Source: an optimization exercise on an open RTL-to-GDS flow (aim: small area, a short achievable clock period and few clock cycles). Production flows keep margins and buffers that such runs may drop.
Where RTL was checked, it was by simulation tests only, not by an equivalence proof against the original.
The series may have gaps, and a smaller design here may also do less where the tests do not look.
Only the layout flow was run in run 8; the RTL was not checked for function there.

Figure 1. Flops by top-level scope (run 1).
(1 px per um)
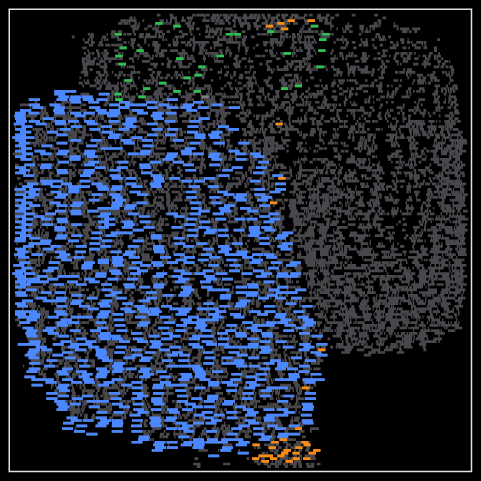
Figure 2. Register map, names as in the netlist (run 1).
(1 px per um)
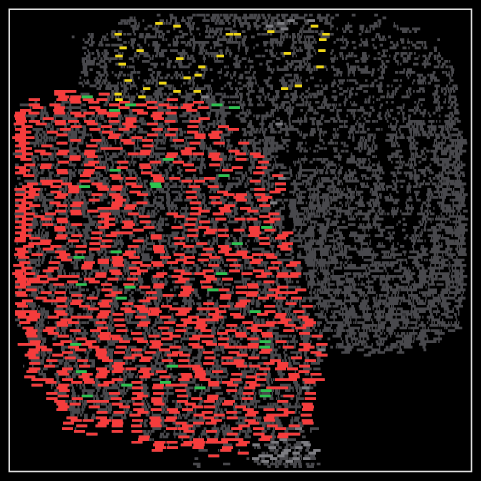
Figure 3. Clock network drawn from the DEF (run 1).
(1 px per um)
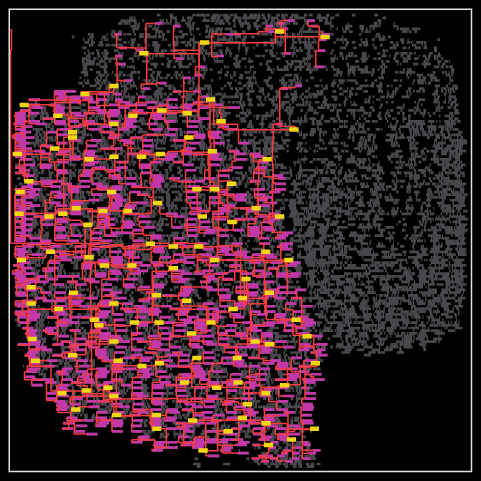
Figure 4. Cell outlines without signal wires (run 1).
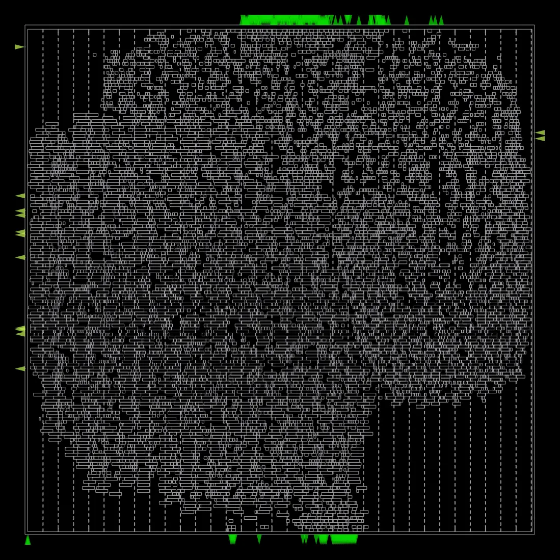
## flow/design.v in outline (module list and top-level ports)
// module ALU: 180 lines
// module AND_GATE: 16 lines
// module AND_GATE_10_INPUTS: 56 lines
// module AND_GATE_5_INPUTS: 31 lines
// module AND_GATE_6_INPUTS: 36 lines
// module AND_GATE_7_INPUTS: 41 lines
// module AND_GATE_8_INPUTS: 46 lines
// module AND_GATE_9_INPUTS: 51 lines
// module AND_GATE_BUS: 17 lines
// module Adder: 17 lines
// module Bit_Extender_12_32_SIGN: 8 lines
// module Bit_Extender_20_32_SIGN: 8 lines
// module Bit_Extender_8_32: 8 lines
// module Comparator: 24 lines
// module MULL: 10 lines
// module Multiplexer_16: 79 lines
// module Multiplexer_bus_16: 80 lines
// module Multiplexer_bus_2: 24 lines
// module Multiplexer_bus_32: 144 lines
// module Multiplexer_bus_4: 32 lines
// module NOR_GATE_BUS: 17 lines
// module NOT_GATE: 6 lines
// module OR_GATE: 16 lines
// module OR_GATE_10_INPUTS: 56 lines
// module OR_GATE_11_INPUTS: 61 lines
// module OR_GATE_15_INPUTS: 81 lines
// module OR_GATE_21_INPUTS: 111 lines
// module OR_GATE_3_INPUTS: 21 lines
// module OR_GATE_6_INPUTS: 36 lines
// module OR_GATE_7_INPUTS: 41 lines
// module OR_GATE_8_INPUTS: 46 lines
// module OR_GATE_BUS: 17 lines
// module REGISTER_FLIP_FLOP: 27 lines
// module REGISTER_FLIP_FLOP_PC: 27 lines
// module Shifter_32_bit: 18 lines
// module Subtractor: 19 lines
// module XOR_GATE_BUS: 23 lines
// module arithmetic_controller: 1309 lines
// module hardwired_controller: 148 lines
// module regfile1: 27 lines
// module signal_generator: 1808 lines
// module flappy_cpu: 552 lines
module flappy_cpu( clk,
                   rst,
                   button,
                   imem_addr,
                   imem_rdata,
                   dmem_addr,
                   dmem_wdata,
                   dmem_we,
                   dmem_rdata,
                   led,
                   halted);
  // ...
==> flow/run.sh <==
#!/bin/bash
# synth_recipe.tcl (not shown) runs the flow's synth.tcl, then flattens the netlist and writes it again
# the make line also repeats each setting of config.mk as NAME=value (left out here)
make -C /OpenROAD-flow-scripts/flow DESIGN_CONFIG=/design/flow/config.mk WORK_HOME=/design/flow/orfs CLKGATE_MAP_FILE= SYNTH_SCRIPT=/design/flow/synth_recipe.tcl finish
==> flow/config.mk <==
export PLATFORM = sky130hd
export DESIGN_NAME = flappy_cpu
export DESIGN_NICKNAME = flappy_cpu
export VERILOG_FILES = /design/flow/design.v
export SDC_FILE = /design/flow/constraint.sdc
export NUM_CORES = 4
export LEC_CHECK = 0
export CAP_MARGIN = 20
export CORE_MARGIN = 2
export CORE_UTILIZATION = 40
export SLEW_MARGIN = 20
==> flow/constraint.sdc <==
create_clock -name core_clock -period 25.0 [get_ports {clk}]
set_input_delay 5.0000 -clock core_clock [delete_from_list [all_inputs] [get_ports {clk}]]
set_output_delay 5.0000 -clock core_clock [all_outputs]
set_load 0.01 [all_outputs]
==> impl_metrics.py, run 1 <==
metrics = {
    "status": {
        "status": "finished clean",
    },
    "logic_synthesis": {
        "synth_common_cells": "1024 x edfxtp_1, 748 x nor2_1, 716 x nand2_1, 636 x inv_1, 525 x a21oi_1",
        "synthCells": 8497,
        "ys_seq_elements": 1088,
        "synth_area_per_cell_um2": 9.82,
        "synth_edf_count": 1024,
        "synth_area_leaders": "edfxtp_1 37%, fa_1 9.9%, mux2i_1 4.6%, ha_1 4.1%, nor2_1 3.4%",
        "synth_top_area_share_pct": 36.8,
        "ys_warn_count": 16,
        "ys_async_sr_fraction_pct": 0,
        "synth_top_area_cell": "edfxtp_1",
        "synth_area_um2": 83500,
        "synth.most_common_cell": "edfxtp_1",
        "ys.flop_type": "edfxtp_1",
        "yosysSeqAreaShare_pct": 38.4,
        "ys_types": 115,
    },
    "global_routing": {
        "overflow": 0,
        "grt_pass1_wl_mm": 618,
        "grt_max_degree": 88,
        "track_usage_pct": 42.0,
        "grt_pass1_vias": 75200,
        "antenna_found_initial": 47,
    },
    "layout": {
        "multi_input_comb_cells": 6142,
        "seq_area_um2": 32000,
        "clk_share_pct": 3.71,
        "clock_buffers": 139,
        "inverters": 659,
        "largest_register_ffs": 992,
        "final_common_cell": "edfxtp_1",
        "nets": 9323,
        "final_area_um2": 93400,
        "final_core_util_pct": 45.1,
        "multiInputGateArea_um2": 47000,
        "buf_share_pct": 5.14,
        "buffers": 568,
        "area_growth_pct": 11.9,
        "fill_cells": 19700,
        "largestClassByArea": "multi-input gates",
        "multi_input_area_share_pct": 50.3,
        "drive_gt1_share_pct": 11.1,
        "n_antenna_cell": 56,
        "fin_cells": 11500,
        "final_cell_mix": "1024 x edfxtp_1, 712 x nand2_1, 707 x nor2_1, 633 x inv_1, 515 x a21oi_1",
    },
    "floorplan": {
        "initial_core_util_pct": 40.3,
        "taps": 2788,
        "fp.dieH_um": 461,
        "ios": 165,
        "chipWidth_um": 461,
        "core_um2": 207000,
        "die_area_um2": 212000,
        "core.rowCount": 167,
    },
    "worst_hold_path": {
        "worst_hold_path_type": "reg -> reg",
        "min_path_cells": 2,
    },
    "route": {
        "ant_nets": 0,
        "wire_per_inst_um": 39.9,
        "via_count": 81000,
        "drt-total-wl_mm": 458,
        "drc": 0,
        "firstDrtPassIters": 7,
        "post_drt_via_cell_ratio": 7.04,
        "initialDrtViolationCount": 15200,
    },
    "timing": {
        "hold_viol": 0,
        "slew-limit-headroom_pct": 6.22,
        "grt_setup_unrepaired": "false",
        "min_period_ns": 22.71,
        "finalSetupViolCount": 0,
        "hold_ws_ns": 0.495,
        "finalCritPeriodShare_pct": 90.8,
        "fin_setup_tns_ns": 0,
        "finClkSkew_ns": 0.0541,
        "max_freq_mhz": 44.0,
        "finalMaxSlewViolations": 0,
        "tightest_slew_ns": 1.40,
        "setup_ws_ns": 2.29,
    },
    "cts": {
        "hold_buffers": 0,
        "root_buffer": "clkbuf_16",
        "clkSlewWorstSetupHoldPaths_ns": 0.06,
        "clk_latency_ns": 0.80,
        "cts_buffers": 109,
        "clockBufferDepth": 3,
        "htree_num_levels": 3,
        "ctsResizeCount": 0,
        "cts_tree": "built",
        "postCtsSetupBuffers": 0,
        "cts_sinks": 1088,
    },
    "placed_design": {
        "dp_hpwl_mm": 303,
        "finalWeightedCongestion": 1.03,
        "io_buffers": 162,
        "dp_slack_ns": 2.98,
        "place_inst": 11200,
        "dpl_cell_area_um2": 89700,
    },
    "setup_path": {
        "cp_max_fo": 21,
        "required_ns": 20.00,
        "cp.arrival_ns": 17.71,
        "cp_slowest_cell": "a211oi_2",
        "critical_path.endpoint_type": "output port",
        "cp-start-kind": "primary input",
        "crit_top_cell": "fa_1",
        "max_stage_delay_ns": 1.08,
        "reg2regPathDepth": 35,
        "crit_type": "in -> out",
        "r2r_setup_slack_ns": 12.09,
    },
    "flow_run": {
        "max_cap_viol_count": 0,
    },
}
Testbench counts for the RTL of run 1, summed over its fixed seeds: cycles 129,762.
Notes on Figure 1 above:
- green: REGISTER_FILE_1 (flops 31)
- blue: regfile0 (flops 1024)
- orange: REGISTER_FILE_2 (flops 32; where a column down the middle)
- not colored: 1

Notes on Figure 2 above:
- red: regfile0.rf (flops 992)
- green: regfile0.rf31 (flops 32)
- yellow: REGISTER_FILE_1.s_state_reg (flops 31)
- not colored: 33

Notes on Figure 3 above:
- yellow: clock-net drivers (count 109)
- red: clock wires (length 14600 um)
- magenta: flip-flops (count 1088)
- routed clock nets: 110

Notes on Figure 4 above:
number of sequential cells: 1088
sequential cell area share: 34.3%

-- run 1: kinds of logic after synthesis --
| logic type | synth area share, % |
|---|---|
| DFF | 38.4 |
| AOI/OAI and AO/OA | 19.4 |
| adders and majority gates | 14.0 |
| and+or+nand+nor | 13.0 |
| xor gates and xnor gates | 1.88 |
| buffers and inverters | 6.51 |
| muxes | 6.88 |
| other | 0.00449 |
-- run 1: critical path, delay by kind of cell --
kind                     cells  cell delay (ns)
AO/OA/AOI/OAI                7             2.98
XOR/XNOR                     1             0.17
adder cells (fa/ha/maj)      9             3.75
buffers and inverters       11             3.23
multiplexers                 1             0.14
AND/OR/NAND/NOR              5             2.37
-- run 1: metal layers --
metal  GRT usage, %  wire, um  vias up
li1               -         -    31400
met1           50.6    158000    39600
met2           58.6    184000     7697
met3           16.8     68800     2222
met4           34.6     46600       28
met5          0.689       416        -
Figure 5. Cell density map (run 1).
The die is cut into 23 by 23 equal tiles; black is low, pale yellow is high, 0 to 100% covered.
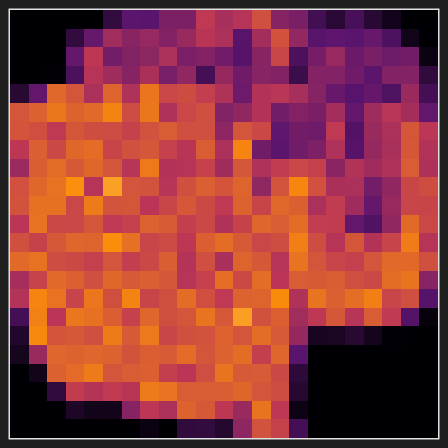

--- run 2: outline of the changes from run 1 ---
flow/design.v: 5417 -> 1004 lines; modules unchanged: 0
  mul_pp: new, 820 lines
  flappy_cpu: edited, 552 -> 183 lines
  removed: ALU, AND_GATE, AND_GATE_10_INPUTS, AND_GATE_5_INPUTS, AND_GATE_6_INPUTS, AND_GATE_7_INPUTS, AND_GATE_8_INPUTS, AND_GATE_9_INPUTS, AND_GATE_BUS, Adder, Bit_Extender_12_32_SIGN, Bit_Extender_20_32_SIGN, Bit_Extender_8_32, Comparator, MULL, Multiplexer_16, Multiplexer_bus_16, Multiplexer_bus_2, Multiplexer_bus_32, Multiplexer_bus_4, NOR_GATE_BUS, NOT_GATE, OR_GATE, OR_GATE_10_INPUTS, OR_GATE_11_INPUTS, OR_GATE_15_INPUTS, OR_GATE_21_INPUTS, OR_GATE_3_INPUTS, OR_GATE_6_INPUTS, OR_GATE_7_INPUTS and 11 more
==> module flappy_cpu as of run 2 <==
module flappy_cpu(
    input         clk,
    input         rst,
    input         button,
    output [19:0] imem_addr,
    input  [31:0] imem_rdata,
    output [11:0] dmem_addr,
    output [31:0] dmem_wdata,
    output        dmem_we,
    input  [31:0] dmem_rdata,
    output [31:0] led,
    output        halted);
   reg [31:2] pc;         
   reg [31:0] ir;         
   reg        ec_e;       
   reg        v_e;        
   reg        halted_r;
   reg [31:0] led_r;
   reg [31:0] res_m;      
   reg [31:0] sd_m;       
   reg [31:0] m2_m;       
   reg [31:0] m3_m;
   reg [4:0]  rd_m;
   reg        wb_m;       
   reg        ld_m;
   reg        lbu_m;
   reg        st_m;
   reg        mul_m;
   wire [4:0] opc = ir[6:2];
   wire [2:0] f3  = ir[14:12];
   wire is_load  = opc == 5'b00000;
   wire is_opi   = opc == 5'b00100;
   wire is_auipc = opc == 5'b00101;
   wire is_store = opc == 5'b01000;
   wire is_op    = opc == 5'b01100;
   wire is_lui   = opc == 5'b01101;
   wire is_br    = opc == 5'b11000;
   wire is_jalr  = opc == 5'b11001;
   wire is_jal   = opc == 5'b11011;
   wire is_ecall = ec_e;
   wire is_mul   = is_op & ir[25];
   wire [4:0] ra1 = ir[19:15];
   wire [4:0] ra2 = ir[24:20];
   wire [4:0] rd  = ir[11:7];
   wire use1 = ~(is_lui | is_auipc | is_jal);
   wire use2 = is_op | is_store | is_br | is_ecall;
   wire writes_rd = is_load | is_opi | is_op | is_auipc | is_lui | is_jal | is_jalr;
   wire [31:0] imm_i = {{20{ir[31]}}, ir[31:20]};
   wire [31:0] imm_s = {{20{ir[31]}}, ir[31:25], ir[11:7]};
   wire [31:0] imm_b = {{19{ir[31]}}, ir[31], ir[7], ir[30:25], ir[11:8], 1'b0};
   wire [31:0] imm_u = {ir[31:12], 12'b0};
   wire [31:0] imm_j = {{11{ir[31]}}, ir[31], ir[19:12], ir[20], ir[30:21], 1'b0};
   wire        rf_we = wb_m;
   wire [31:0] wd;
   wire [31:0] rv [0:31];
   assign rv[0] = 32'd0;
   genvar gi;
   generate
      for (gi = 1; gi < 32; gi = gi + 1) begin : g_rf
         reg [31:0] q;
         always @(posedge clk)
            if (gi == 31 && button)
               q <= 32'd1;
            else if (rf_we && rd_m == gi)
               q <= wd;
         assign rv[gi] = q;
      end
   endgenerate
   wire [31:0] r1 = rv[ra1];
   wire [31:0] r2 = rv[ra2];
   wire [31:0] a  = (wb_m && rd_m == ra1) ? res_m : r1;
   wire [31:0] b2 = (wb_m && rd_m == ra2) ? res_m : r2;
   wire stall = v_e & wb_m & (ld_m | mul_m) &
                ((use1 & (rd_m == ra1)) | (use2 & (rd_m == ra2)));
   wire [31:0] b = (is_op | is_br) ? b2 : (is_store ? imm_s : imm_i);
   wire sub = is_br | ((is_op | is_opi) & (f3[2:1] == 2'b01)) | (is_op & ir[30] & (f3 == 3'b000));
   wire [31:0] sum = a + (sub ? ~b : b) + {31'd0, sub};
   wire lt_s = (a[31] ^ b[31]) ? a[31] : sum[31];
   wire lt_u = (a[31] ^ b[31]) ? b[31] : sum[31];
   wire eq   = (a == b);
   wire        left = ~f3[2];
   wire [31:0] a_rev;
   wire [31:0] sh_r;
   wire [31:0] sh;
   generate
      for (gi = 0; gi < 32; gi = gi + 1) begin : g_rev
         assign a_rev[gi] = a[31 - gi];
         assign sh[gi] = left ? sh_r[31 - gi] : sh_r[gi];
      end
   endgenerate
   wire [31:0] sh_in = left ? a_rev : a;
   wire [32:0] sh_x  = {ir[30] & sh_in[31], sh_in};
   wire [32:0] sh_o  = $signed(sh_x) >>> b[4:0];
   assign sh_r = sh_o[31:0];
   reg [31:0] alu;
   always @(*) begin
      case (f3)
         3'b000: alu = sum;
         3'b001: alu = sh;
         3'b010: alu = {31'd0, lt_s};
         3'b011: alu = {31'd0, lt_u};
         3'b100: alu = a ^ b;
         3'b101: alu = sh;
         3'b110: alu = a | b;
         default: alu = a & b;
      endcase
   end
   wire [31:2] pc_e = pc - 30'd1;
   wire [31:0] tgt  = {pc_e, 2'b00} + (is_jal ? imm_j : (is_br ? imm_b : imm_u));
   wire [31:2] link = pc;
   wire [31:0] res = is_lui ? imm_u :
                     is_auipc ? tgt :
                     (is_jal | is_jalr) ? {link, 2'b00} :
                     is_mul ? mul_r0 :
                     (is_op | is_opi) ? alu : sum;
   wire [31:0] mul_r0, mul_r1, mul_r2, mul_r3;
   mul_pp u_mul(.a(a), .b(b2), .r0(mul_r0), .r1(mul_r1), .r2(mul_r2), .r3(mul_r3));
   wire cond = f3[2] ? ((f3[1] ? lt_u : lt_s) ^ f3[0]) : (eq ^ f3[0]);
   wire go    = v_e & ~stall;
   wire taken = go & (is_jal | is_jalr | (is_br & cond));
   wire [31:2] target = is_jalr ? sum[31:2] : tgt[31:2];
   wire a7_34    = (a == 32'd34);
   wire halt_now = go & is_ecall & ~a7_34;
   wire led_now  = go & is_ecall & a7_34;
   wire if_ec = (imem_rdata[6:2] == 5'b11100) & ~imem_rdata[21];
   always @(posedge clk) begin
      if (rst) begin
         pc       <= 30'd0;
         v_e      <= 1'b0;
         halted_r <= 1'b0;
         led_r    <= 32'd0;
      end else if (!halted_r) begin
         if (halt_now) begin
            halted_r <= 1'b1;
            v_e      <= 1'b0;
         end else if (!stall) begin
            pc  <= taken ? target : pc + 30'd1;
            v_e <= ~taken;
         end
         if (led_now)
            led_r <= b2;
      end
      if (!stall) begin
         ir   <= imem_rdata | {8'd0, if_ec, 1'b0, if_ec, 1'b0, if_ec, 3'd0, if_ec, 15'd0};
         ec_e <= if_ec;
      end
   end
   wire issue = go & ~halted_r & ~rst;
   always @(posedge clk) begin
      res_m <= res;
      sd_m  <= is_mul ? mul_r1 : b2;
      m2_m  <= mul_r2;
      m3_m  <= mul_r3;
      rd_m  <= rd;
      wb_m  <= issue & writes_rd & (rd != 5'd0);
      ld_m  <= is_load;
      lbu_m <= f3[2];
      st_m  <= issue & is_store;
      mul_m <= is_mul;
   end
   reg [7:0] lbyte;
   always @(*) begin
      case (res_m[1:0])
         2'd0: lbyte = dmem_rdata[7:0];
         2'd1: lbyte = dmem_rdata[15:8];
         2'd2: lbyte = dmem_rdata[23:16];
         default: lbyte = dmem_rdata[31:24];
      endcase
   end
   wire [31:0] p1s = res_m ^ sd_m ^ m2_m;
   wire [31:0] p1c = (res_m & sd_m) | (res_m & m2_m) | (sd_m & m2_m);
   wire [31:0] p2s = p1s ^ {p1c[30:0], 1'b0} ^ m3_m;
   wire [31:0] p2c = (p1s & {p1c[30:0], 1'b0}) | (p1s & m3_m) | ({p1c[30:0], 1'b0} & m3_m);
   wire [31:0] prod = p2s + {p2c[30:0], 1'b0};
   assign wd = ld_m ? (lbu_m ? {24'd0, lbyte} : dmem_rdata) :
               mul_m ? prod : res_m;
   assign imem_addr  = pc[21:2];
   assign dmem_addr  = res_m[13:2];
   assign dmem_wdata = sd_m;
   assign dmem_we    = st_m;
   assign led        = led_r;
   assign halted     = halted_r;
endmodule
Figure 6. Cell density map (run 2).
The die is cut into 23 by 23 equal tiles; black is low, pale yellow is high, 0 to 100% covered.
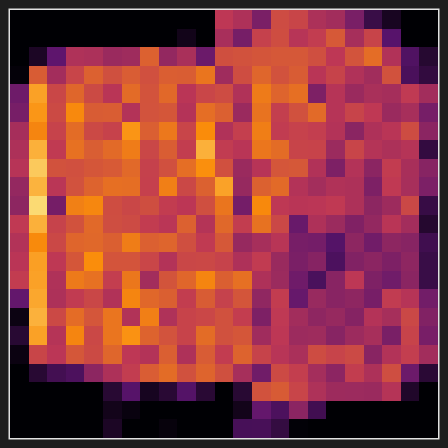
- nearly empty tiles: 13%
- tiles over 75% full: 3.4%
- mean over tiles: 43%
- fullest tile: 92%
- densest ninth of the die: west

==> run 2 against run 1 <==
  * Still clean
  * Fmax is 110% higher
  * Non-clock buffer count is 31 lower
  * Register-to-register slack better by 2.3 ns
  * Final cell count is 5.1% lower
  * Global-route usage is 1.1 points higher
  * Worst setup slack better by 12 ns
  * Flip-flop and latch count is 129 higher
  * Sequential share of layout area is 3.4 points higher
  * Routed wire length is 0.54% higher
  * Design area is 2.7% lower
  * Via count is 3.1% higher
==> impl_metrics.py, run 2 <==
metrics = {
    "logic_synthesis": {
        "synth_area_leaders": "edfxtp_1 37%, dfxtp_1 5.6%, a22oi_1 4.9%, fa_1 4.8%, and3_1 4.5%",
        "synth.most_common_cell": "edfxtp_1",
        "ys.flop_type": "edfxtp_1",
        "synthCells": 8236,
        "synth_area_per_cell_um2": 9.81,
        "ys_warn_count": 1,
        "ys_seq_elements": 1217,
        "yosysSeqAreaShare_pct": 42.4,
        "synth_top_area_cell": "edfxtp_1",
        "synth_common_cells": "991 x edfxtp_1, 579 x and3_1, 577 x clkbuf_1, 531 x a22oi_1, 516 x a21oi_1",
        "ys_types": 112,
        "synth_edf_count": 991,
        "ys_async_sr_fraction_pct": 0,
        "synth_top_area_share_pct": 36.8,
        "synth_area_um2": 80800,
    },
    "placed_design": {
        "dp_hpwl_mm": 287,
        "place_inst": 10600,
        "dp_slack_ns": 15.34,
        "dpl_cell_area_um2": 86000,
        "io_buffers": 162,
        "finalWeightedCongestion": 1.04,
    },
    "route": {
        "met1_length_mm": 151,
        "top_layer_used": "met5",
        "post_drt_via_cell_ratio": 7.65,
        "drt-total-wl_mm": 461,
        "wl_met2_mm": 182,
        "ant_nets": 0,
        "initialDrtViolationCount": 18100,
        "firstDrtPassIters": 12,
        "drc": 0,
        "via_count": 83500,
        "wire_per_inst_um": 42.2,
        "dr_wl_met3_mm": 78.4,
    },
    "cts": {
        "htree_num_levels": 4,
        "cts_sinks": 1217,
        "root_buffer": "clkbuf_16",
        "postCtsSetupBuffers": 0,
        "clk_latency_ns": 0.85,
        "cts_buffers": 139,
        "clkSlewWorstSetupHoldPaths_ns": 0.06,
        "hold_buffers": 0,
        "cts_tree": "built",
        "ctsResizeCount": 0,
        "clockBufferDepth": 3,
    },
    "status": {
        "status": "finished clean",
    },
    "layout": {
        "area_growth_pct": 12.5,
        "final_core_util_pct": 45.1,
        "nets": 8506,
        "largest_register_ffs": 992,
        "final_area_um2": 91000,
        "final_cell_mix": "991 x edfxtp_1, 576 x and3_1, 526 x a22oi_1, 508 x a21oi_1, 481 x nand2_1",
        "drive_gt1_share_pct": 11.4,
        "fin_cells": 10900,
        "final_common_cell": "edfxtp_1",
    },
    "setup_path": {
        "cp_max_fo": 34,
        "critical_path.endpoint_type": "flop",
        "path_delay_family": "compound AO/OA/AOI/OAI gates",
        "r2r_setup_slack_ns": 14.38,
        "reg2regPathDepth": 25,
        "required_ns": 25.58,
        "cp.arrival_ns": 11.19,
        "max_stage_delay_ns": 1.06,
        "cp_slowest_cell": "nor4_1",
        "cp.depth": 25,
        "crit_buf_inv": 8,
        "cp-start-kind": "flop",
        "crit_type": "reg -> reg",
    },
    "timing": {
        "grt_setup_unrepaired": "false",
        "setup_ws_ns": 14.38,
        "finalMaxSlewViolations": 0,
        "hold_viol": 0,
        "min_period_ns": 10.62,
        "fin_setup_tns_ns": 0,
        "hold_ws_ns": 0.428,
        "finalCritPeriodShare_pct": 42.5,
        "tightest_slew_ns": 1.39,
        "finalSetupViolCount": 0,
        "max_freq_mhz": 94.2,
        "slew-limit-headroom_pct": 7.40,
        "finClkSkew_ns": 0.0682,
    },
    "floorplan": {
        "core_um2": 201000,
        "fp.dieH_um": 454,
        "initial_core_util_pct": 40.1,
        "chipWidth_um": 454,
        "die_area_um2": 206000,
        "ios": 165,
        "core.rowCount": 165,
    },
    "global_routing": {
        "grt.met3_usage_pct": 19.9,
        "use_met2_pct": 59.7,
        "grt_pass1_wl_mm": 619,
        "overflow": 0,
        "grtUsageMet1_pct": 50.8,
        "grt.busiest_layer": "met2",
        "track_usage_pct": 43.1,
        "grt_pass1_vias": 74800,
        "antenna_found_initial": 51,
        "grt_max_degree": 87,
    },
    "worst_hold_path": {
        "worst_hold_path_type": "reg -> reg",
        "min_path_cells": 0,
    },
    "flow_run": {
        "max_cap_viol_count": 0,
    },
}
Testbench counts for the RTL of run 2, summed over its fixed seeds: cycles 142,907.
Figure 7. I/O pins on the die edge (run 2).
(1 px per um) Pins as bars across the die edge, other pins in gray.
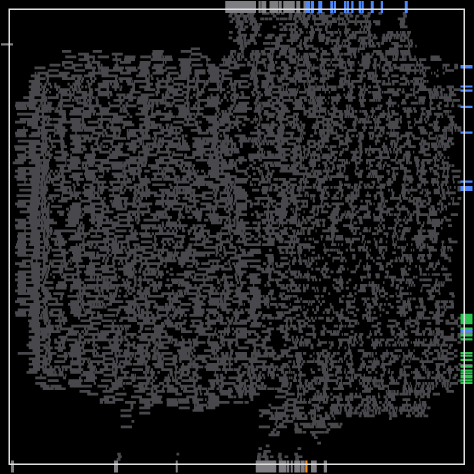
- blue: led (pins 32; direction output; edge 20 north, 12 east)
- orange: dmem_we (pins 1; direction output; edge south)
- green: imem_addr (pins 20; direction output; edge east)

==> run 2: cell types whose count changed after synthesis, moves of 133 or more <==
cell	change
a22oi_1	+412
dfxtp_1	+162
clkbuf_1	+259
inv_1	-456
fa_1	-220
a2111oi_0	+133
and3_1	+532
nand2_1	-231
nor2_1	-280
mux2i_1	-253
==> run 2: logic make-up after synthesis <==
family	Yosys count	synth area share [%]
XOR/XNOR	218	2.46
flip-flops	1217	42.4
AND/OR/NAND/NOR	2421	15.5
adder cells (fa/ha/maj)	423	8.20
AO/OA/AOI/OAI	2709	23.0
multiplexers	194	2.94
buffers and inverters	1054	5.46
==> run 2: cell type report <==
cell class / count / area [um2]
flip-flops and latches: 1217 / 34300
well taps: 2672 / 3340
fillers: 19100 / 111000
inverters: 200 / 756
multi-input cells: 5965 / 43200
clock inverters: 92 / 1140
repair buffers: 537 / 4450
clock buffers: 164 / 3600
diodes: 61 / 153
Figure 8. Cell outlines without signal wires (run 2).
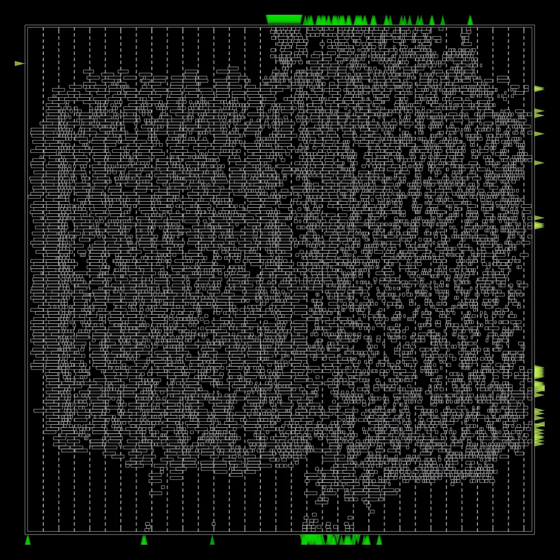

--- run 3: outline of the changes from run 2 ---
flow/design.v: 1004 -> 1048 lines; modules unchanged: 0
  mul_pp: edited, 820 -> 824 lines
  flappy_cpu: edited, 183 -> 223 lines
==> module flappy_cpu as of run 3 <==
module flappy_cpu(
    input         clk,
    input         rst,
    input         button,
    output [19:0] imem_addr,
    input  [31:0] imem_rdata,
    output [11:0] dmem_addr,
    output [31:0] dmem_wdata,
    output        dmem_we,
    input  [31:0] dmem_rdata,
    output [31:0] led,
    output        halted);
   reg [31:2] pc;         
   reg [31:0] ir;         
   reg        ec_e;       
   reg [31:2] pc_e;       
   reg        pred_e;     
   reg        v_e;        
   reg        halted_r;
   reg [31:0] led_r;
   reg [31:0] res_m;      
   reg [31:0] sd_m;       
   reg [31:0] m2_m;       
   reg [31:0] m3_m;
   reg [13:0] t31_m;      
   reg [4:0]  rd_m;
   reg        wb_m;       
   reg        ld_m;
   reg        lbu_m;
   reg        st_m;
   reg        mul_m;
   wire [4:0] opc = ir[6:2];
   wire [2:0] f3  = ir[14:12];
   wire is_load  = opc == 5'b00000;
   wire is_opi   = opc == 5'b00100;
   wire is_auipc = opc == 5'b00101;
   wire is_store = opc == 5'b01000;
   wire is_op    = opc == 5'b01100;
   wire is_lui   = opc == 5'b01101;
   wire is_br    = opc == 5'b11000;
   wire is_jalr  = opc == 5'b11001;
   wire is_jal   = opc == 5'b11011;
   wire is_ecall = ec_e;
   wire is_mul   = is_op & ir[25];
   wire [4:0] ra1 = ir[19:15];
   wire [4:0] ra2 = ir[24:20];
   wire [4:0] rd  = ir[11:7];
   wire use1 = ~(is_lui | is_auipc | is_jal);
   wire use2 = is_op | is_store | is_br | is_ecall;
   wire writes_rd = is_load | is_opi | is_op | is_auipc | is_lui | is_jal | is_jalr;
   wire [31:0] imm_i = {{20{ir[31]}}, ir[31:20]};
   wire [31:0] imm_s = {{20{ir[31]}}, ir[31:25], ir[11:7]};
   wire [31:0] imm_b = {{19{ir[31]}}, ir[31], ir[7], ir[30:25], ir[11:8], 1'b0};
   wire [31:0] imm_u = {ir[31:12], 12'b0};
   wire [31:0] imm_j = {{11{ir[31]}}, ir[31], ir[19:12], ir[20], ir[30:21], 1'b0};
   wire        rf_we = wb_m;
   wire [31:0] wd;
   wire [31:0] rv [0:31];
   assign rv[0] = 32'd0;
   genvar gi;
   generate
      for (gi = 1; gi < 32; gi = gi + 1) begin : g_rf
         reg [31:0] q;
         always @(posedge clk)
            if (gi == 31 && button)
               q <= 32'd1;
            else if (rf_we && rd_m == gi)
               q <= wd;
         assign rv[gi] = q;
      end
   endgenerate
   reg [31:1] s1_e, s2_e;
   reg [31:0] r1, r2;
   integer k;
   always @(*) begin
      r1 = 32'd0;
      r2 = 32'd0;
      for (k = 1; k < 32; k = k + 1) begin
         r1 = r1 | (rv[k] & {32{s1_e[k]}});
         r2 = r2 | (rv[k] & {32{s2_e[k]}});
      end
   end
   reg fw1_e, fw2_e, dep_e;
   wire [31:0] a  = fw1_e ? res_m : r1;
   wire [31:0] b2 = fw2_e ? res_m : r2;
   wire stall = v_e & dep_e;
   wire [31:0] b = (is_op | is_br) ? b2 : (is_store ? imm_s : imm_i);
   wire sub = is_br | ((is_op | is_opi) & (f3[2:1] == 2'b01)) | (is_op & ir[30] & (f3 == 3'b000));
   wire [31:0] sum = a + (sub ? ~b : b) + {31'd0, sub};
   wire lt_s = (a[31] ^ b[31]) ? a[31] : sum[31];
   wire lt_u = (a[31] ^ b[31]) ? b[31] : sum[31];
   wire eq   = (a == b);
   wire        left = ~f3[2];
   wire [31:0] a_rev;
   wire [31:0] sh_r;
   wire [31:0] sh;
   generate
      for (gi = 0; gi < 32; gi = gi + 1) begin : g_rev
         assign a_rev[gi] = a[31 - gi];
         assign sh[gi] = left ? sh_r[31 - gi] : sh_r[gi];
      end
   endgenerate
   wire [31:0] sh_in = left ? a_rev : a;
   wire [32:0] sh_x  = {ir[30] & sh_in[31], sh_in};
   wire [32:0] sh_o  = $signed(sh_x) >>> b[4:0];
   assign sh_r = sh_o[31:0];
   reg [31:0] alu;
   always @(*) begin
      case (f3)
         3'b000: alu = sum;
         3'b001: alu = sh;
         3'b010: alu = {31'd0, lt_s};
         3'b011: alu = {31'd0, lt_u};
         3'b100: alu = a ^ b;
         3'b101: alu = sh;
         3'b110: alu = a | b;
         default: alu = a & b;
      endcase
   end
   wire [31:0] tgt  = {pc_e, 2'b00} + (is_jal ? imm_j : (is_br ? imm_b : imm_u));
   wire [31:2] link = pc_e + 30'd1;
   wire [31:0] res = is_lui ? imm_u :
                     is_auipc ? tgt :
                     (is_jal | is_jalr) ? {link, 2'b00} :
                     is_mul ? mul_r0 :
                     (is_op | is_opi) ? alu : sum;
   wire [31:0] mul_r0, mul_r1, mul_r2, mul_r3;
   wire [13:0] mul_t31;
   mul_pp u_mul(.a(a), .b(b2), .r0(mul_r0), .r1(mul_r1), .r2(mul_r2), .r3(mul_r3), .t31(mul_t31));
   wire cond = f3[2] ? ((f3[1] ? lt_u : lt_s) ^ f3[0]) : (eq ^ f3[0]);
   wire go    = v_e & ~stall;
   wire taken    = is_jal | is_jalr | (is_br & cond);
   wire redirect = go & (pred_e ? ~taken : taken);
   wire [31:2] target = pred_e ? link : (is_jalr ? sum[31:2] : tgt[31:2]);
   wire a7_34    = (a == 32'd34);
   wire halt_now = go & is_ecall & ~a7_34;
   wire led_now  = go & is_ecall & a7_34;
   wire if_ec = (imem_rdata[6:2] == 5'b11100) & ~imem_rdata[21];
   wire [31:0] if_ir = imem_rdata | {8'd0, if_ec, 1'b0, if_ec, 1'b0, if_ec, 3'd0, if_ec, 15'd0};
   wire [31:0] if_s1 = 32'd1 << if_ir[19:15];
   wire [31:0] if_s2 = 32'd1 << if_ir[24:20];
   wire [4:0] if_op  = imem_rdata[6:2];
   wire if_use1 = ~((if_op == 5'b01101) | (if_op == 5'b00101) | (if_op == 5'b11011));
   wire if_use2 = (if_op == 5'b01100) | (if_op == 5'b01000) | (if_op == 5'b11000) | if_ec;
   wire wb_next = go & writes_rd & (rd != 5'd0);
   wire if_m1   = wb_next & (if_ir[19:15] == rd);
   wire if_m2   = wb_next & (if_ir[24:20] == rd);
   wire if_dep  = (is_load | is_mul) & ((if_use1 & if_m1) | (if_use2 & if_m2));
   wire        if_pred = (imem_rdata[6:2] == 5'b11000) & (&{imem_rdata[31:28], imem_rdata[7]});
   wire [6:0]  if_lo   = {1'b0, pc[7:2]} + {1'b0, imem_rdata[27:25], imem_rdata[11:9]};
   wire [31:8] pc_hi_m1 = pc[31:8] - 24'd1;
   wire [31:2] if_tgt  = {if_lo[6] ? pc[31:8] : pc_hi_m1, if_lo[5:0]};
   always @(posedge clk) begin
      if (rst) begin
         pc       <= 30'd0;
         v_e      <= 1'b0;
         halted_r <= 1'b0;
         led_r    <= 32'd0;
      end else if (!halted_r) begin
         if (halt_now) begin
            halted_r <= 1'b1;
            v_e      <= 1'b0;
         end else if (!stall) begin
            pc  <= redirect ? target : (if_pred ? if_tgt : pc + 30'd1);
            v_e <= ~redirect;
         end
         if (led_now)
            led_r <= b2;
      end
      if (!stall) begin
         ir     <= if_ir;
         ec_e   <= if_ec;
         pc_e   <= pc;
         pred_e <= if_pred;
         s1_e <= if_s1[31:1];
         s2_e <= if_s2[31:1];
         fw1_e  <= if_m1;
         fw2_e  <= if_m2;
         dep_e  <= if_dep;
      end else begin
         fw1_e  <= 1'b0;
         fw2_e  <= 1'b0;
         dep_e  <= 1'b0;
      end
   end
   wire issue = go & ~halted_r & ~rst;
   always @(posedge clk) begin
      res_m <= res;
      sd_m  <= is_mul ? mul_r1 : b2;
      m2_m  <= mul_r2;
      m3_m  <= mul_r3;
      t31_m <= mul_t31;
      rd_m  <= rd;
      wb_m  <= issue & writes_rd & (rd != 5'd0);
      ld_m  <= is_load;
      lbu_m <= f3[2];
      st_m  <= issue & is_store;
      mul_m <= is_mul;
   end
   reg [7:0] lbyte;
   always @(*) begin
      case (res_m[1:0])
         2'd0: lbyte = dmem_rdata[7:0];
         2'd1: lbyte = dmem_rdata[15:8];
         2'd2: lbyte = dmem_rdata[23:16];
         default: lbyte = dmem_rdata[31:24];
      endcase
   end
   wire [31:0] m3x = {m3_m[31] ^ (^t31_m), m3_m[30:0]};
   wire [31:0] p1s = res_m ^ sd_m ^ m2_m;
   wire [31:0] p1c = (res_m & sd_m) | (res_m & m2_m) | (sd_m & m2_m);
   wire [31:0] p2s = p1s ^ {p1c[30:0], 1'b0} ^ m3x;
   wire [31:0] p2c = (p1s & {p1c[30:0], 1'b0}) | (p1s & m3x) | ({p1c[30:0], 1'b0} & m3x);
   wire [31:0] prod = p2s + {p2c[30:0], 1'b0};
   assign wd = ld_m ? (lbu_m ? {24'd0, lbyte} : dmem_rdata) :
               mul_m ? prod : res_m;
   assign imem_addr  = pc[21:2];
   assign dmem_addr  = res_m[13:2];
   assign dmem_wdata = sd_m;
   assign dmem_we    = st_m;
   assign led        = led_r;
   assign halted     = halted_r;
endmodule
==> flow/flow/run.sh (new file) <==
#!/bin/bash
set -euo pipefail
bash standard.sh SETUP_SLACK_MARGIN=18.4 cts > standard_to_cts.log 2>&1
bash standard.sh SETUP_SLACK_MARGIN=18.4 SKIP_GATE_CLONING=1 finish > standard_finish.log 2>&1
==> flow/standard.sh (new file) <==
#!/bin/bash
# synth_recipe.tcl (not shown) runs the flow's synth.tcl, then flattens the netlist and writes it again
# the make line also repeats each setting of config.mk as NAME=value (left out here)
make -C /OpenROAD-flow-scripts/flow DESIGN_CONFIG=/design/flow/config.mk WORK_HOME=/design/flow/orfs CLKGATE_MAP_FILE= SYNTH_SCRIPT=/design/flow/synth_recipe.tcl "${@:-finish}"
removed: flow/run.sh
Figure 9. Cell outlines without signal wires (run 3).
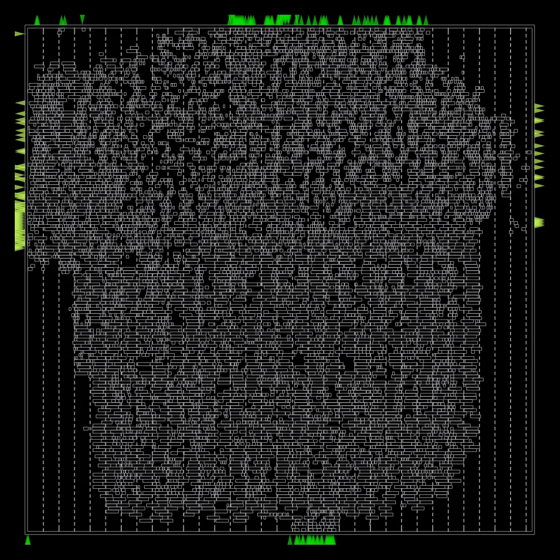
fill cell count: 18300
final std cells w/o fill: 10700
well tap count: 2656
core outline area: 199000 um2
number of sequential cells: 1325

Figure 10. I/O pins on the die edge (run 3).
(1 px per um) Pins as bars across the die edge, other pins in gray.
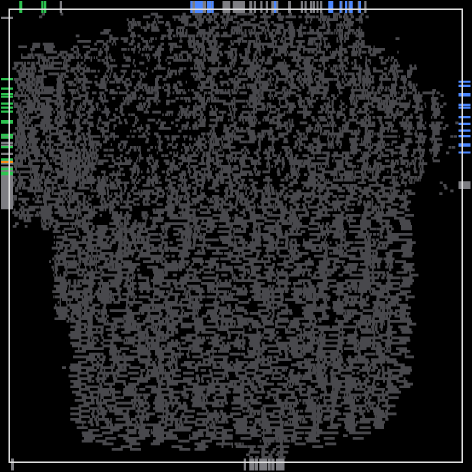
- blue: led (pins 32; direction output; edge 19 north, 13 east)
- orange: dmem_we (pins 1; direction output; edge west)
- green: imem_addr (pins 20; direction output; edge 16 west, 4 north)

==> run 3 against run 2 <==
  * Global-route usage decreased by 1.5 points
  * Fmax increased by 55%
  * Clock skew increased by 0.015 ns
  * Utilization increased by 2.1 points
  * First-iteration DRC count decreased by 9.7%
  * Register-to-register slack improved by 3.8 ns
  * Worst setup slack improved by 3.8 ns
  * Sequential share of layout area increased by 2.1 points
  * Worst hold slack improved by 0.045 ns
  * Critical path depth decreased by 10
==> impl_metrics.py, run 3 <==
metrics = {
    "status": {
        "status": "finished clean",
    },
    "layout": {
        "seq_area_um2": 37500,
        "seq_share_pct": 39.8,
        "buf_share_pct": 6.82,
        "final_area_um2": 94200,
        "buffers": 668,
        "final_common_cell": "edfxtp_1",
        "drive_gt1_share_pct": 14.4,
        "multi_input_comb_cells": 5546,
        "area_growth_pct": 17.6,
        "inverters": 222,
        "n_antenna_cell": 24,
    },
    "setup_path": {
        "required_ns": 25.71,
        "cp-start-kind": "flop",
        "cp_max_fo": 28,
        "r2r_setup_slack_ns": 18.14,
    },
    "cts": {
        "clk_latency_ns": 0.87,
        "hold_buffers": 0,
        "cts_buffers": 150,
        "root_buffer": "clkbuf_16",
        "htree_num_levels": 4,
        "ctsResizeCount": 404,
        "postCtsSetupBuffers": 61,
    },
    "global_routing": {
        "grt.met3_usage_pct": 19.8,
        "use_met2_pct": 55.1,
        "grt.busiest_layer": "met2",
        "grtUsageMet1_pct": 51.7,
        "grt_pass1_vias": 72100,
        "antenna_found_initial": 27,
        "grt_max_degree": 79,
        "track_usage_pct": 41.7,
    },
    "route": {
        "wl_met2_mm": 169,
        "ant_nets": 0,
        "drc": 0,
        "firstDrtPassIters": 14,
        "wire_per_inst_um": 41.5,
    },
    "timing": {
        "fin_setup_tns_ns": 0,
        "finalSetupViolCount": 0,
        "tightest_slew_ns": 1.24,
        "min_period_ns": 6.86,
        "max_freq_mhz": 146,
        "finalMaxSlewViolations": 0,
    },
    "placed_design": {
        "place_inst": 10300,
        "dp_hpwl_mm": 270,
        "io_buffers": 162,
    },
    "logic_synthesis": {
        "synth_area_leaders": "edfxtp_1 41%, dfxtp_1 6.0%, a22oi_1 5.3%, fa_1 4.8%, a21oi_1 4.4%",
        "synth_common_cells": "1084 x edfxtp_1, 712 x a21oi_1, 575 x nand2_1, 566 x a22oi_1, 547 x clkbuf_1",
        "synth_area_um2": 80100,
        "yosysSeqAreaShare_pct": 46.7,
        "ys.flop_type": "edfxtp_1",
        "synth_top_area_cell": "edfxtp_1",
        "synth_edf_count": 1084,
    },
    "floorplan": {
        "die_area_um2": 204000,
        "fp.dieH_um": 452,
        "initial_core_util_pct": 40.2,
    },
}
Testbench counts for the RTL of run 3, summed over its fixed seeds: cycles 135,073.
-- run 3: changes by cell type in the layout (fill, tap and decap cells not counted), sizes merged, moves of 41 or more --
cell           delta
a2111oi         -174
a21oi           +202
a221oi          +227
a22o            +231
and3            -542
buf             +132
clkbuf           +50
clkdlybuf4s50   -113
dlygate4sd2      +92
edfxtp           +93
mux2i            +41
nand2            +89
nand3           -154
o221ai           -41
-- run 3: critical path, cell delays in order (launching register included) --
cell	delay, ns
dfxtp_2	0.31
buf_4	0.25
inv_1	0.40
buf_6	0.45
nor2_1	0.32
a21oi_4	0.21
buf_4	0.49
clkinvlp_2	0.87
a21oi_1	0.36
o21ai_0	0.19
fa_1	0.43
inv_1	0.12
fa_1	0.50
fa_1	1.00
o211ai_1	0.28
a21oi_1	0.31
-- run 3: kinds of logic (layout without fill, tap and decap cells) --
group                      count (synthesis)  count (layout)  synth area share (%)
AOI/OAI and AO/OA                       2996            2999                  25.5
muxes                                    194             194                  2.62
other                                      0              24                     0
and+or+nand+nor                         1684            1685                  9.60
DFF                                     1325            1325                  46.7
xor gates and xnor gates                 265             265                  2.90
buffers and inverters                    942            1169                  4.64
adders and majority gates                403             403                  8.06
Figure 11. Clock network drawn from the DEF (run 3).
(1 px per um)
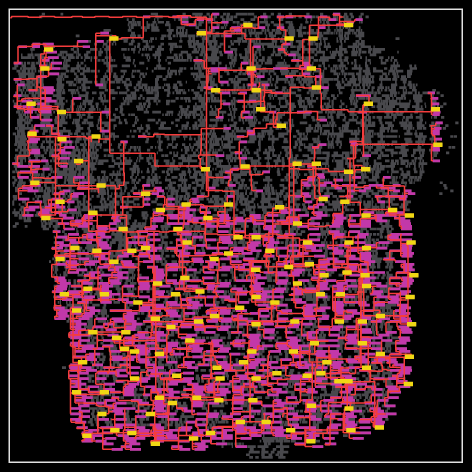

==> run 4: changes to the inputs <==
==> flow/run.sh (new file) <==
#!/bin/bash
# synth_recipe.tcl (not shown) runs the flow's synth.tcl, then flattens the netlist and writes it again
# the make line also repeats each setting of config.mk as NAME=value (left out here)
make -C /OpenROAD-flow-scripts/flow DESIGN_CONFIG=/design/flow/config.mk WORK_HOME=/design/flow/orfs CLKGATE_MAP_FILE= SYNTH_SCRIPT=/design/flow/synth_recipe.tcl finish
--- a/flow/config.mk
+++ b/flow/config.mk
@@ -8,4 +8,4 @@
 export CAP_MARGIN = 20
 export CORE_MARGIN = 2
-export CORE_UTILIZATION = 40
+export CORE_UTILIZATION = 55
 export SLEW_MARGIN = 20
removed: flow/flow/run.sh
removed: flow/standard.sh
Figure 12. Clock network drawn from the DEF (run 4).
(1.5 px per um)
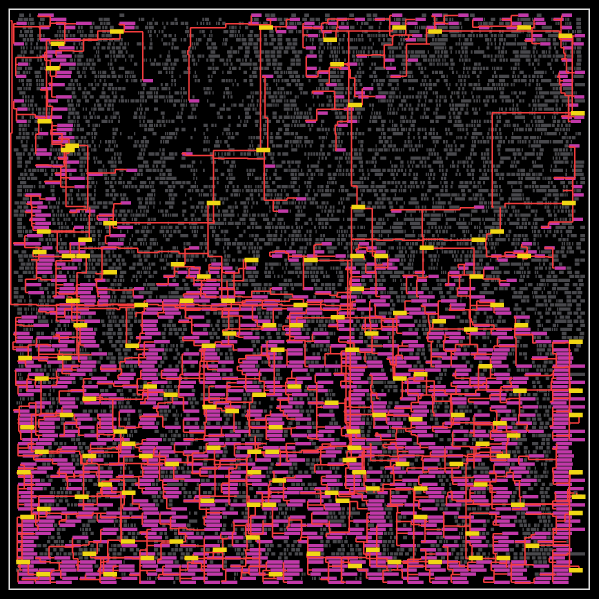
- magenta: flip-flops (count 1325)
- red: clock wires (length 16500 um)
- yellow: clock-net drivers (count 143)
- flops lie: all over the die
- routed clock nets: 144

==> run 4 against run 3 <==
  * Final cell count shrank 8.8%
  * Critical path type unchanged
  * Sequential share of layout area grew 1.9 points
==> impl_metrics.py, run 4 <==
metrics = {
    "logic_synthesis": {
        "synth_edf_count": 1084,
        "synth_top_area_share_pct": 40.6,
        "ys_seq_elements": 1325,
        "ys_async_sr_fraction_pct": 0,
        "synth_area_per_cell_um2": 10.3,
        "ys.flop_type": "edfxtp_1",
        "synth_top_area_cell": "edfxtp_1",
        "synth.most_common_cell": "edfxtp_1",
        "ys_types": 95,
        "ys_warn_count": 1,
        "synth_common_cells": "1084 x edfxtp_1, 712 x a21oi_1, 575 x nand2_1, 566 x a22oi_1, 547 x clkbuf_1",
        "synth_area_leaders": "edfxtp_1 41%, dfxtp_1 6.0%, a22oi_1 5.3%, fa_1 4.8%, a21oi_1 4.4%",
        "synth_area_um2": 80100,
        "yosysSeqAreaShare_pct": 46.7,
    },
    "placed_design": {
        "place_inst": 9491,
        "io_buffers": 162,
        "dp_hpwl_mm": 257,
        "dpl_cell_area_um2": 84600,
        "dp_slack_ns": 16.29,
        "finalWeightedCongestion": 1.03,
    },
    "cts": {
        "clkSlewWorstSetupHoldPaths_ns": 0.06,
        "ctsResizeCount": 0,
        "htree_num_levels": 4,
        "hold_buffers": 0,
        "clockBufferDepth": 3,
        "clk_latency_ns": 0.85,
        "postCtsSetupBuffers": 0,
        "root_buffer": "clkbuf_16",
        "cts_tree": "built",
        "cts_sinks": 1325,
        "cts_buffers": 143,
    },
    "timing": {
        "finalCritPeriodShare_pct": 34.3,
        "hold_ws_ns": 0.481,
        "fin_setup_tns_ns": 0,
        "slew-limit-headroom_pct": 9.45,
        "setup_ws_ns": 16.41,
        "finClkSkew_ns": 0.0947,
        "min_period_ns": 8.59,
        "finalSetupViolCount": 0,
        "max_freq_mhz": 116,
        "finalMaxSlewViolations": 0,
        "tightest_slew_ns": 1.35,
    },
    "layout": {
        "drive_gt1_share_pct": 9.42,
        "multiInputGateArea_um2": 40000,
        "area_growth_pct": 11.9,
        "fin_cells": 9776,
        "final_cell_mix": "1084 x edfxtp_1, 685 x a21oi_1, 574 x nand2_1, 566 x a22oi_1, 464 x nor2_1",
        "final_area_um2": 89700,
        "fill_cells": 11900,
        "final_core_util_pct": 61.8,
        "final_common_cell": "edfxtp_1",
        "largest_register_ffs": 992,
        "seq_area_um2": 37400,
    },
    "worst_hold_path": {
        "worst_hold_path_type": "reg -> reg",
        "min_path_cells": 2,
    },
    "setup_path": {
        "worstPathCellList": "buf_4 -> a22o_1 -> a221oi_1 -> nand4_1 -> o22ai_4 -> a21boi_4 -> clkinv_1 -> ha_1 -> nor4_1 -> nand4_1 -> nor3_1 -> nor2_1 -> nand3_1 -> o21ai_0 -> o211a_1 -> nor4_1 -> or3_1 -> buf_4 -> mux2_1 -> a22oi_1 -> nor2_1",
        "r2r_setup_slack_ns": 16.41,
        "reg2regPathDepth": 21,
        "cp-start-kind": "flop",
        "cp.depth": 21,
        "required_ns": 25.67,
        "critical_path.endpoint_type": "flop",
        "crit_buf_inv": 3,
        "max_stage_delay_ns": 1.00,
        "cp.arrival_ns": 9.26,
        "cp_slowest_cell": "edfxtp_1",
        "cp_max_fo": 22,
        "crit_type": "reg -> reg",
        "path_delay_family": "simple AND/OR/NAND/NOR gates",
    },
    "route": {
        "wire_per_inst_um": 42.4,
        "drc": 0,
        "post_drt_via_cell_ratio": 8.07,
        "dr_wl_met3_mm": 82.1,
        "firstDrtPassIters": 10,
        "ant_nets": 0,
        "wl_met2_mm": 153,
        "drt-total-wl_mm": 414,
        "met1_length_mm": 140,
    },
    "status": {
        "status": "finished clean",
    },
    "floorplan": {
        "core_um2": 145000,
        "core.rowCount": 140,
        "die_area_um2": 149000,
        "ios": 165,
        "chipWidth_um": 386,
        "initial_core_util_pct": 55.2,
        "fp.dieH_um": 386,
    },
    "global_routing": {
        "grtUsageMet1_pct": 69.7,
        "grt_pass1_wl_mm": 563,
        "grt_max_degree": 74,
        "antenna_found_initial": 25,
        "grt_pass1_vias": 71900,
        "use_met2_pct": 69.7,
        "grt.met3_usage_pct": 28.5,
        "overflow": 0,
        "track_usage_pct": 54.4,
        "grt.busiest_layer": "met2",
    },
}
Figure 13. I/O pins on the die edge (run 4).
(1 px per um) Pins as bars across the die edge, other pins in gray.
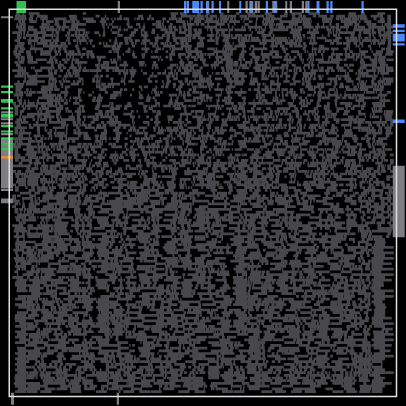
- blue: led (pins 32; direction output; edge 21 north, 11 east)
- green: imem_addr (pins 20; direction output; edge 12 west, 8 north)
- orange: dmem_we (pins 1; direction output; edge west)

run 4: changes by cell type in the layout (fill, tap and decap cells not counted), moves of 40 or more:
cell | before | now
buf_12 | 42 | 2
buf_4 | 375 | 322
buf_6 | 58 | 1
clkdlybuf4s50_1 | 47 | 160
dfxtp_1 | 180 | 235
dlygate4sd2_1 | 92 | 0
run 4: area by class of cell:
cell class | count | share of cell area, %
Antenna cell | 18 | 0.0502
Clock buffer | 190 | 4.39
Clock inverter | 76 | 1.12
Inverter | 221 | 0.928
Multi-Input combinational cell | 5542 | 44.6
Sequential cell | 1325 | 41.7
Tap cell | 1917 | 2.67
Timing Repair Buffer | 487 | 4.55
run 4: cell families (layout without fill, tap and decap cells):
logic type / count (synthesis) / in the layout / synth area share (%)
buffers and inverters: 942 / 974 / 4.64
adder cells (fa/ha/maj): 403 / 403 / 8.06
flip-flops: 1325 / 1325 / 46.7
XOR/XNOR: 265 / 265 / 2.90
multiplexers: 194 / 194 / 2.62
other: 0 / 18 / 0
AO/OA/AOI/OAI: 2996 / 2996 / 25.5
AND/OR/NAND/NOR: 1684 / 1684 / 9.60
Figure 14. Cell density map (run 4).
(1 px per um) The die is cut into 39 by 39 equal tiles; black is low, pale yellow is high, 0 to 100% covered.
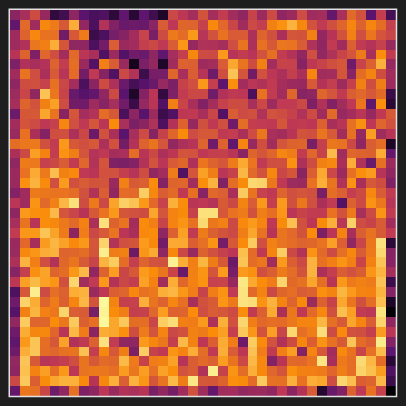

==> run 5: changes to the inputs <==
==> flow/flow/run.sh (new file) <==
#!/bin/bash
set -euo pipefail
ARGS=(SETUP_SLACK_MARGIN=18.4 "BUFFER_PORTS_ARGS=-buffer_cell sky130_fd_sc_hd__buf_4")
bash standard.sh "${ARGS[@]}" cts > standard_to_cts.log 2>&1
bash standard.sh "${ARGS[@]}" SKIP_GATE_CLONING=1 finish > standard_finish.log 2>&1
==> flow/standard.sh (new file) <==
#!/bin/bash
# synth_recipe.tcl (not shown) runs the flow's synth.tcl, then flattens the netlist and writes it again
# the make line also repeats each setting of config.mk as NAME=value (left out here)
make -C /OpenROAD-flow-scripts/flow DESIGN_CONFIG=/design/flow/config.mk WORK_HOME=/design/flow/orfs CLKGATE_MAP_FILE= SYNTH_SCRIPT=/design/flow/synth_recipe.tcl "${@:-finish}"
removed: flow/run.sh
Figure 15. Cell density map (run 5).
(1 px per um) The die is cut into 39 by 39 equal tiles; black is low, pale yellow is high, 0 to 100% covered.
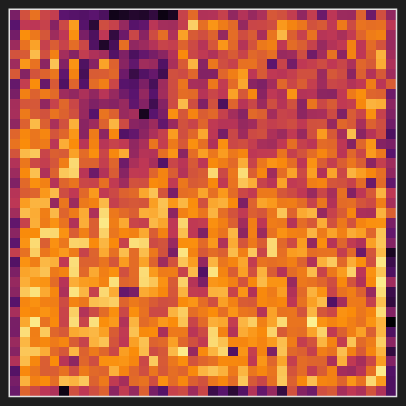
- nearly empty tiles: 0.10%
- tiles over 75% full: 22%
- fullest tile: 97%
- mean over tiles: 60%

Figure 16. I/O pins on the die edge (run 5).
(1 px per um) Pins as bars across the die edge, other pins in gray.
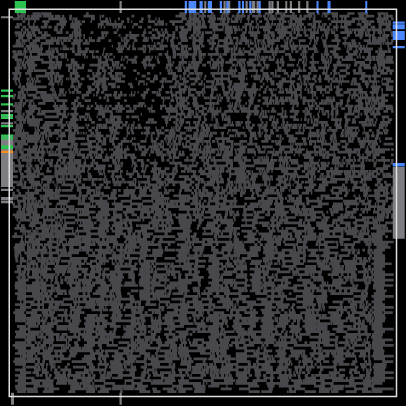
- orange: dmem_we (pins 1; direction output; edge west)
- green: imem_addr (pins 20; direction output; edge 10 west, 10 north)
- blue: led (pins 32; direction output; edge 19 north, 13 east)
- all pins by edge: 65 east, 52 west, 45 north, 3 south

==> run 5 against run 4 <==
  * Routed wire length is 2.5% higher
  * Sequential share of layout area is 1.2 points lower
  * Final cell count is 1.5% higher
  * Synthesized area stayed put
  * Flip-flop and latch count stayed put
  * First-iteration DRC count is 3.7% higher
  * Global-route usage is 0.45 points higher
  * Die area stayed put
  * Design area is 2.9% higher
  * Utilization is 1.8 points higher
==> impl_metrics.py, run 5 <==
metrics = {
    "timing": {
        "min_period_ns": 6.81,
        "fin_setup_tns_ns": 0,
        "finalMaxSlewViolations": 0,
        "slew-limit-headroom_pct": 14.3,
        "finClkSkew_ns": 0.0604,
        "finalCritPeriodShare_pct": 27.2,
        "hold_ws_ns": 0.484,
        "grt_setup_unrepaired": "true",
        "finalSetupViolCount": 0,
        "setup_ws_ns": 18.19,
        "max_freq_mhz": 147,
        "tightest_slew_ns": 1.28,
        "hold_viol": 0,
    },
    "worst_hold_path": {
        "min_path_cells": 2,
        "worst_hold_path_type": "reg -> reg",
    },
    "placed_design": {
        "io_buffers": 162,
        "dp_hpwl_mm": 256,
        "finalWeightedCongestion": 1.04,
        "place_inst": 9497,
        "dp_slack_ns": 16.86,
    },
    "layout": {
        "area_growth_pct": 15.2,
        "largest_register_ffs": 992,
        "final_cell_mix": "1084 x edfxtp_1, 659 x a21oi_1, 562 x nand2_1, 561 x a22oi_1, 515 x buf_4",
        "final_common_cell": "edfxtp_1",
        "drive_gt1_share_pct": 15.0,
        "fin_cells": 9927,
        "nets": 8313,
    },
    "logic_synthesis": {
        "yosysSeqAreaShare_pct": 46.7,
        "synth_edf_count": 1084,
        "ys_warn_count": 1,
        "synth_area_per_cell_um2": 10.3,
        "synth_top_area_cell": "edfxtp_1",
        "synth_compound_gate_area_share_pct": 25.5,
        "synth_top_family_by_area": "compound AO/OA/AOI/OAI gates",
        "ys_seq_elements": 1325,
        "synth_common_cells": "1084 x edfxtp_1, 712 x a21oi_1, 575 x nand2_1, 566 x a22oi_1, 547 x clkbuf_1",
        "synth_area_leaders": "edfxtp_1 41%, dfxtp_1 6.0%, a22oi_1 5.3%, fa_1 4.8%, a21oi_1 4.4%",
        "synthMuxAreaShare_pct": 2.62,
        "ys.flop_type": "edfxtp_1",
        "ys_async_sr_fraction_pct": 0,
        "synth_area_um2": 80100,
        "ys_types": 95,
        "synth.most_common_cell": "edfxtp_1",
        "synthAdderAreaFrac_pct": 8.06,
        "synthCells": 7809,
        "synth_top_area_share_pct": 40.6,
        "yosys.area_share.xor_xnor_pct": 2.90,
        "yosys.area_share.simple_pct": 9.60,
    },
    "cts": {
        "clk_latency_ns": 0.82,
        "htree_num_levels": 4,
        "root_buffer": "clkbuf_16",
        "postCtsSetupBuffers": 39,
        "cts_buffers": 144,
        "cts_sinks": 1325,
        "clkSlewWorstSetupHoldPaths_ns": 0.06,
        "clockBufferDepth": 3,
        "ctsResizeCount": 166,
        "cts_tree": "built",
        "hold_buffers": 0,
    },
    "flow_run": {
        "max_cap_viol_count": 0,
    },
    "setup_path": {
        "reg2regPathDepth": 21,
        "crit_type": "reg -> reg",
        "path_delay_family": "simple AND/OR/NAND/NOR gates",
        "worstPathCellList": "buf_4 -> buf_6 -> a22o_1 -> a221oi_1 -> and4_1 -> a21oi_4 -> clkinv_1 -> ha_1 -> nor4_4 -> nand4_1 -> nor3_4 -> nor2_1 -> nand3_1 -> o21ai_1 -> o211a_1 -> o31a_1 -> or3_4 -> buf_12 -> mux2_1 -> a22oi_2 -> nor2_1",
        "cp_slowest_cell": "edfxtp_1",
        "cp_max_fo": 18,
        "crit_top_cell": "nor2_1",
        "max_stage_delay_ns": 0.58,
        "cp.depth": 21,
        "crit_buf_inv": 4,
        "cp.arrival_ns": 7.45,
        "cp-start-kind": "flop",
        "critical_path.endpoint_type": "flop",
        "required_ns": 25.64,
        "r2r_setup_slack_ns": 18.19,
    },
    "floorplan": {
        "ios": 165,
        "initial_core_util_pct": 55.2,
        "core_um2": 145000,
        "die_area_um2": 149000,
        "fp.dieH_um": 386,
        "core.rowCount": 140,
        "chipWidth_um": 386,
    },
    "global_routing": {
        "track_usage_pct": 54.8,
        "grt_pass1_wl_mm": 565,
        "grt_max_degree": 91,
        "antenna_found_initial": 20,
        "grt_pass1_vias": 71700,
        "overflow": 0,
    },
    "route": {
        "ant_nets": 0,
        "wire_per_inst_um": 42.8,
        "drc": 0,
        "drt-total-wl_mm": 424,
        "initialDrtViolationCount": 16800,
        "via_count": 80300,
        "post_drt_via_cell_ratio": 8.09,
        "firstDrtPassIters": 14,
    },
    "status": {
        "status": "finished clean",
    },
}
run 5: cell type report:
cell class / count / area [um2]
diodes: 30 / 75.1
repair buffers: 622 / 5660
clock inverters: 78 / 1170
fillers: 11700 / 52900
inverters: 221 / 877
well taps: 1917 / 2400
clock buffers: 190 / 3990
multi-input cells: 5544 / 40700
flip-flops and latches: 1325 / 37400
run 5: per-layer routing:
| layer | vias up | share of wire, % | GRT usage (%) |
|---|---|---|---|
| met4 | 33 | 9.4 | 38.1 |
| li1 | 30400 | - | - |
| met3 | 2477 | 20 | 30.9 |
| met2 | 9221 | 37 | 70.4 |
| met1 | 38200 | 33 | 68.4 |
| met5 | - | 0.13 | 2.44 |
run 5: stage by stage:
stage          cell area, um2  utilization [%]
6_report                92300             63.6
5_1_grt                 92200             63.5
4_1_cts                 90600             62.4
3_5_place_dp            84300             58.0
3_3_place_gp            84300             58.0
2_1_floorplan           80300                -
Figure 17. Cell outlines without signal wires (run 5).
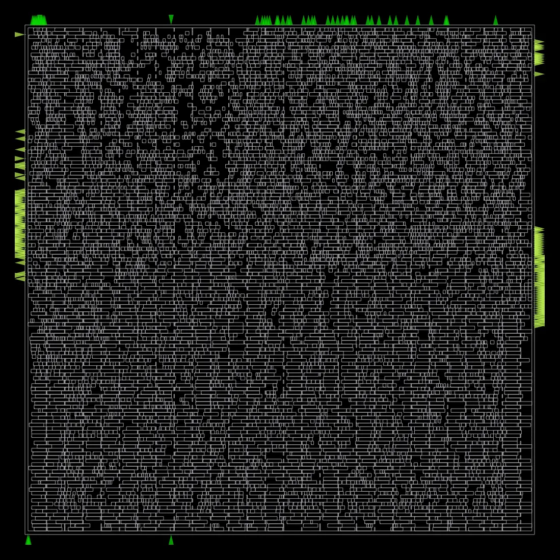

==> run 6: changes to the inputs <==
==> flow/flow/run.sh (replaced) <==
#!/bin/bash
set -euo pipefail
ARGS=(SETUP_SLACK_MARGIN=18.8 "BUFFER_PORTS_ARGS=-buffer_cell sky130_fd_sc_hd__buf_4")
bash standard.sh "${ARGS[@]}" cts > standard_to_cts.log 2>&1
bash standard.sh "${ARGS[@]}" SKIP_GATE_CLONING=1 finish > standard_finish.log 2>&1
Figure 18. Cell outlines without signal wires (run 6).
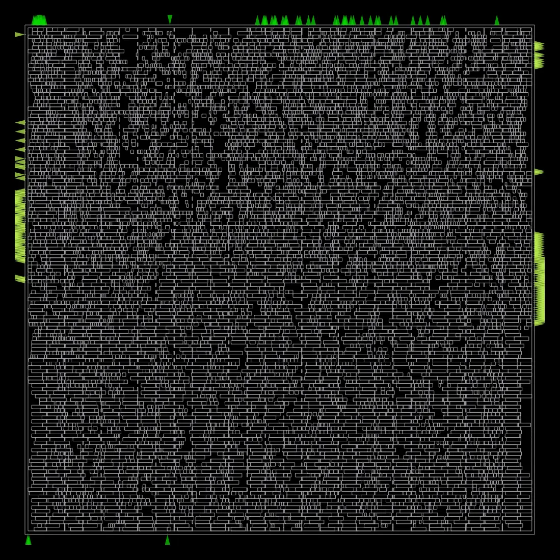
well tap count: 1917
core outline area: 145000 um2
num rows: 140
fill cell count: 11100

==> run 6 against run 5 <==
  * Synthesized area unchanged
  * Synthesized cell count unchanged
  * Fmax up 0.71%
  * Non-clock buffer count up 213
  * Critical path depth unchanged
  * First-iteration DRC count up 7.4%
  * Clock-buffer cell count down 14
  * Utilization up 2.7 points
  * Routed wire length up 4.1%
  * Still clean on timing, DRC and antenna
==> impl_metrics.py, run 6 <==
metrics = {
    "floorplan": {
        "ios": 165,
        "chipWidth_um": 386,
        "die_area_um2": 149000,
        "initial_core_util_pct": 55.2,
        "fp.dieH_um": 386,
    },
    "global_routing": {
        "grt.busiest_layer": "met2",
        "use_met2_pct": 72.2,
        "grt.met3_usage_pct": 34.0,
        "antenna_found_initial": 32,
        "track_usage_pct": 56.9,
        "grt_max_degree": 73,
        "grt_pass1_vias": 73200,
        "grtUsageMet1_pct": 70.3,
        "grt_pass1_wl_mm": 583,
        "overflow": 0,
    },
    "logic_synthesis": {
        "synth_compound_gate_area_share_pct": 25.5,
        "ys_warn_count": 1,
        "synth_top_area_cell": "edfxtp_1",
        "ys_types": 95,
        "yosys.area_share.xor_xnor_pct": 2.90,
        "synthCells": 7809,
        "synthAdderAreaFrac_pct": 8.06,
        "synth_area_um2": 80100,
        "synth_top_area_share_pct": 40.6,
        "ys_seq_elements": 1325,
        "synthMuxAreaShare_pct": 2.62,
        "ys_async_sr_fraction_pct": 0,
        "synth.most_common_cell": "edfxtp_1",
        "synth_edf_count": 1084,
        "synth_common_cells": "1084 x edfxtp_1, 712 x a21oi_1, 575 x nand2_1, 566 x a22oi_1, 547 x clkbuf_1",
        "synth_top_family_by_area": "compound AO/OA/AOI/OAI gates",
        "ys.flop_type": "edfxtp_1",
        "synth_area_leaders": "edfxtp_1 41%, dfxtp_1 6.0%, a22oi_1 5.3%, fa_1 4.8%, a21oi_1 4.4%",
        "synth_area_per_cell_um2": 10.3,
        "yosys.area_share.simple_pct": 9.60,
        "yosysSeqAreaShare_pct": 46.7,
    },
    "route": {
        "firstDrtPassIters": 11,
        "ant_nets": 0,
        "drt-total-wl_mm": 442,
        "wire_per_inst_um": 43.5,
        "via_count": 82600,
        "post_drt_via_cell_ratio": 8.14,
        "drc": 0,
        "initialDrtViolationCount": 18000,
    },
    "placed_design": {
        "io_buffers": 162,
        "dp_hpwl_mm": 261,
        "finalWeightedCongestion": 1.06,
        "dp_slack_ns": 16.85,
    },
    "setup_path": {
        "max_stage_delay_ns": 0.67,
        "cp_max_fo": 22,
        "cp.depth": 21,
        "cp.arrival_ns": 7.51,
        "crit_type": "reg -> reg",
        "worstPathCellList": "buf_4 -> buf_4 -> a22oi_1 -> nand2_1 -> nor3_1 -> a21oi_4 -> clkinv_4 -> ha_1 -> nor4_4 -> nand4_1 -> nor3_4 -> nor2_1 -> nand2_1 -> mux2i_4 -> o211a_1 -> o31a_1 -> or3_4 -> bufbuf_16 -> a211oi_4 -> o21ai_4 -> a21oi_2",
        "path_delay_family": "compound AO/OA/AOI/OAI gates",
        "crit_buf_inv": 4,
        "reg2regPathDepth": 21,
        "cp-start-kind": "flop",
        "critical_path.endpoint_type": "flop",
        "r2r_setup_slack_ns": 18.24,
        "required_ns": 25.74,
        "cp_slowest_cell": "a21oi_4",
    },
    "cts": {
        "cts_sinks": 1325,
        "postCtsSetupBuffers": 202,
        "cts_buffers": 143,
        "clkSlewWorstSetupHoldPaths_ns": 0.06,
        "clockBufferDepth": 3,
        "ctsResizeCount": 597,
        "hold_buffers": 0,
        "clk_latency_ns": 0.85,
        "cts_tree": "built",
        "htree_num_levels": 4,
        "root_buffer": "clkbuf_16",
    },
    "timing": {
        "finalMaxSlewViolations": 0,
        "grt_setup_unrepaired": "true",
        "finClkSkew_ns": 0.0756,
        "max_freq_mhz": 148,
        "finalSetupViolCount": 0,
        "fin_setup_tns_ns": 0,
        "finalCritPeriodShare_pct": 27.1,
        "setup_ws_ns": 18.24,
        "slew-limit-headroom_pct": 12.2,
        "hold_viol": 0,
        "min_period_ns": 6.76,
        "tightest_slew_ns": 1.32,
        "hold_ws_ns": 0.472,
    },
    "layout": {
        "nets": 8529,
        "final_cell_mix": "1084 x edfxtp_1, 642 x a21oi_1, 562 x nand2_1, 556 x a22oi_1, 523 x buf_4",
        "final_common_cell": "edfxtp_1",
        "largest_register_ffs": 992,
        "final_core_util_pct": 66.3,
        "area_growth_pct": 20.1,
        "drive_gt1_share_pct": 19.6,
    },
    "worst_hold_path": {
        "worst_hold_path_type": "reg -> reg",
        "min_path_cells": 0,
    },
    "status": {
        "status": "finished clean",
    },
    "flow_run": {
        "max_cap_viol_count": 0,
    },
}
Figure 19. I/O pins on the die edge (run 6).
(1 px per um) Pins as bars across the die edge, other pins in gray.
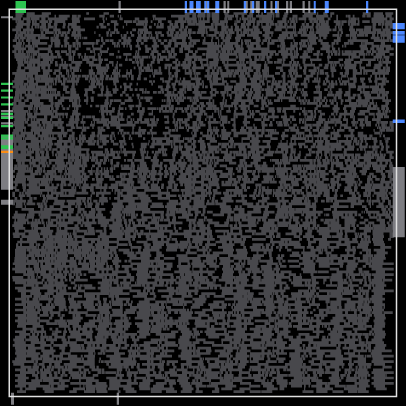
- blue: led (pins 32; direction output; edge 19 north, 13 east)
- green: imem_addr (pins 20; direction output; edge 11 west, 9 north)
- orange: dmem_we (pins 1; direction output; edge west)
- all pins by edge: 64 east, 54 west, 44 north, 3 south

==> run 6: cell counts after synthesis <==
No cell type changed its count.
==> run 6: per-layer routing <==
layer,routed length (um),vias to the layer above,part of all wire (%)
li1,-,30800,-
met1,142000,39000,32
met2,161000,9915,36
met3,92600,2831,21
met4,45300,32,10
met5,732,-,0.17
==> run 6: kinds of logic after synthesis <==
kind of cell | count (synthesis)
adders and majority gates | 403
AOI/OAI and AO/OA | 2996
buffers and inverters | 942
DFF | 1325
xor gates and xnor gates | 265
and+or+nand+nor | 1684
muxes | 194
==> run 6: cell type report <==
class / instances / area (um2)
diodes: 39 / 97.6
clock inverters: 86 / 1240
repair buffers: 835 / 8690
fillers: 11100 / 49000
clock buffers: 176 / 3800
well taps: 1917 / 2400
repair inverters: 4 / 28.8
inverters: 221 / 960
flip-flops and latches: 1325 / 37600
multi-input cells: 5544 / 41400
==> run 6: per-stage QoR <==
step / cell area [um2] / std cells
2_1_floorplan: 80300 / 7809
3_5_place_dp: 84300 / 9494
4_1_cts: 93700 / 9980
5_1_grt: 96200 / 10100
6_report: 96200 / 10100
3_3_place_gp: 84300 / 9494
Figure 20. Register map, names as in the netlist (run 6).
(1.5 px per um)
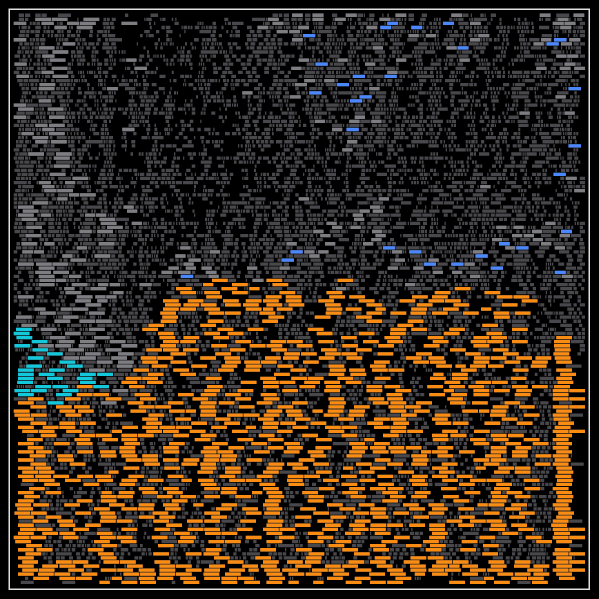

==> run 7: changes to the inputs <==
--- a/flow/design.v
+++ b/flow/design.v
@@ -952,6 +952,9 @@
    wire [31:0] mul_r0, mul_r1, mul_r2, mul_r3;
    wire [13:0] mul_t31;
-   mul_pp u_mul(.a(a), .b(b2), .r0(mul_r0), .r1(mul_r1), .r2(mul_r2), .r3(mul_r3), .t31(mul_t31));
-   wire cond = f3[2] ? ((f3[1] ? lt_u : lt_s) ^ f3[0]) : (eq ^ f3[0]);
+   mul_pp u_mul(.a(r1), .b(r2), .r0(mul_r0), .r1(mul_r1), .r2(mul_r2), .r3(mul_r3), .t31(mul_t31));
+   wire        br_sgn = ~f3[1];
+   wire        br_lt  = {a[31] ^ br_sgn, a[30:0]} < {b2[31] ^ br_sgn, b2[30:0]};
+   wire        br_eq  = (a == b2);
+   wire cond = f3[2] ? (br_lt ^ f3[0]) : (br_eq ^ f3[0]);
    wire go    = v_e & ~stall;
    wire taken    = is_jal | is_jalr | (is_br & cond);
@@ -971,5 +974,7 @@
    wire if_m1   = wb_next & (if_ir[19:15] == rd);
    wire if_m2   = wb_next & (if_ir[24:20] == rd);
-   wire if_dep  = (is_load | is_mul) & ((if_use1 & if_m1) | (if_use2 & if_m2));
+   wire if_mul  = (if_op == 5'b01100) & imem_rdata[25];
+   wire if_dep  = ((is_load | is_mul) & ((if_use1 & if_m1) | (if_use2 & if_m2))) |
+                  (if_mul & (if_m1 | if_m2));
    wire        if_pred = (imem_rdata[6:2] == 5'b11000) & (&{imem_rdata[31:28], imem_rdata[7]});
    wire [6:0]  if_lo   = {1'b0, pc[7:2]} + {1'b0, imem_rdata[27:25], imem_rdata[11:9]};
==> flow/flow/run.sh (replaced) <==
#!/bin/bash
set -euo pipefail
ARGS=(SETUP_SLACK_MARGIN=18.4 "BUFFER_PORTS_ARGS=-buffer_cell sky130_fd_sc_hd__buf_4")
bash standard.sh "${ARGS[@]}" cts > standard_to_cts.log 2>&1
bash standard.sh "${ARGS[@]}" SKIP_GATE_CLONING=1 finish > standard_finish.log 2>&1
Figure 21. Register map, names as in the netlist (run 7).
(1.5 px per um)
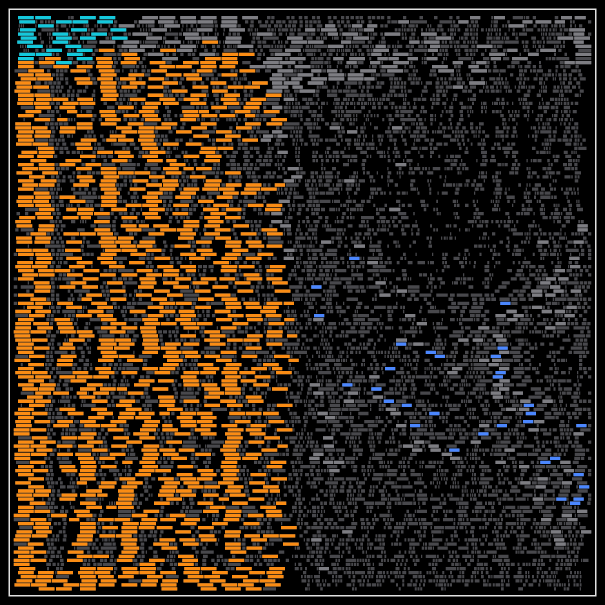
- cyan: s2_e (flops 31; where north-west)
- blue: sd_m (flops 32)
- orange: g_rf.q (flops 992)
- not colored: 270

==> run 7 against run 6 <==
  * Highest routed layer unchanged
  * Flip-flop and latch count did not move
  * Largest cell class unchanged
  * Fmax fell by 0.91%
  * First-iteration DRC count decreased by 3.1%
==> impl_metrics.py, run 7 <==
metrics = {
    "logic_synthesis": {
        "synthCells": 7940,
        "ys_seq_elements": 1325,
        "ys_warn_count": 1,
        "synth_area_um2": 82000,
        "yosysSeqAreaShare_pct": 45.6,
        "ys.flop_type": "edfxtp_1",
        "synth_top_area_share_pct": 39.7,
        "synth.most_common_cell": "edfxtp_1",
        "synthMuxAreaShare_pct": 3.23,
        "ys_async_sr_fraction_pct": 0,
        "synth_compound_gate_area_share_pct": 24.5,
        "yosys.area_share.simple_pct": 10.6,
        "synth_edf_count": 1084,
        "yosys.area_share.xor_xnor_pct": 2.59,
        "synth_top_family_by_area": "compound AO/OA/AOI/OAI gates",
        "ys_types": 106,
        "synth_top_area_cell": "edfxtp_1",
        "synth_area_leaders": "edfxtp_1 40%, a22oi_1 6.8%, dfxtp_1 5.9%, fa_1 4.7%, ha_1 3.4%",
        "synth_common_cells": "1084 x edfxtp_1, 742 x a22oi_1, 559 x a21oi_1, 535 x nand2_1, 532 x nor2_1",
    },
    "worst_hold_path": {
        "min_path_cells": 2,
        "worst_hold_path_type": "reg -> reg",
    },
    "global_routing": {
        "grt.busiest_layer": "met2",
        "grt_max_degree": 80,
        "antenna_found_initial": 26,
        "grt_pass1_vias": 74000,
        "track_usage_pct": 55.5,
        "use_met2_pct": 73.9,
        "grtUsageMet1_pct": 66.8,
        "overflow": 0,
    },
    "setup_path": {
        "cp.arrival_ns": 7.47,
        "cp_max_fo": 27,
        "critical_path.endpoint_type": "flop",
        "reg2regPathDepth": 19,
        "cp-start-kind": "flop",
        "r2r_setup_slack_ns": 18.17,
        "crit_type": "reg -> reg",
    },
    "route": {
        "ant_nets": 0,
        "post_drt_via_cell_ratio": 8.15,
        "wl_met2_mm": 166,
        "firstDrtPassIters": 15,
        "dr_wl_met3_mm": 81.8,
        "wire_per_inst_um": 43.5,
        "via_count": 81600,
        "drc": 0,
    },
    "timing": {
        "min_period_ns": 6.83,
        "hold_ws_ns": 0.470,
        "hold_viol": 0,
        "finalSetupViolCount": 0,
        "max_freq_mhz": 147,
        "grt_setup_unrepaired": "true",
        "finClkSkew_ns": 0.0857,
        "finalMaxSlewViolations": 0,
        "slew-limit-headroom_pct": 12.8,
        "fin_setup_tns_ns": 0,
    },
    "layout": {
        "multi_input_area_share_pct": 45.4,
        "seq_area_um2": 37400,
        "area_growth_pct": 12.9,
        "flops_and_latches": 1325,
        "inverters": 247,
        "final_common_cell": "edfxtp_1",
        "buf_share_pct": 5.03,
        "fill_cells": 12000,
        "n_antenna_cell": 26,
        "nets": 8422,
        "largestClassByArea": "multi-input gates",
        "final_cell_mix": "1084 x edfxtp_1, 738 x a22oi_1, 536 x a21oi_1, 508 x nand2_1, 480 x buf_4",
        "drive_gt1_share_pct": 14.4,
        "largest_register_ffs": 992,
        "seq_share_pct": 40.4,
        "clock_buffers": 193,
        "clk_share_pct": 5.47,
    },
    "cts": {
        "clk_latency_ns": 0.85,
        "hold_buffers": 0,
        "cts_buffers": 144,
        "clockBufferDepth": 3,
        "postCtsSetupBuffers": 20,
        "cts_tree": "built",
        "ctsResizeCount": 152,
        "cts_sinks": 1325,
        "htree_num_levels": 4,
    },
    "floorplan": {
        "core_um2": 148000,
        "initial_core_util_pct": 55.4,
        "core.rowCount": 141,
        "chipWidth_um": 390,
        "die_area_um2": 152000,
        "fp.dieH_um": 390,
        "ios": 165,
        "taps": 1930,
    },
    "status": {
        "status": "finished clean",
    },
    "flow_run": {
        "max_cap_viol_count": 0,
    },
    "placed_design": {
        "dp_hpwl_mm": 279,
    },
}
Testbench counts for the RTL of run 7, summed over its fixed seeds: cycles 135,304.
Figure 22. Cell density map (run 7).
(1 px per um) The die is cut into 39 by 39 equal tiles; black is low, pale yellow is high, 0 to 100% covered.
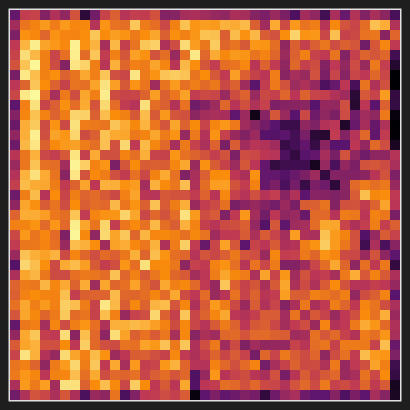
- tiles over 75% full: 21%
- fullest tile: 99%
- mean over tiles: 59%
- nearly empty tiles: 0.30%

==> run 7: cell count changes after synthesis, sizes merged, moves of 66 or more <==
cell	delta
a21oi	-158
a221oi	-150
a22o	-154
a22oi	+176
buf	+66
clkbuf	-80
o221ai	+83
==> run 7: worst max-delay path, stage by stage (launching register included) <==
cell	delay (ns)
edfxtp_1	0.67
buf_6	0.38
a22o_1	0.31
a221oi_1	0.31
and4_1	0.35
and2_1	0.73
o21ai_0	0.17
o221ai_1	0.11
a21oi_1	0.15
fa_1	0.55
fa_1	0.42
fa_1	0.54
inv_1	0.05
fa_1	0.80
a211oi_1	0.13
a21oi_1	0.15
nor2_1	0.08
nand3_1	0.11
a2111oi_2	0.05
a211oi_2	0.48
==> run 7: stage by stage <==
stage	cell area [um2]	utilization, %	setup WS, ns	instances
2_1_floorplan	82100	-	17.86	7940
3_3_place_gp	85800	58.0	16.60	9669
3_5_place_dp	85800	58.0	16.70	9669
4_1_cts	91600	62.0	18.23	9952
5_1_grt	92500	62.6	18.18	9984
6_report	92600	62.6	18.17	10000
Figure 23. Cell outlines without signal wires (run 7).
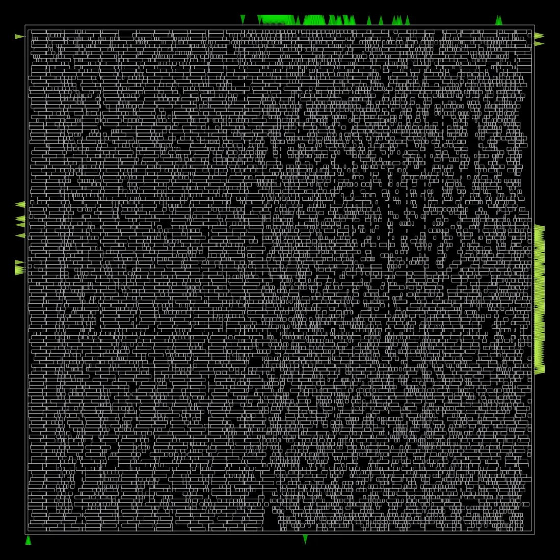

==> run 8: changes to the inputs <==
--- a/flow/design.v
+++ b/flow/design.v
@@ -906,8 +906,8 @@
       end
    end
-   reg fw1_e, fw2_e, dep_e;
-   wire [31:0] a  = fw1_e ? res_m : r1;
-   wire [31:0] b2 = fw2_e ? res_m : r2;
-   wire stall = v_e & dep_e;
+   wire [31:0] a  = (wb_m && rd_m == ra1) ? res_m : r1;
+   wire [31:0] b2 = (wb_m && rd_m == ra2) ? res_m : r2;
+   wire stall = v_e & wb_m & (ld_m | mul_m) &
+                ((use1 & (rd_m == ra1)) | (use2 & (rd_m == ra2)));
    wire [31:0] b = (is_op | is_br) ? b2 : (is_store ? imm_s : imm_i);
    wire sub = is_br | ((is_op | is_opi) & (f3[2:1] == 2'b01)) | (is_op & ir[30] & (f3 == 3'b000));
@@ -952,9 +952,6 @@
    wire [31:0] mul_r0, mul_r1, mul_r2, mul_r3;
    wire [13:0] mul_t31;
-   mul_pp u_mul(.a(r1), .b(r2), .r0(mul_r0), .r1(mul_r1), .r2(mul_r2), .r3(mul_r3), .t31(mul_t31));
-   wire        br_sgn = ~f3[1];
-   wire        br_lt  = {a[31] ^ br_sgn, a[30:0]} < {b2[31] ^ br_sgn, b2[30:0]};
-   wire        br_eq  = (a == b2);
-   wire cond = f3[2] ? (br_lt ^ f3[0]) : (br_eq ^ f3[0]);
+   mul_pp u_mul(.a(a), .b(b2), .r0(mul_r0), .r1(mul_r1), .r2(mul_r2), .r3(mul_r3), .t31(mul_t31));
+   wire cond = f3[2] ? ((f3[1] ? lt_u : lt_s) ^ f3[0]) : (eq ^ f3[0]);
    wire go    = v_e & ~stall;
    wire taken    = is_jal | is_jalr | (is_br & cond);
@@ -968,13 +965,4 @@
    wire [31:0] if_s1 = 32'd1 << if_ir[19:15];
    wire [31:0] if_s2 = 32'd1 << if_ir[24:20];
-   wire [4:0] if_op  = imem_rdata[6:2];
-   wire if_use1 = ~((if_op == 5'b01101) | (if_op == 5'b00101) | (if_op == 5'b11011));
-   wire if_use2 = (if_op == 5'b01100) | (if_op == 5'b01000) | (if_op == 5'b11000) | if_ec;
-   wire wb_next = go & writes_rd & (rd != 5'd0);
-   wire if_m1   = wb_next & (if_ir[19:15] == rd);
-   wire if_m2   = wb_next & (if_ir[24:20] == rd);
-   wire if_mul  = (if_op == 5'b01100) & imem_rdata[25];
-   wire if_dep  = ((is_load | is_mul) & ((if_use1 & if_m1) | (if_use2 & if_m2))) |
-                  (if_mul & (if_m1 | if_m2));
    wire        if_pred = (imem_rdata[6:2] == 5'b11000) & (&{imem_rdata[31:28], imem_rdata[7]});
    wire [6:0]  if_lo   = {1'b0, pc[7:2]} + {1'b0, imem_rdata[27:25], imem_rdata[11:9]};
@@ -1005,11 +993,4 @@
          s1_e <= if_s1[31:1];
          s2_e <= if_s2[31:1];
-         fw1_e  <= if_m1;
-         fw2_e  <= if_m2;
-         dep_e  <= if_dep;
-      end else begin
-         fw1_e  <= 1'b0;
-         fw2_e  <= 1'b0;
-         dep_e  <= 1'b0;
       end
    end
==> flow/flow/run.sh (replaced) <==
#!/bin/bash
set -euo pipefail
bash standard.sh SETUP_SLACK_MARGIN=18.4 finish > standard_flow.log 2>&1
--- a/flow/config.mk
+++ b/flow/config.mk
@@ -8,4 +8,4 @@
 export CAP_MARGIN = 20
 export CORE_MARGIN = 2
-export CORE_UTILIZATION = 55
+export CORE_UTILIZATION = 40
 export SLEW_MARGIN = 20
Figure 24. Cell outlines without signal wires (run 8).
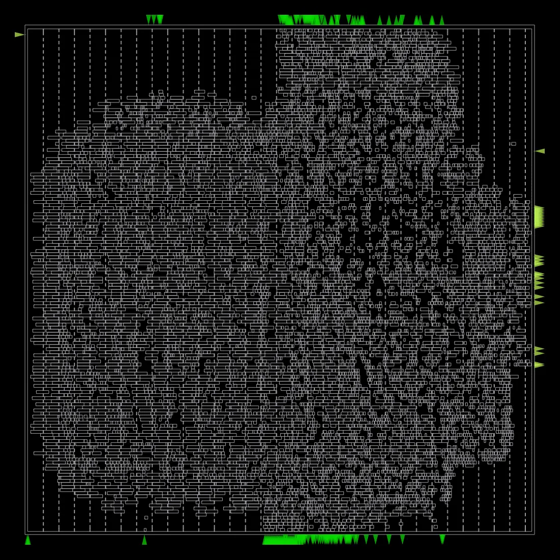
sequential cell area share: 39.5%
core outline area: 200000 um2
num rows: 164
final std cells w/o fill: 10700

Figure 25. Cell density map (run 8).
The die is cut into 23 by 23 equal tiles; black is low, pale yellow is high, 0 to 100% covered.
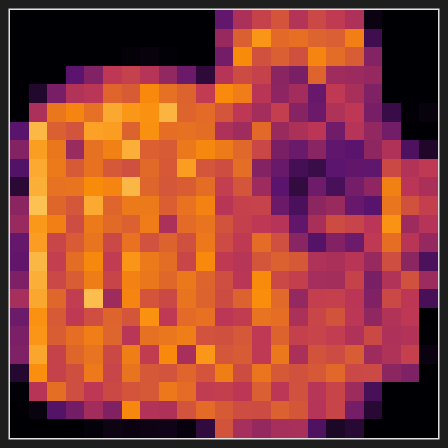
- mean over tiles: 45%
- fullest tile: 87%
- tiles over 75% full: 6.0%
- nearly empty tiles: 15%
- densest ninth of the die: west

==> run 8 against run 7 <==
  * The layout now fails its checks (max-capacitance violations, max-slew violations)
  * First-iteration DRC count decreased by 5.0%
  * Highest routed layer unchanged
  * Synthesized area decreased by 1.9%
  * Worst hold slack got worse by 0.016 ns
==> impl_metrics.py, run 8 <==
metrics = {
    "logic_synthesis": {
        "synth_compound_gate_area_share_pct": 24.9,
        "synth_common_cells": "1084 x edfxtp_1, 632 x a21oi_1, 588 x a22oi_1, 551 x nor2_1, 512 x clkbuf_1",
        "ys_warn_count": 1,
        "synthMuxAreaShare_pct": 3.07,
        "synth_area_per_cell_um2": 10.4,
        "ys_types": 97,
        "synth_top_area_cell": "edfxtp_1",
        "synth_edf_count": 1084,
        "synth_top_area_share_pct": 40.5,
        "yosysSeqAreaShare_pct": 46.4,
        "synth.most_common_cell": "edfxtp_1",
        "synthCells": 7745,
        "synthAdderAreaFrac_pct": 8.27,
        "synth_area_um2": 80400,
        "yosys.area_share.simple_pct": 9.69,
        "synth_top_family_by_area": "compound AO/OA/AOI/OAI gates",
        "ys_seq_elements": 1322,
        "ys_async_sr_fraction_pct": 0,
        "ys.flop_type": "edfxtp_1",
        "yosys.area_share.xor_xnor_pct": 2.81,
        "synth_area_leaders": "edfxtp_1 40%, dfxtp_1 5.9%, a22oi_1 5.5%, fa_1 4.8%, a21oi_1 3.9%",
    },
    "timing": {
        "slew-limit-headroom_pct": -83.1,
        "finClkSkew_ns": 0.0853,
        "hold_viol": 0,
        "min_period_ns": 6.88,
        "grt_setup_unrepaired": "true",
        "max_freq_mhz": 145,
        "finalCritPeriodShare_pct": 27.5,
        "finalMaxSlewViolations": 3,
        "hold_ws_ns": 0.454,
        "finalSetupViolCount": 0,
        "setup_ws_ns": 18.12,
        "tightest_slew_ns": 2.73,
        "fin_setup_tns_ns": 0,
    },
    "setup_path": {
        "max_stage_delay_ns": 0.76,
        "required_ns": 25.63,
        "cp-start-kind": "flop",
        "path_delay_family": "adder cells",
        "worstPathCellList": "buf_6 -> a22oi_1 -> nand4_1 -> nor2_1 -> a31oi_4 -> buf_12 -> inv_1 -> buf_6 -> maj3_1 -> a22oi_1 -> fa_1 -> fa_1 -> inv_1 -> fa_1 -> o21ai_0 -> o211ai_1",
        "critical_path.endpoint_type": "flop",
        "crit_type": "reg -> reg",
        "cp.depth": 16,
        "r2r_setup_slack_ns": 18.12,
        "cp_slowest_cell": "edfxtp_1",
        "crit_top_cell": "fa_1",
        "cp_max_fo": 32,
        "reg2regPathDepth": 16,
        "cp.arrival_ns": 7.51,
        "crit_buf_inv": 5,
    },
    "route": {
        "drc": 0,
        "dr_wl_met3_mm": 72.9,
        "via_count": 78900,
        "post_drt_via_cell_ratio": 7.40,
        "firstDrtPassIters": 12,
        "drt-total-wl_mm": 444,
        "top_layer_used": "met5",
        "wl_met2_mm": 177,
        "initialDrtViolationCount": 16600,
        "wire_per_inst_um": 41.6,
        "ant_nets": 0,
        "met1_length_mm": 145,
    },
    "layout": {
        "area_growth_pct": 18.2,
        "final_cell_mix": "1084 x edfxtp_1, 594 x a21oi_1, 585 x a22oi_1, 509 x nor2_1, 424 x nand2_1",
        "final_core_util_pct": 47.6,
        "clk_share_pct": 5.22,
        "nets": 8326,
        "n_antenna_cell": 16,
        "largestClassByArea": "multi-input gates",
        "seq_area_um2": 37500,
        "final_common_cell": "edfxtp_1",
        "clock_buffers": 201,
        "buf_share_pct": 7.15,
        "largest_register_ffs": 992,
        "fill_cells": 18200,
        "multiInputGateArea_um2": 41400,
        "flops_and_latches": 1322,
        "inverters": 244,
        "multi_input_area_share_pct": 43.6,
        "buffers": 688,
        "drive_gt1_share_pct": 15.2,
        "final_area_um2": 95000,
        "multi_input_comb_cells": 5467,
    },
    "placed_design": {
        "finalWeightedCongestion": 1.03,
        "dpl_cell_area_um2": 85900,
        "dp_hpwl_mm": 269,
        "place_inst": 10200,
        "io_buffers": 162,
        "dp_slack_ns": 15.61,
    },
    "cts": {
        "hold_buffers": 0,
        "clockBufferDepth": 3,
        "htree_num_levels": 4,
        "cts_sinks": 1322,
        "clkSlewWorstSetupHoldPaths_ns": 0.06,
        "cts_tree": "built",
        "root_buffer": "clkbuf_16",
        "clk_latency_ns": 0.85,
        "cts_buffers": 148,
    },
    "global_routing": {
        "grt_pass1_wl_mm": 594,
        "overflow": 0,
        "antenna_found_initial": 22,
        "grt_pass1_vias": 73000,
        "track_usage_pct": 41.6,
        "grt_max_degree": 79,
    },
    "floorplan": {
        "fp.dieH_um": 452,
        "chipWidth_um": 452,
        "initial_core_util_pct": 40.3,
        "taps": 2656,
        "die_area_um2": 205000,
        "ios": 165,
    },
    "status": {
        "violations": "max-capacitance violations, max-slew violations",
        "status": "finished with violations",
    },
    "worst_hold_path": {
        "worst_hold_path_type": "reg -> reg",
        "min_path_cells": 0,
    },
    "flow_run": {
        "max_cap_viol_count": 1,
    },
}
run 8: cell types whose count changed in the layout (fill, tap and decap cells not counted), sizes merged, moves of 39 or more:
cell | before | now
a22o | 109 | 210
o221ai | 163 | 79
nand2 | 536 | 433
mux2i | 126 | 203
buf | 554 | 515
clkdlybuf4s50 | 0 | 49
nand3 | 180 | 137
a221oi | 157 | 276
dlygate4sd2 | 0 | 102
a21oi | 560 | 634
a22oi | 742 | 589
o21ai | 450 | 406
run 8: metal layers:
layer | vias to the layer above | global-route usage (%)
met5 | - | 1.12
met4 | 32 | 33.7
met3 | 2544 | 17.8
met2 | 8035 | 58.3
met1 | 37800 | 49.2
li1 | 30500 | -
run 8: what timing repair did:
action,4_1_cts,5_1_grt
pin swaps,53,76
cloned,13,11
hold endpoints to repair,0,0
buffers inserted,99,89
gates resized for setup,485,179
setup endpoints to repair,190,76
Figure 26. I/O pins on the die edge (run 8).
(1 px per um) Pins as bars across the die edge, other pins in gray.
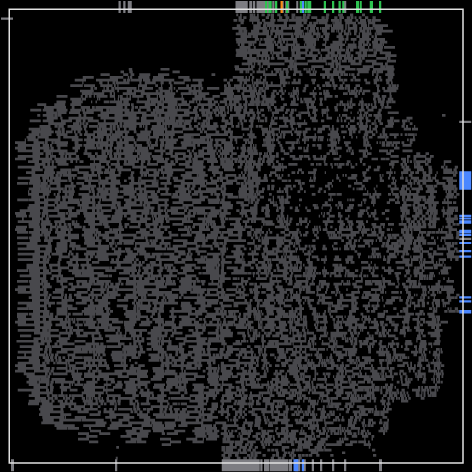

==> run 9: changes to the inputs <==
--- a/flow/design.v
+++ b/flow/design.v
@@ -906,8 +906,8 @@
       end
    end
-   wire [31:0] a  = (wb_m && rd_m == ra1) ? res_m : r1;
-   wire [31:0] b2 = (wb_m && rd_m == ra2) ? res_m : r2;
-   wire stall = v_e & wb_m & (ld_m | mul_m) &
-                ((use1 & (rd_m == ra1)) | (use2 & (rd_m == ra2)));
+   reg fw1_e, fw2_e, dep_e;
+   wire [31:0] a  = fw1_e ? res_m : r1;
+   wire [31:0] b2 = fw2_e ? res_m : r2;
+   wire stall = v_e & dep_e;
    wire [31:0] b = (is_op | is_br) ? b2 : (is_store ? imm_s : imm_i);
    wire sub = is_br | ((is_op | is_opi) & (f3[2:1] == 2'b01)) | (is_op & ir[30] & (f3 == 3'b000));
@@ -965,8 +965,15 @@
    wire [31:0] if_s1 = 32'd1 << if_ir[19:15];
    wire [31:0] if_s2 = 32'd1 << if_ir[24:20];
-   wire        if_pred = (imem_rdata[6:2] == 5'b11000) & (&{imem_rdata[31:28], imem_rdata[7]});
-   wire [6:0]  if_lo   = {1'b0, pc[7:2]} + {1'b0, imem_rdata[27:25], imem_rdata[11:9]};
-   wire [31:8] pc_hi_m1 = pc[31:8] - 24'd1;
-   wire [31:2] if_tgt  = {if_lo[6] ? pc[31:8] : pc_hi_m1, if_lo[5:0]};
+   wire [4:0] if_op  = imem_rdata[6:2];
+   wire if_use1 = ~((if_op == 5'b01101) | (if_op == 5'b00101) | (if_op == 5'b11011));
+   wire if_use2 = (if_op == 5'b01100) | (if_op == 5'b01000) | (if_op == 5'b11000) | if_ec;
+   wire wb_next = go & writes_rd & (rd != 5'd0);
+   wire if_m1   = wb_next & (if_ir[19:15] == rd);
+   wire if_m2   = wb_next & (if_ir[24:20] == rd);
+   wire if_dep  = (is_load | is_mul) & ((if_use1 & if_m1) | (if_use2 & if_m2));
+   wire        if_pred = (imem_rdata[6:2] == 5'b11000) & (&{imem_rdata[31:26], imem_rdata[7]});
+   wire [4:0]  if_lo   = {1'b0, pc[5:2]} + {1'b0, imem_rdata[25], imem_rdata[11:9]};
+   wire [31:6] pc_hi_m1 = pc[31:6] - 26'd1;
+   wire [31:2] if_tgt  = {if_lo[4] ? pc[31:6] : pc_hi_m1, if_lo[3:0]};
    always @(posedge clk) begin
       if (rst) begin
@@ -979,19 +986,20 @@
             halted_r <= 1'b1;
             v_e      <= 1'b0;
-         end else if (!stall) begin
-            pc  <= redirect ? target : (if_pred ? if_tgt : pc + 30'd1);
-            v_e <= ~redirect;
+         end else begin
+            pc  <= redirect ? target : (stall ? pc_e : (if_pred ? if_tgt : pc + 30'd1));
+            v_e <= ~(redirect | stall);
          end
          if (led_now)
             led_r <= b2;
       end
-      if (!stall) begin
-         ir     <= if_ir;
-         ec_e   <= if_ec;
-         pc_e   <= pc;
-         pred_e <= if_pred;
-         s1_e <= if_s1[31:1];
-         s2_e <= if_s2[31:1];
-      end
+      ir     <= if_ir;
+      ec_e   <= if_ec;
+      pc_e   <= pc;
+      pred_e <= if_pred;
+      s1_e   <= if_s1[31:1];
+      s2_e   <= if_s2[31:1];
+      fw1_e  <= if_m1;
+      fw2_e  <= if_m2;
+      dep_e  <= if_dep;
    end
    wire issue = go & ~halted_r & ~rst;
==> flow/flow/run.sh (replaced) <==
#!/bin/bash
set -euo pipefail
ARGS=(SETUP_SLACK_MARGIN=18.4 "BUFFER_PORTS_ARGS=-buffer_cell sky130_fd_sc_hd__buf_4")
bash standard.sh "${ARGS[@]}" cts > standard_to_cts.log 2>&1
bash standard.sh "${ARGS[@]}" SKIP_GATE_CLONING=1 finish > standard_finish.log 2>&1
--- a/flow/config.mk
+++ b/flow/config.mk
@@ -8,4 +8,4 @@
 export CAP_MARGIN = 20
 export CORE_MARGIN = 2
-export CORE_UTILIZATION = 40
+export CORE_UTILIZATION = 55
 export SLEW_MARGIN = 20
Figure 27. I/O pins on the die edge (run 9).
(1 px per um) Pins as bars across the die edge, other pins in gray.
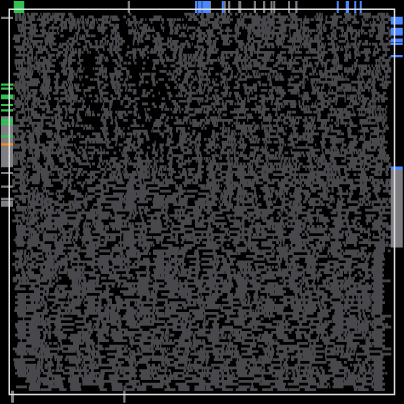
- blue: led (pins 32; direction output; edge 16 north, 16 east)
- green: imem_addr (pins 20; direction output; edge 11 west, 9 north)
- orange: dmem_we (pins 1; direction output; edge west)

Figure 28. Register map, names as in the netlist (run 9).
(1.5 px per um)
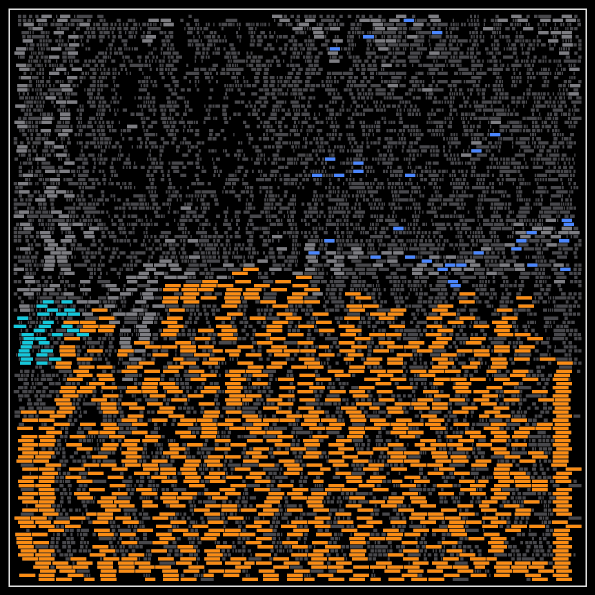
- blue: sd_m (flops 32)
- cyan: s2_e (flops 31; where west)
- orange: g_rf.q (flops 992)
- not colored: 270

==> run 9 against run 8 <==
  * Now clean on timing, DRC and antenna
  * Via count rose by 0.80%
  * Non-clock buffer count fell by 162
  * Register-to-register slack barely moved
  * Worst setup slack improved by 0.012 ns
==> impl_metrics.py, run 9 <==
metrics = {
    "logic_synthesis": {
        "yosysSeqAreaShare_pct": 45.6,
        "synth_area_um2": 79300,
        "synthCells": 7882,
        "ys_seq_elements": 1325,
        "synth_area_per_cell_um2": 10.1,
        "ys.flop_type": "edfxtp_1",
        "synthAdderAreaFrac_pct": 8.24,
        "synth_common_cells": "960 x edfxtp_1, 700 x a21oi_1, 616 x nand2_1, 607 x a22oi_1, 551 x clkbuf_1",
        "yosys.area_share.xor_xnor_pct": 3.19,
        "ys_warn_count": 1,
        "yosys.area_share.simple_pct": 10.2,
        "synth_top_area_cell": "edfxtp_1",
        "synth_top_family_by_area": "compound AO/OA/AOI/OAI gates",
        "synth_top_area_share_pct": 36.4,
        "synth_edf_count": 960,
        "ys_async_sr_fraction_pct": 0,
        "synth.most_common_cell": "edfxtp_1",
        "synth_compound_gate_area_share_pct": 25.1,
        "synth_area_leaders": "edfxtp_1 36%, dfxtp_1 9.2%, a22oi_1 5.7%, fa_1 4.9%, a21oi_1 4.4%",
        "ys_types": 91,
        "synthMuxAreaShare_pct": 2.97,
    },
    "route": {
        "top_layer_used": "met5",
        "firstDrtPassIters": 15,
        "drc": 0,
        "ant_nets": 0,
        "via_count": 79500,
        "wl_met2_mm": 152,
        "post_drt_via_cell_ratio": 8.04,
        "wire_per_inst_um": 41.9,
        "dr_wl_met3_mm": 83.1,
        "met1_length_mm": 139,
    },
    "global_routing": {
        "use_met2_pct": 69.5,
        "grt_pass1_wl_mm": 560,
        "antenna_found_initial": 33,
        "grt.busiest_layer": "met2",
        "grt.met3_usage_pct": 30.4,
        "overflow": 0,
        "track_usage_pct": 54.4,
        "grt_pass1_vias": 71900,
    },
    "timing": {
        "finalMaxSlewViolations": 0,
        "slew-limit-headroom_pct": 8.99,
        "hold_ws_ns": 0.381,
        "fin_setup_tns_ns": 0,
        "finClkSkew_ns": 0.0816,
        "hold_viol": 0,
        "max_freq_mhz": 146,
        "finalSetupViolCount": 0,
        "tightest_slew_ns": 1.36,
        "grt_setup_unrepaired": "true",
        "finalCritPeriodShare_pct": 27.5,
        "min_period_ns": 6.87,
    },
    "layout": {
        "largest_register_ffs": 992,
        "inverters": 229,
        "buf_share_pct": 5.23,
        "multi_input_comb_cells": 5602,
        "flops_and_latches": 1325,
        "final_cell_mix": "960 x edfxtp_1, 651 x a21oi_1, 609 x nand2_1, 605 x a22oi_1, 488 x nor2_1",
        "clock_buffers": 184,
        "buffers": 526,
        "seq_share_pct": 40.3,
        "final_area_um2": 90100,
        "multiInputGateArea_um2": 40800,
        "n_antenna_cell": 38,
        "final_common_cell": "edfxtp_1",
        "final_core_util_pct": 62.9,
        "area_growth_pct": 13.7,
        "multi_input_area_share_pct": 45.3,
        "fin_cells": 9888,
        "drive_gt1_share_pct": 14.3,
        "fill_cells": 11700,
        "clk_share_pct": 5.49,
        "largestClassByArea": "multi-input gates",
        "nets": 8281,
        "seq_area_um2": 36300,
    },
    "setup_path": {
        "cp-start-kind": "flop",
        "max_stage_delay_ns": 0.40,
        "required_ns": 25.66,
        "cp.arrival_ns": 7.53,
        "r2r_setup_slack_ns": 18.13,
        "critical_path.endpoint_type": "flop",
        "crit_type": "reg -> reg",
        "reg2regPathDepth": 30,
        "crit_top_cell": "buf_12",
        "cp_slowest_cell": "or3_4",
        "cp_max_fo": 28,
    },
    "cts": {
        "cts_tree": "built",
        "clkSlewWorstSetupHoldPaths_ns": 0.06,
        "clk_latency_ns": 0.84,
        "cts_buffers": 144,
        "cts_sinks": 1325,
        "root_buffer": "clkbuf_16",
        "htree_num_levels": 4,
        "clockBufferDepth": 3,
    },
    "placed_design": {
        "io_buffers": 162,
        "dp_hpwl_mm": 255,
        "dp_slack_ns": 16.88,
        "place_inst": 9525,
        "finalWeightedCongestion": 1.03,
    },
    "floorplan": {
        "initial_core_util_pct": 55.3,
        "core.rowCount": 139,
        "core_um2": 143000,
        "ios": 165,
        "die_area_um2": 147000,
        "taps": 1903,
        "fp.dieH_um": 384,
        "chipWidth_um": 384,
    },
    "status": {
        "status": "finished clean",
    },
    "flow_run": {
        "max_cap_viol_count": 0,
    },
    "worst_hold_path": {
        "min_path_cells": 0,
        "worst_hold_path_type": "reg -> reg",
    },
}
Testbench counts for the RTL of run 9, summed over its fixed seeds: cycles 135,499.
[run 9: cell count changes in the layout (fill, tap and decap cells not counted), moves of 22 or more]
cell,change
buf_4,+44
dfxtp_1,+108
o22ai_1,+33
a21oi_1,+57
clkdlybuf4s50_1,-49
a222oi_1,-60
dfxtp_2,+28
edfxtp_1,-124
diode_2,+22
dlygate4sd2_1,-102
nand2_1,+185
xor2_1,+41
nand4_1,-47
[run 9: worst max-delay path: cells and delay by family, from the launching register on]
| kind | cells | cell delay (ns) |
|---|---|---|
| and+or+nand+nor | 4 | 0.88 |
| buffers and inverters | 10 | 1.85 |
| DFF | 1 | 0.34 |
| AOI/OAI and AO/OA | 12 | 2.33 |
| xor gates and xnor gates | 1 | 0.14 |
| adders and majority gates | 1 | 0.37 |
| muxes | 2 | 0.66 |
[run 9: timing repair]
item / CTS / global route
setup buffers: 8 / 49
hold buffers: 0 / 0
setup endpoints to repair: 138 / 134
cloned: 3 / 0
pin swaps: 3 / 26
gates resized for setup: 168 / 149
Figure 29. Cell density map (run 9).
(1 px per um) The die is cut into 38 by 38 equal tiles; black is low, pale yellow is high, 0 to 100% covered.
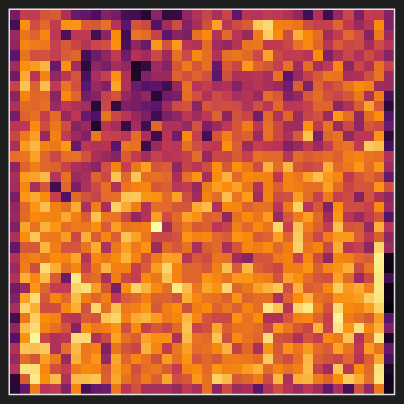

==> run 10: changes to the inputs <==
--- a/flow/config.mk
+++ b/flow/config.mk
@@ -9,3 +9,4 @@
 export CORE_MARGIN = 2
 export CORE_UTILIZATION = 55
+export PLACE_DENSITY = 0.7
 export SLEW_MARGIN = 20
Figure 30. Cell density map (run 10).
(1 px per um) The die is cut into 38 by 38 equal tiles; black is low, pale yellow is high, 0 to 100% covered.
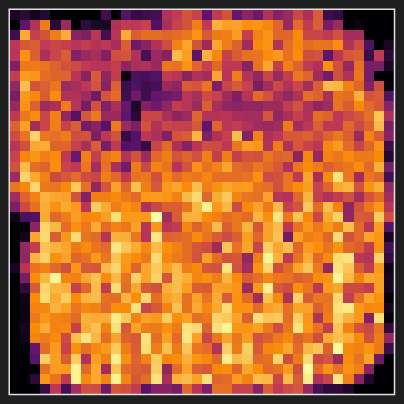
- tiles over 75% full: 26%
- nearly empty tiles: 4.0%
- fullest tile: 100%

Figure 31. I/O pins on the die edge (run 10).
(1 px per um) Pins as bars across the die edge, other pins in gray.
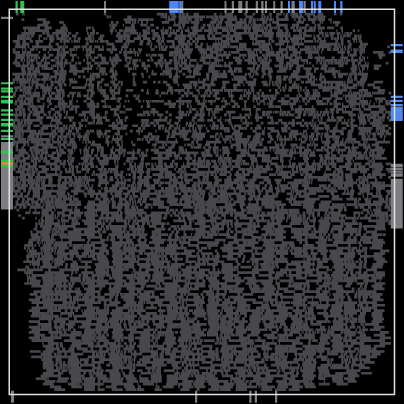
- blue: led (pins 32; direction output; edge 19 north, 13 east)
- orange: dmem_we (pins 1; direction output; edge west)
- green: imem_addr (pins 20; direction output; edge 17 west, 3 north)

==> run 10 against run 9 <==
  * First-iteration DRC count rose by 0.75%
  * Clock-buffer cell count rose by 6
  * Critical endpoint is now pc[30]
==> impl_metrics.py, run 10 <==
metrics = {
    "logic_synthesis": {
        "synthCells": 7882,
        "synth_compound_gate_area_share_pct": 25.1,
        "ys_seq_elements": 1325,
        "synth.most_common_cell": "edfxtp_1",
        "synth_top_family_by_area": "compound AO/OA/AOI/OAI gates",
        "yosys.area_share.xor_xnor_pct": 3.19,
        "synth_area_per_cell_um2": 10.1,
        "synth_area_um2": 79300,
        "synthMuxAreaShare_pct": 2.97,
        "synth_common_cells": "960 x edfxtp_1, 700 x a21oi_1, 616 x nand2_1, 607 x a22oi_1, 551 x clkbuf_1",
        "synth_area_leaders": "edfxtp_1 36%, dfxtp_1 9.2%, a22oi_1 5.7%, fa_1 4.9%, a21oi_1 4.4%",
        "ys_async_sr_fraction_pct": 0,
        "yosysSeqAreaShare_pct": 45.6,
        "ys_warn_count": 1,
        "yosys.area_share.simple_pct": 10.2,
    },
    "layout": {
        "largest_register_ffs": 992,
        "nets": 8275,
        "seq_share_pct": 40.4,
        "multi_input_area_share_pct": 45.3,
        "final_core_util_pct": 62.8,
        "inverters": 228,
        "n_antenna_cell": 21,
        "seq_area_um2": 36300,
        "largestClassByArea": "multi-input gates",
        "clock_buffers": 190,
        "buf_share_pct": 5.12,
        "clk_share_pct": 5.51,
        "fill_cells": 11600,
        "drive_gt1_share_pct": 14.1,
        "area_growth_pct": 13.4,
        "multi_input_comb_cells": 5604,
        "multiInputGateArea_um2": 40700,
        "final_cell_mix": "960 x edfxtp_1, 655 x a21oi_1, 609 x nand2_1, 605 x a22oi_1, 487 x nor2_1",
    },
    "setup_path": {
        "cp-start-kind": "flop",
        "cp.arrival_ns": 7.52,
        "max_stage_delay_ns": 0.83,
        "cp_slowest_cell": "dfxtp_2",
        "crit_type": "reg -> reg",
        "crit_buf_inv": 4,
        "critical_path.endpoint_type": "flop",
        "reg2regPathDepth": 24,
        "cp_max_fo": 41,
        "path_delay_family": "compound AO/OA/AOI/OAI gates",
    },
    "flow_run": {
        "max_cap_viol_count": 0,
    },
    "global_routing": {
        "overflow": 0,
        "track_usage_pct": 52.9,
        "grt_pass1_wl_mm": 547,
        "grt_pass1_vias": 71800,
        "antenna_found_initial": 18,
    },
    "floorplan": {
        "taps": 1903,
        "chipWidth_um": 384,
        "core.rowCount": 139,
        "fp.dieH_um": 384,
        "ios": 165,
        "core_um2": 143000,
        "die_area_um2": 147000,
    },
    "placed_design": {
        "finalWeightedCongestion": 1.06,
        "dp_slack_ns": 17.14,
    },
    "route": {
        "via_count": 79500,
        "wire_per_inst_um": 40.9,
        "firstDrtPassIters": 15,
    },
    "timing": {
        "hold_viol": 0,
        "tightest_slew_ns": 1.31,
        "fin_setup_tns_ns": 0,
        "max_freq_mhz": 145,
        "grt_setup_unrepaired": "true",
        "hold_ws_ns": 0.384,
        "finalMaxSlewViolations": 0,
        "finalCritPeriodShare_pct": 27.6,
        "min_period_ns": 6.89,
    },
    "cts": {
        "cts_sinks": 1325,
        "clk_latency_ns": 0.83,
        "htree_num_levels": 4,
        "cts_tree": "built",
        "clockBufferDepth": 3,
    },
    "status": {
        "status": "finished clean",
    },
    "worst_hold_path": {
        "worst_hold_path_type": "reg -> reg",
        "min_path_cells": 0,
    },
}
[run 10: through the flow]
step / std cells / instance area, um2
3_5_place_dp: 9533 / 83300
4_1_cts: 9806 / 88900
2_1_floorplan: 7882 / 79400
5_1_grt: 9843 / 89900
6_report: 9864 / 89900
3_3_place_gp: 9531 / 83200
[run 10: routing by layer]
layer,part of all wire (%),GRT usage [%],vias to the layer above
li1,-,-,30100
met1,33,65.9,37400
met2,36,67.1,9189
met3,21,32.1,2729
met4,9.7,35.8,60
met5,0.29,1.36,-
[run 10: timing repair]
| item | 4_1_cts | 5_1_grt |
|---|---|---|
| cloned | 4 | 0 |
| gates resized for setup | 170 | 136 |
| endpoints found under the setup margin | 141 | 151 |
| buffers inserted | 7 | 36 |
| hold buffers | 0 | 0 |
| pin swaps | 7 | 10 |

==> notes/layouts.md <==
Pictures saved along the way, in no particular order.

Register map, names as in the netlist.
(a)
(1 px per um)
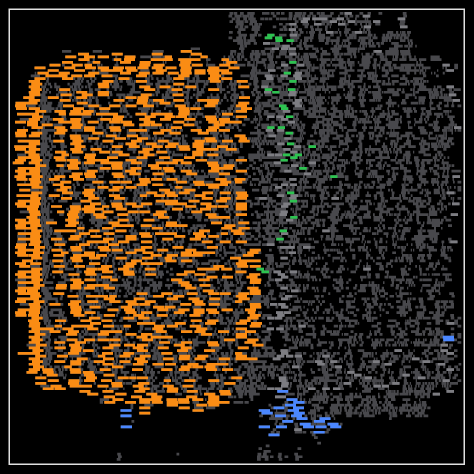
(b)
(1.5 px per um)
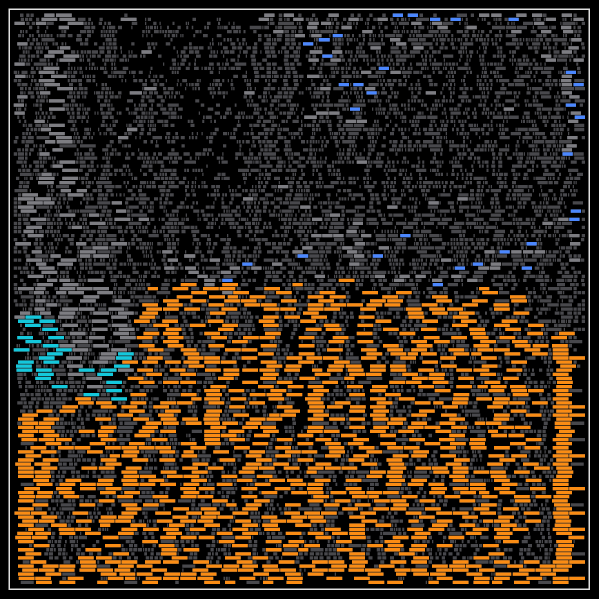
(c)
(1 px per um)
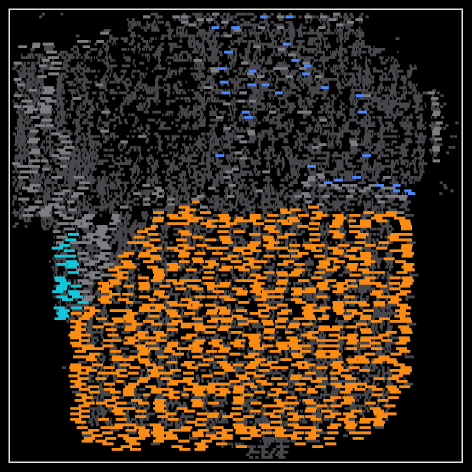
(d)
(1 px per um)
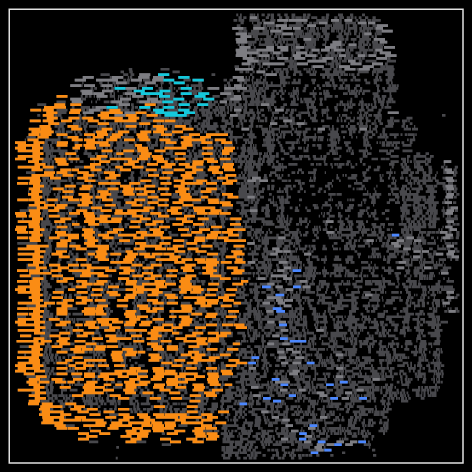
- smallest die: (b)
(c): run 3
(a): run 2
(b): run 5
(d): run 8

## re-timing with driven ports
How much do the figures lean on ideal ports? The routed layouts below were timed once more, with nothing changed but the port constraints. Step 1 sets driving cells, clkbuf_16 on the clock port and buf_2 on the other inputs (assumed; they add their load-dependent delay and slew). Step 2, shift: input delay + t, output delay - t, t = (earliest + latest rising clock arrival at the registers) / 2. This alone moves slack from input paths to output paths. Slacks: ideal / step 1 / step 2; pairs: ideal / step 1.
run | t, ns | setup WS [ns] | hold slack, ns | pins driven straight from the clock port
run 1 | 0.857 | 2.290 / 2.259 / 2.259 | 0.495 / 0.495 / 0.495 | 1
run 2 | 0.907 | 14.384 / 14.384 / 14.384 | 0.428 / 0.428 / 0.428 | 1
run 3 | 0.924 | 18.145 / 18.145 / 17.527 | 0.473 / 0.473 / 0.473 | 1
run 4 | 0.881 | 16.414 / 16.414 / 16.262 | 0.481 / 0.481 / 0.481 | 1
run 5 | 0.879 | 18.189 / 18.189 / 17.540 | 0.484 / 0.484 / 0.484 | 1
run 6 | 0.908 | 18.237 / 18.237 / 17.566 | 0.472 / 0.472 / 0.472 | 1
run 7 | 0.899 | 18.175 / 18.175 / 17.354 | 0.470 / 0.470 / 0.470 | 1
run 8 | 0.891 | 18.121 / 18.121 / 17.558 | 0.454 / 0.454 / 0.454 | 1
run 9 | 0.883 | 18.133 / 18.132 / 17.645 | 0.381 / 0.381 / 0.381 | 1
run 10 | 0.893 | 18.107 / 18.107 / 17.519 | 0.384 / 0.384 / 0.384 | 1
For run 7, which loses most, drivers alone change the setup slack by 0.000 ns; drivers and shift together by -0.821 ns.
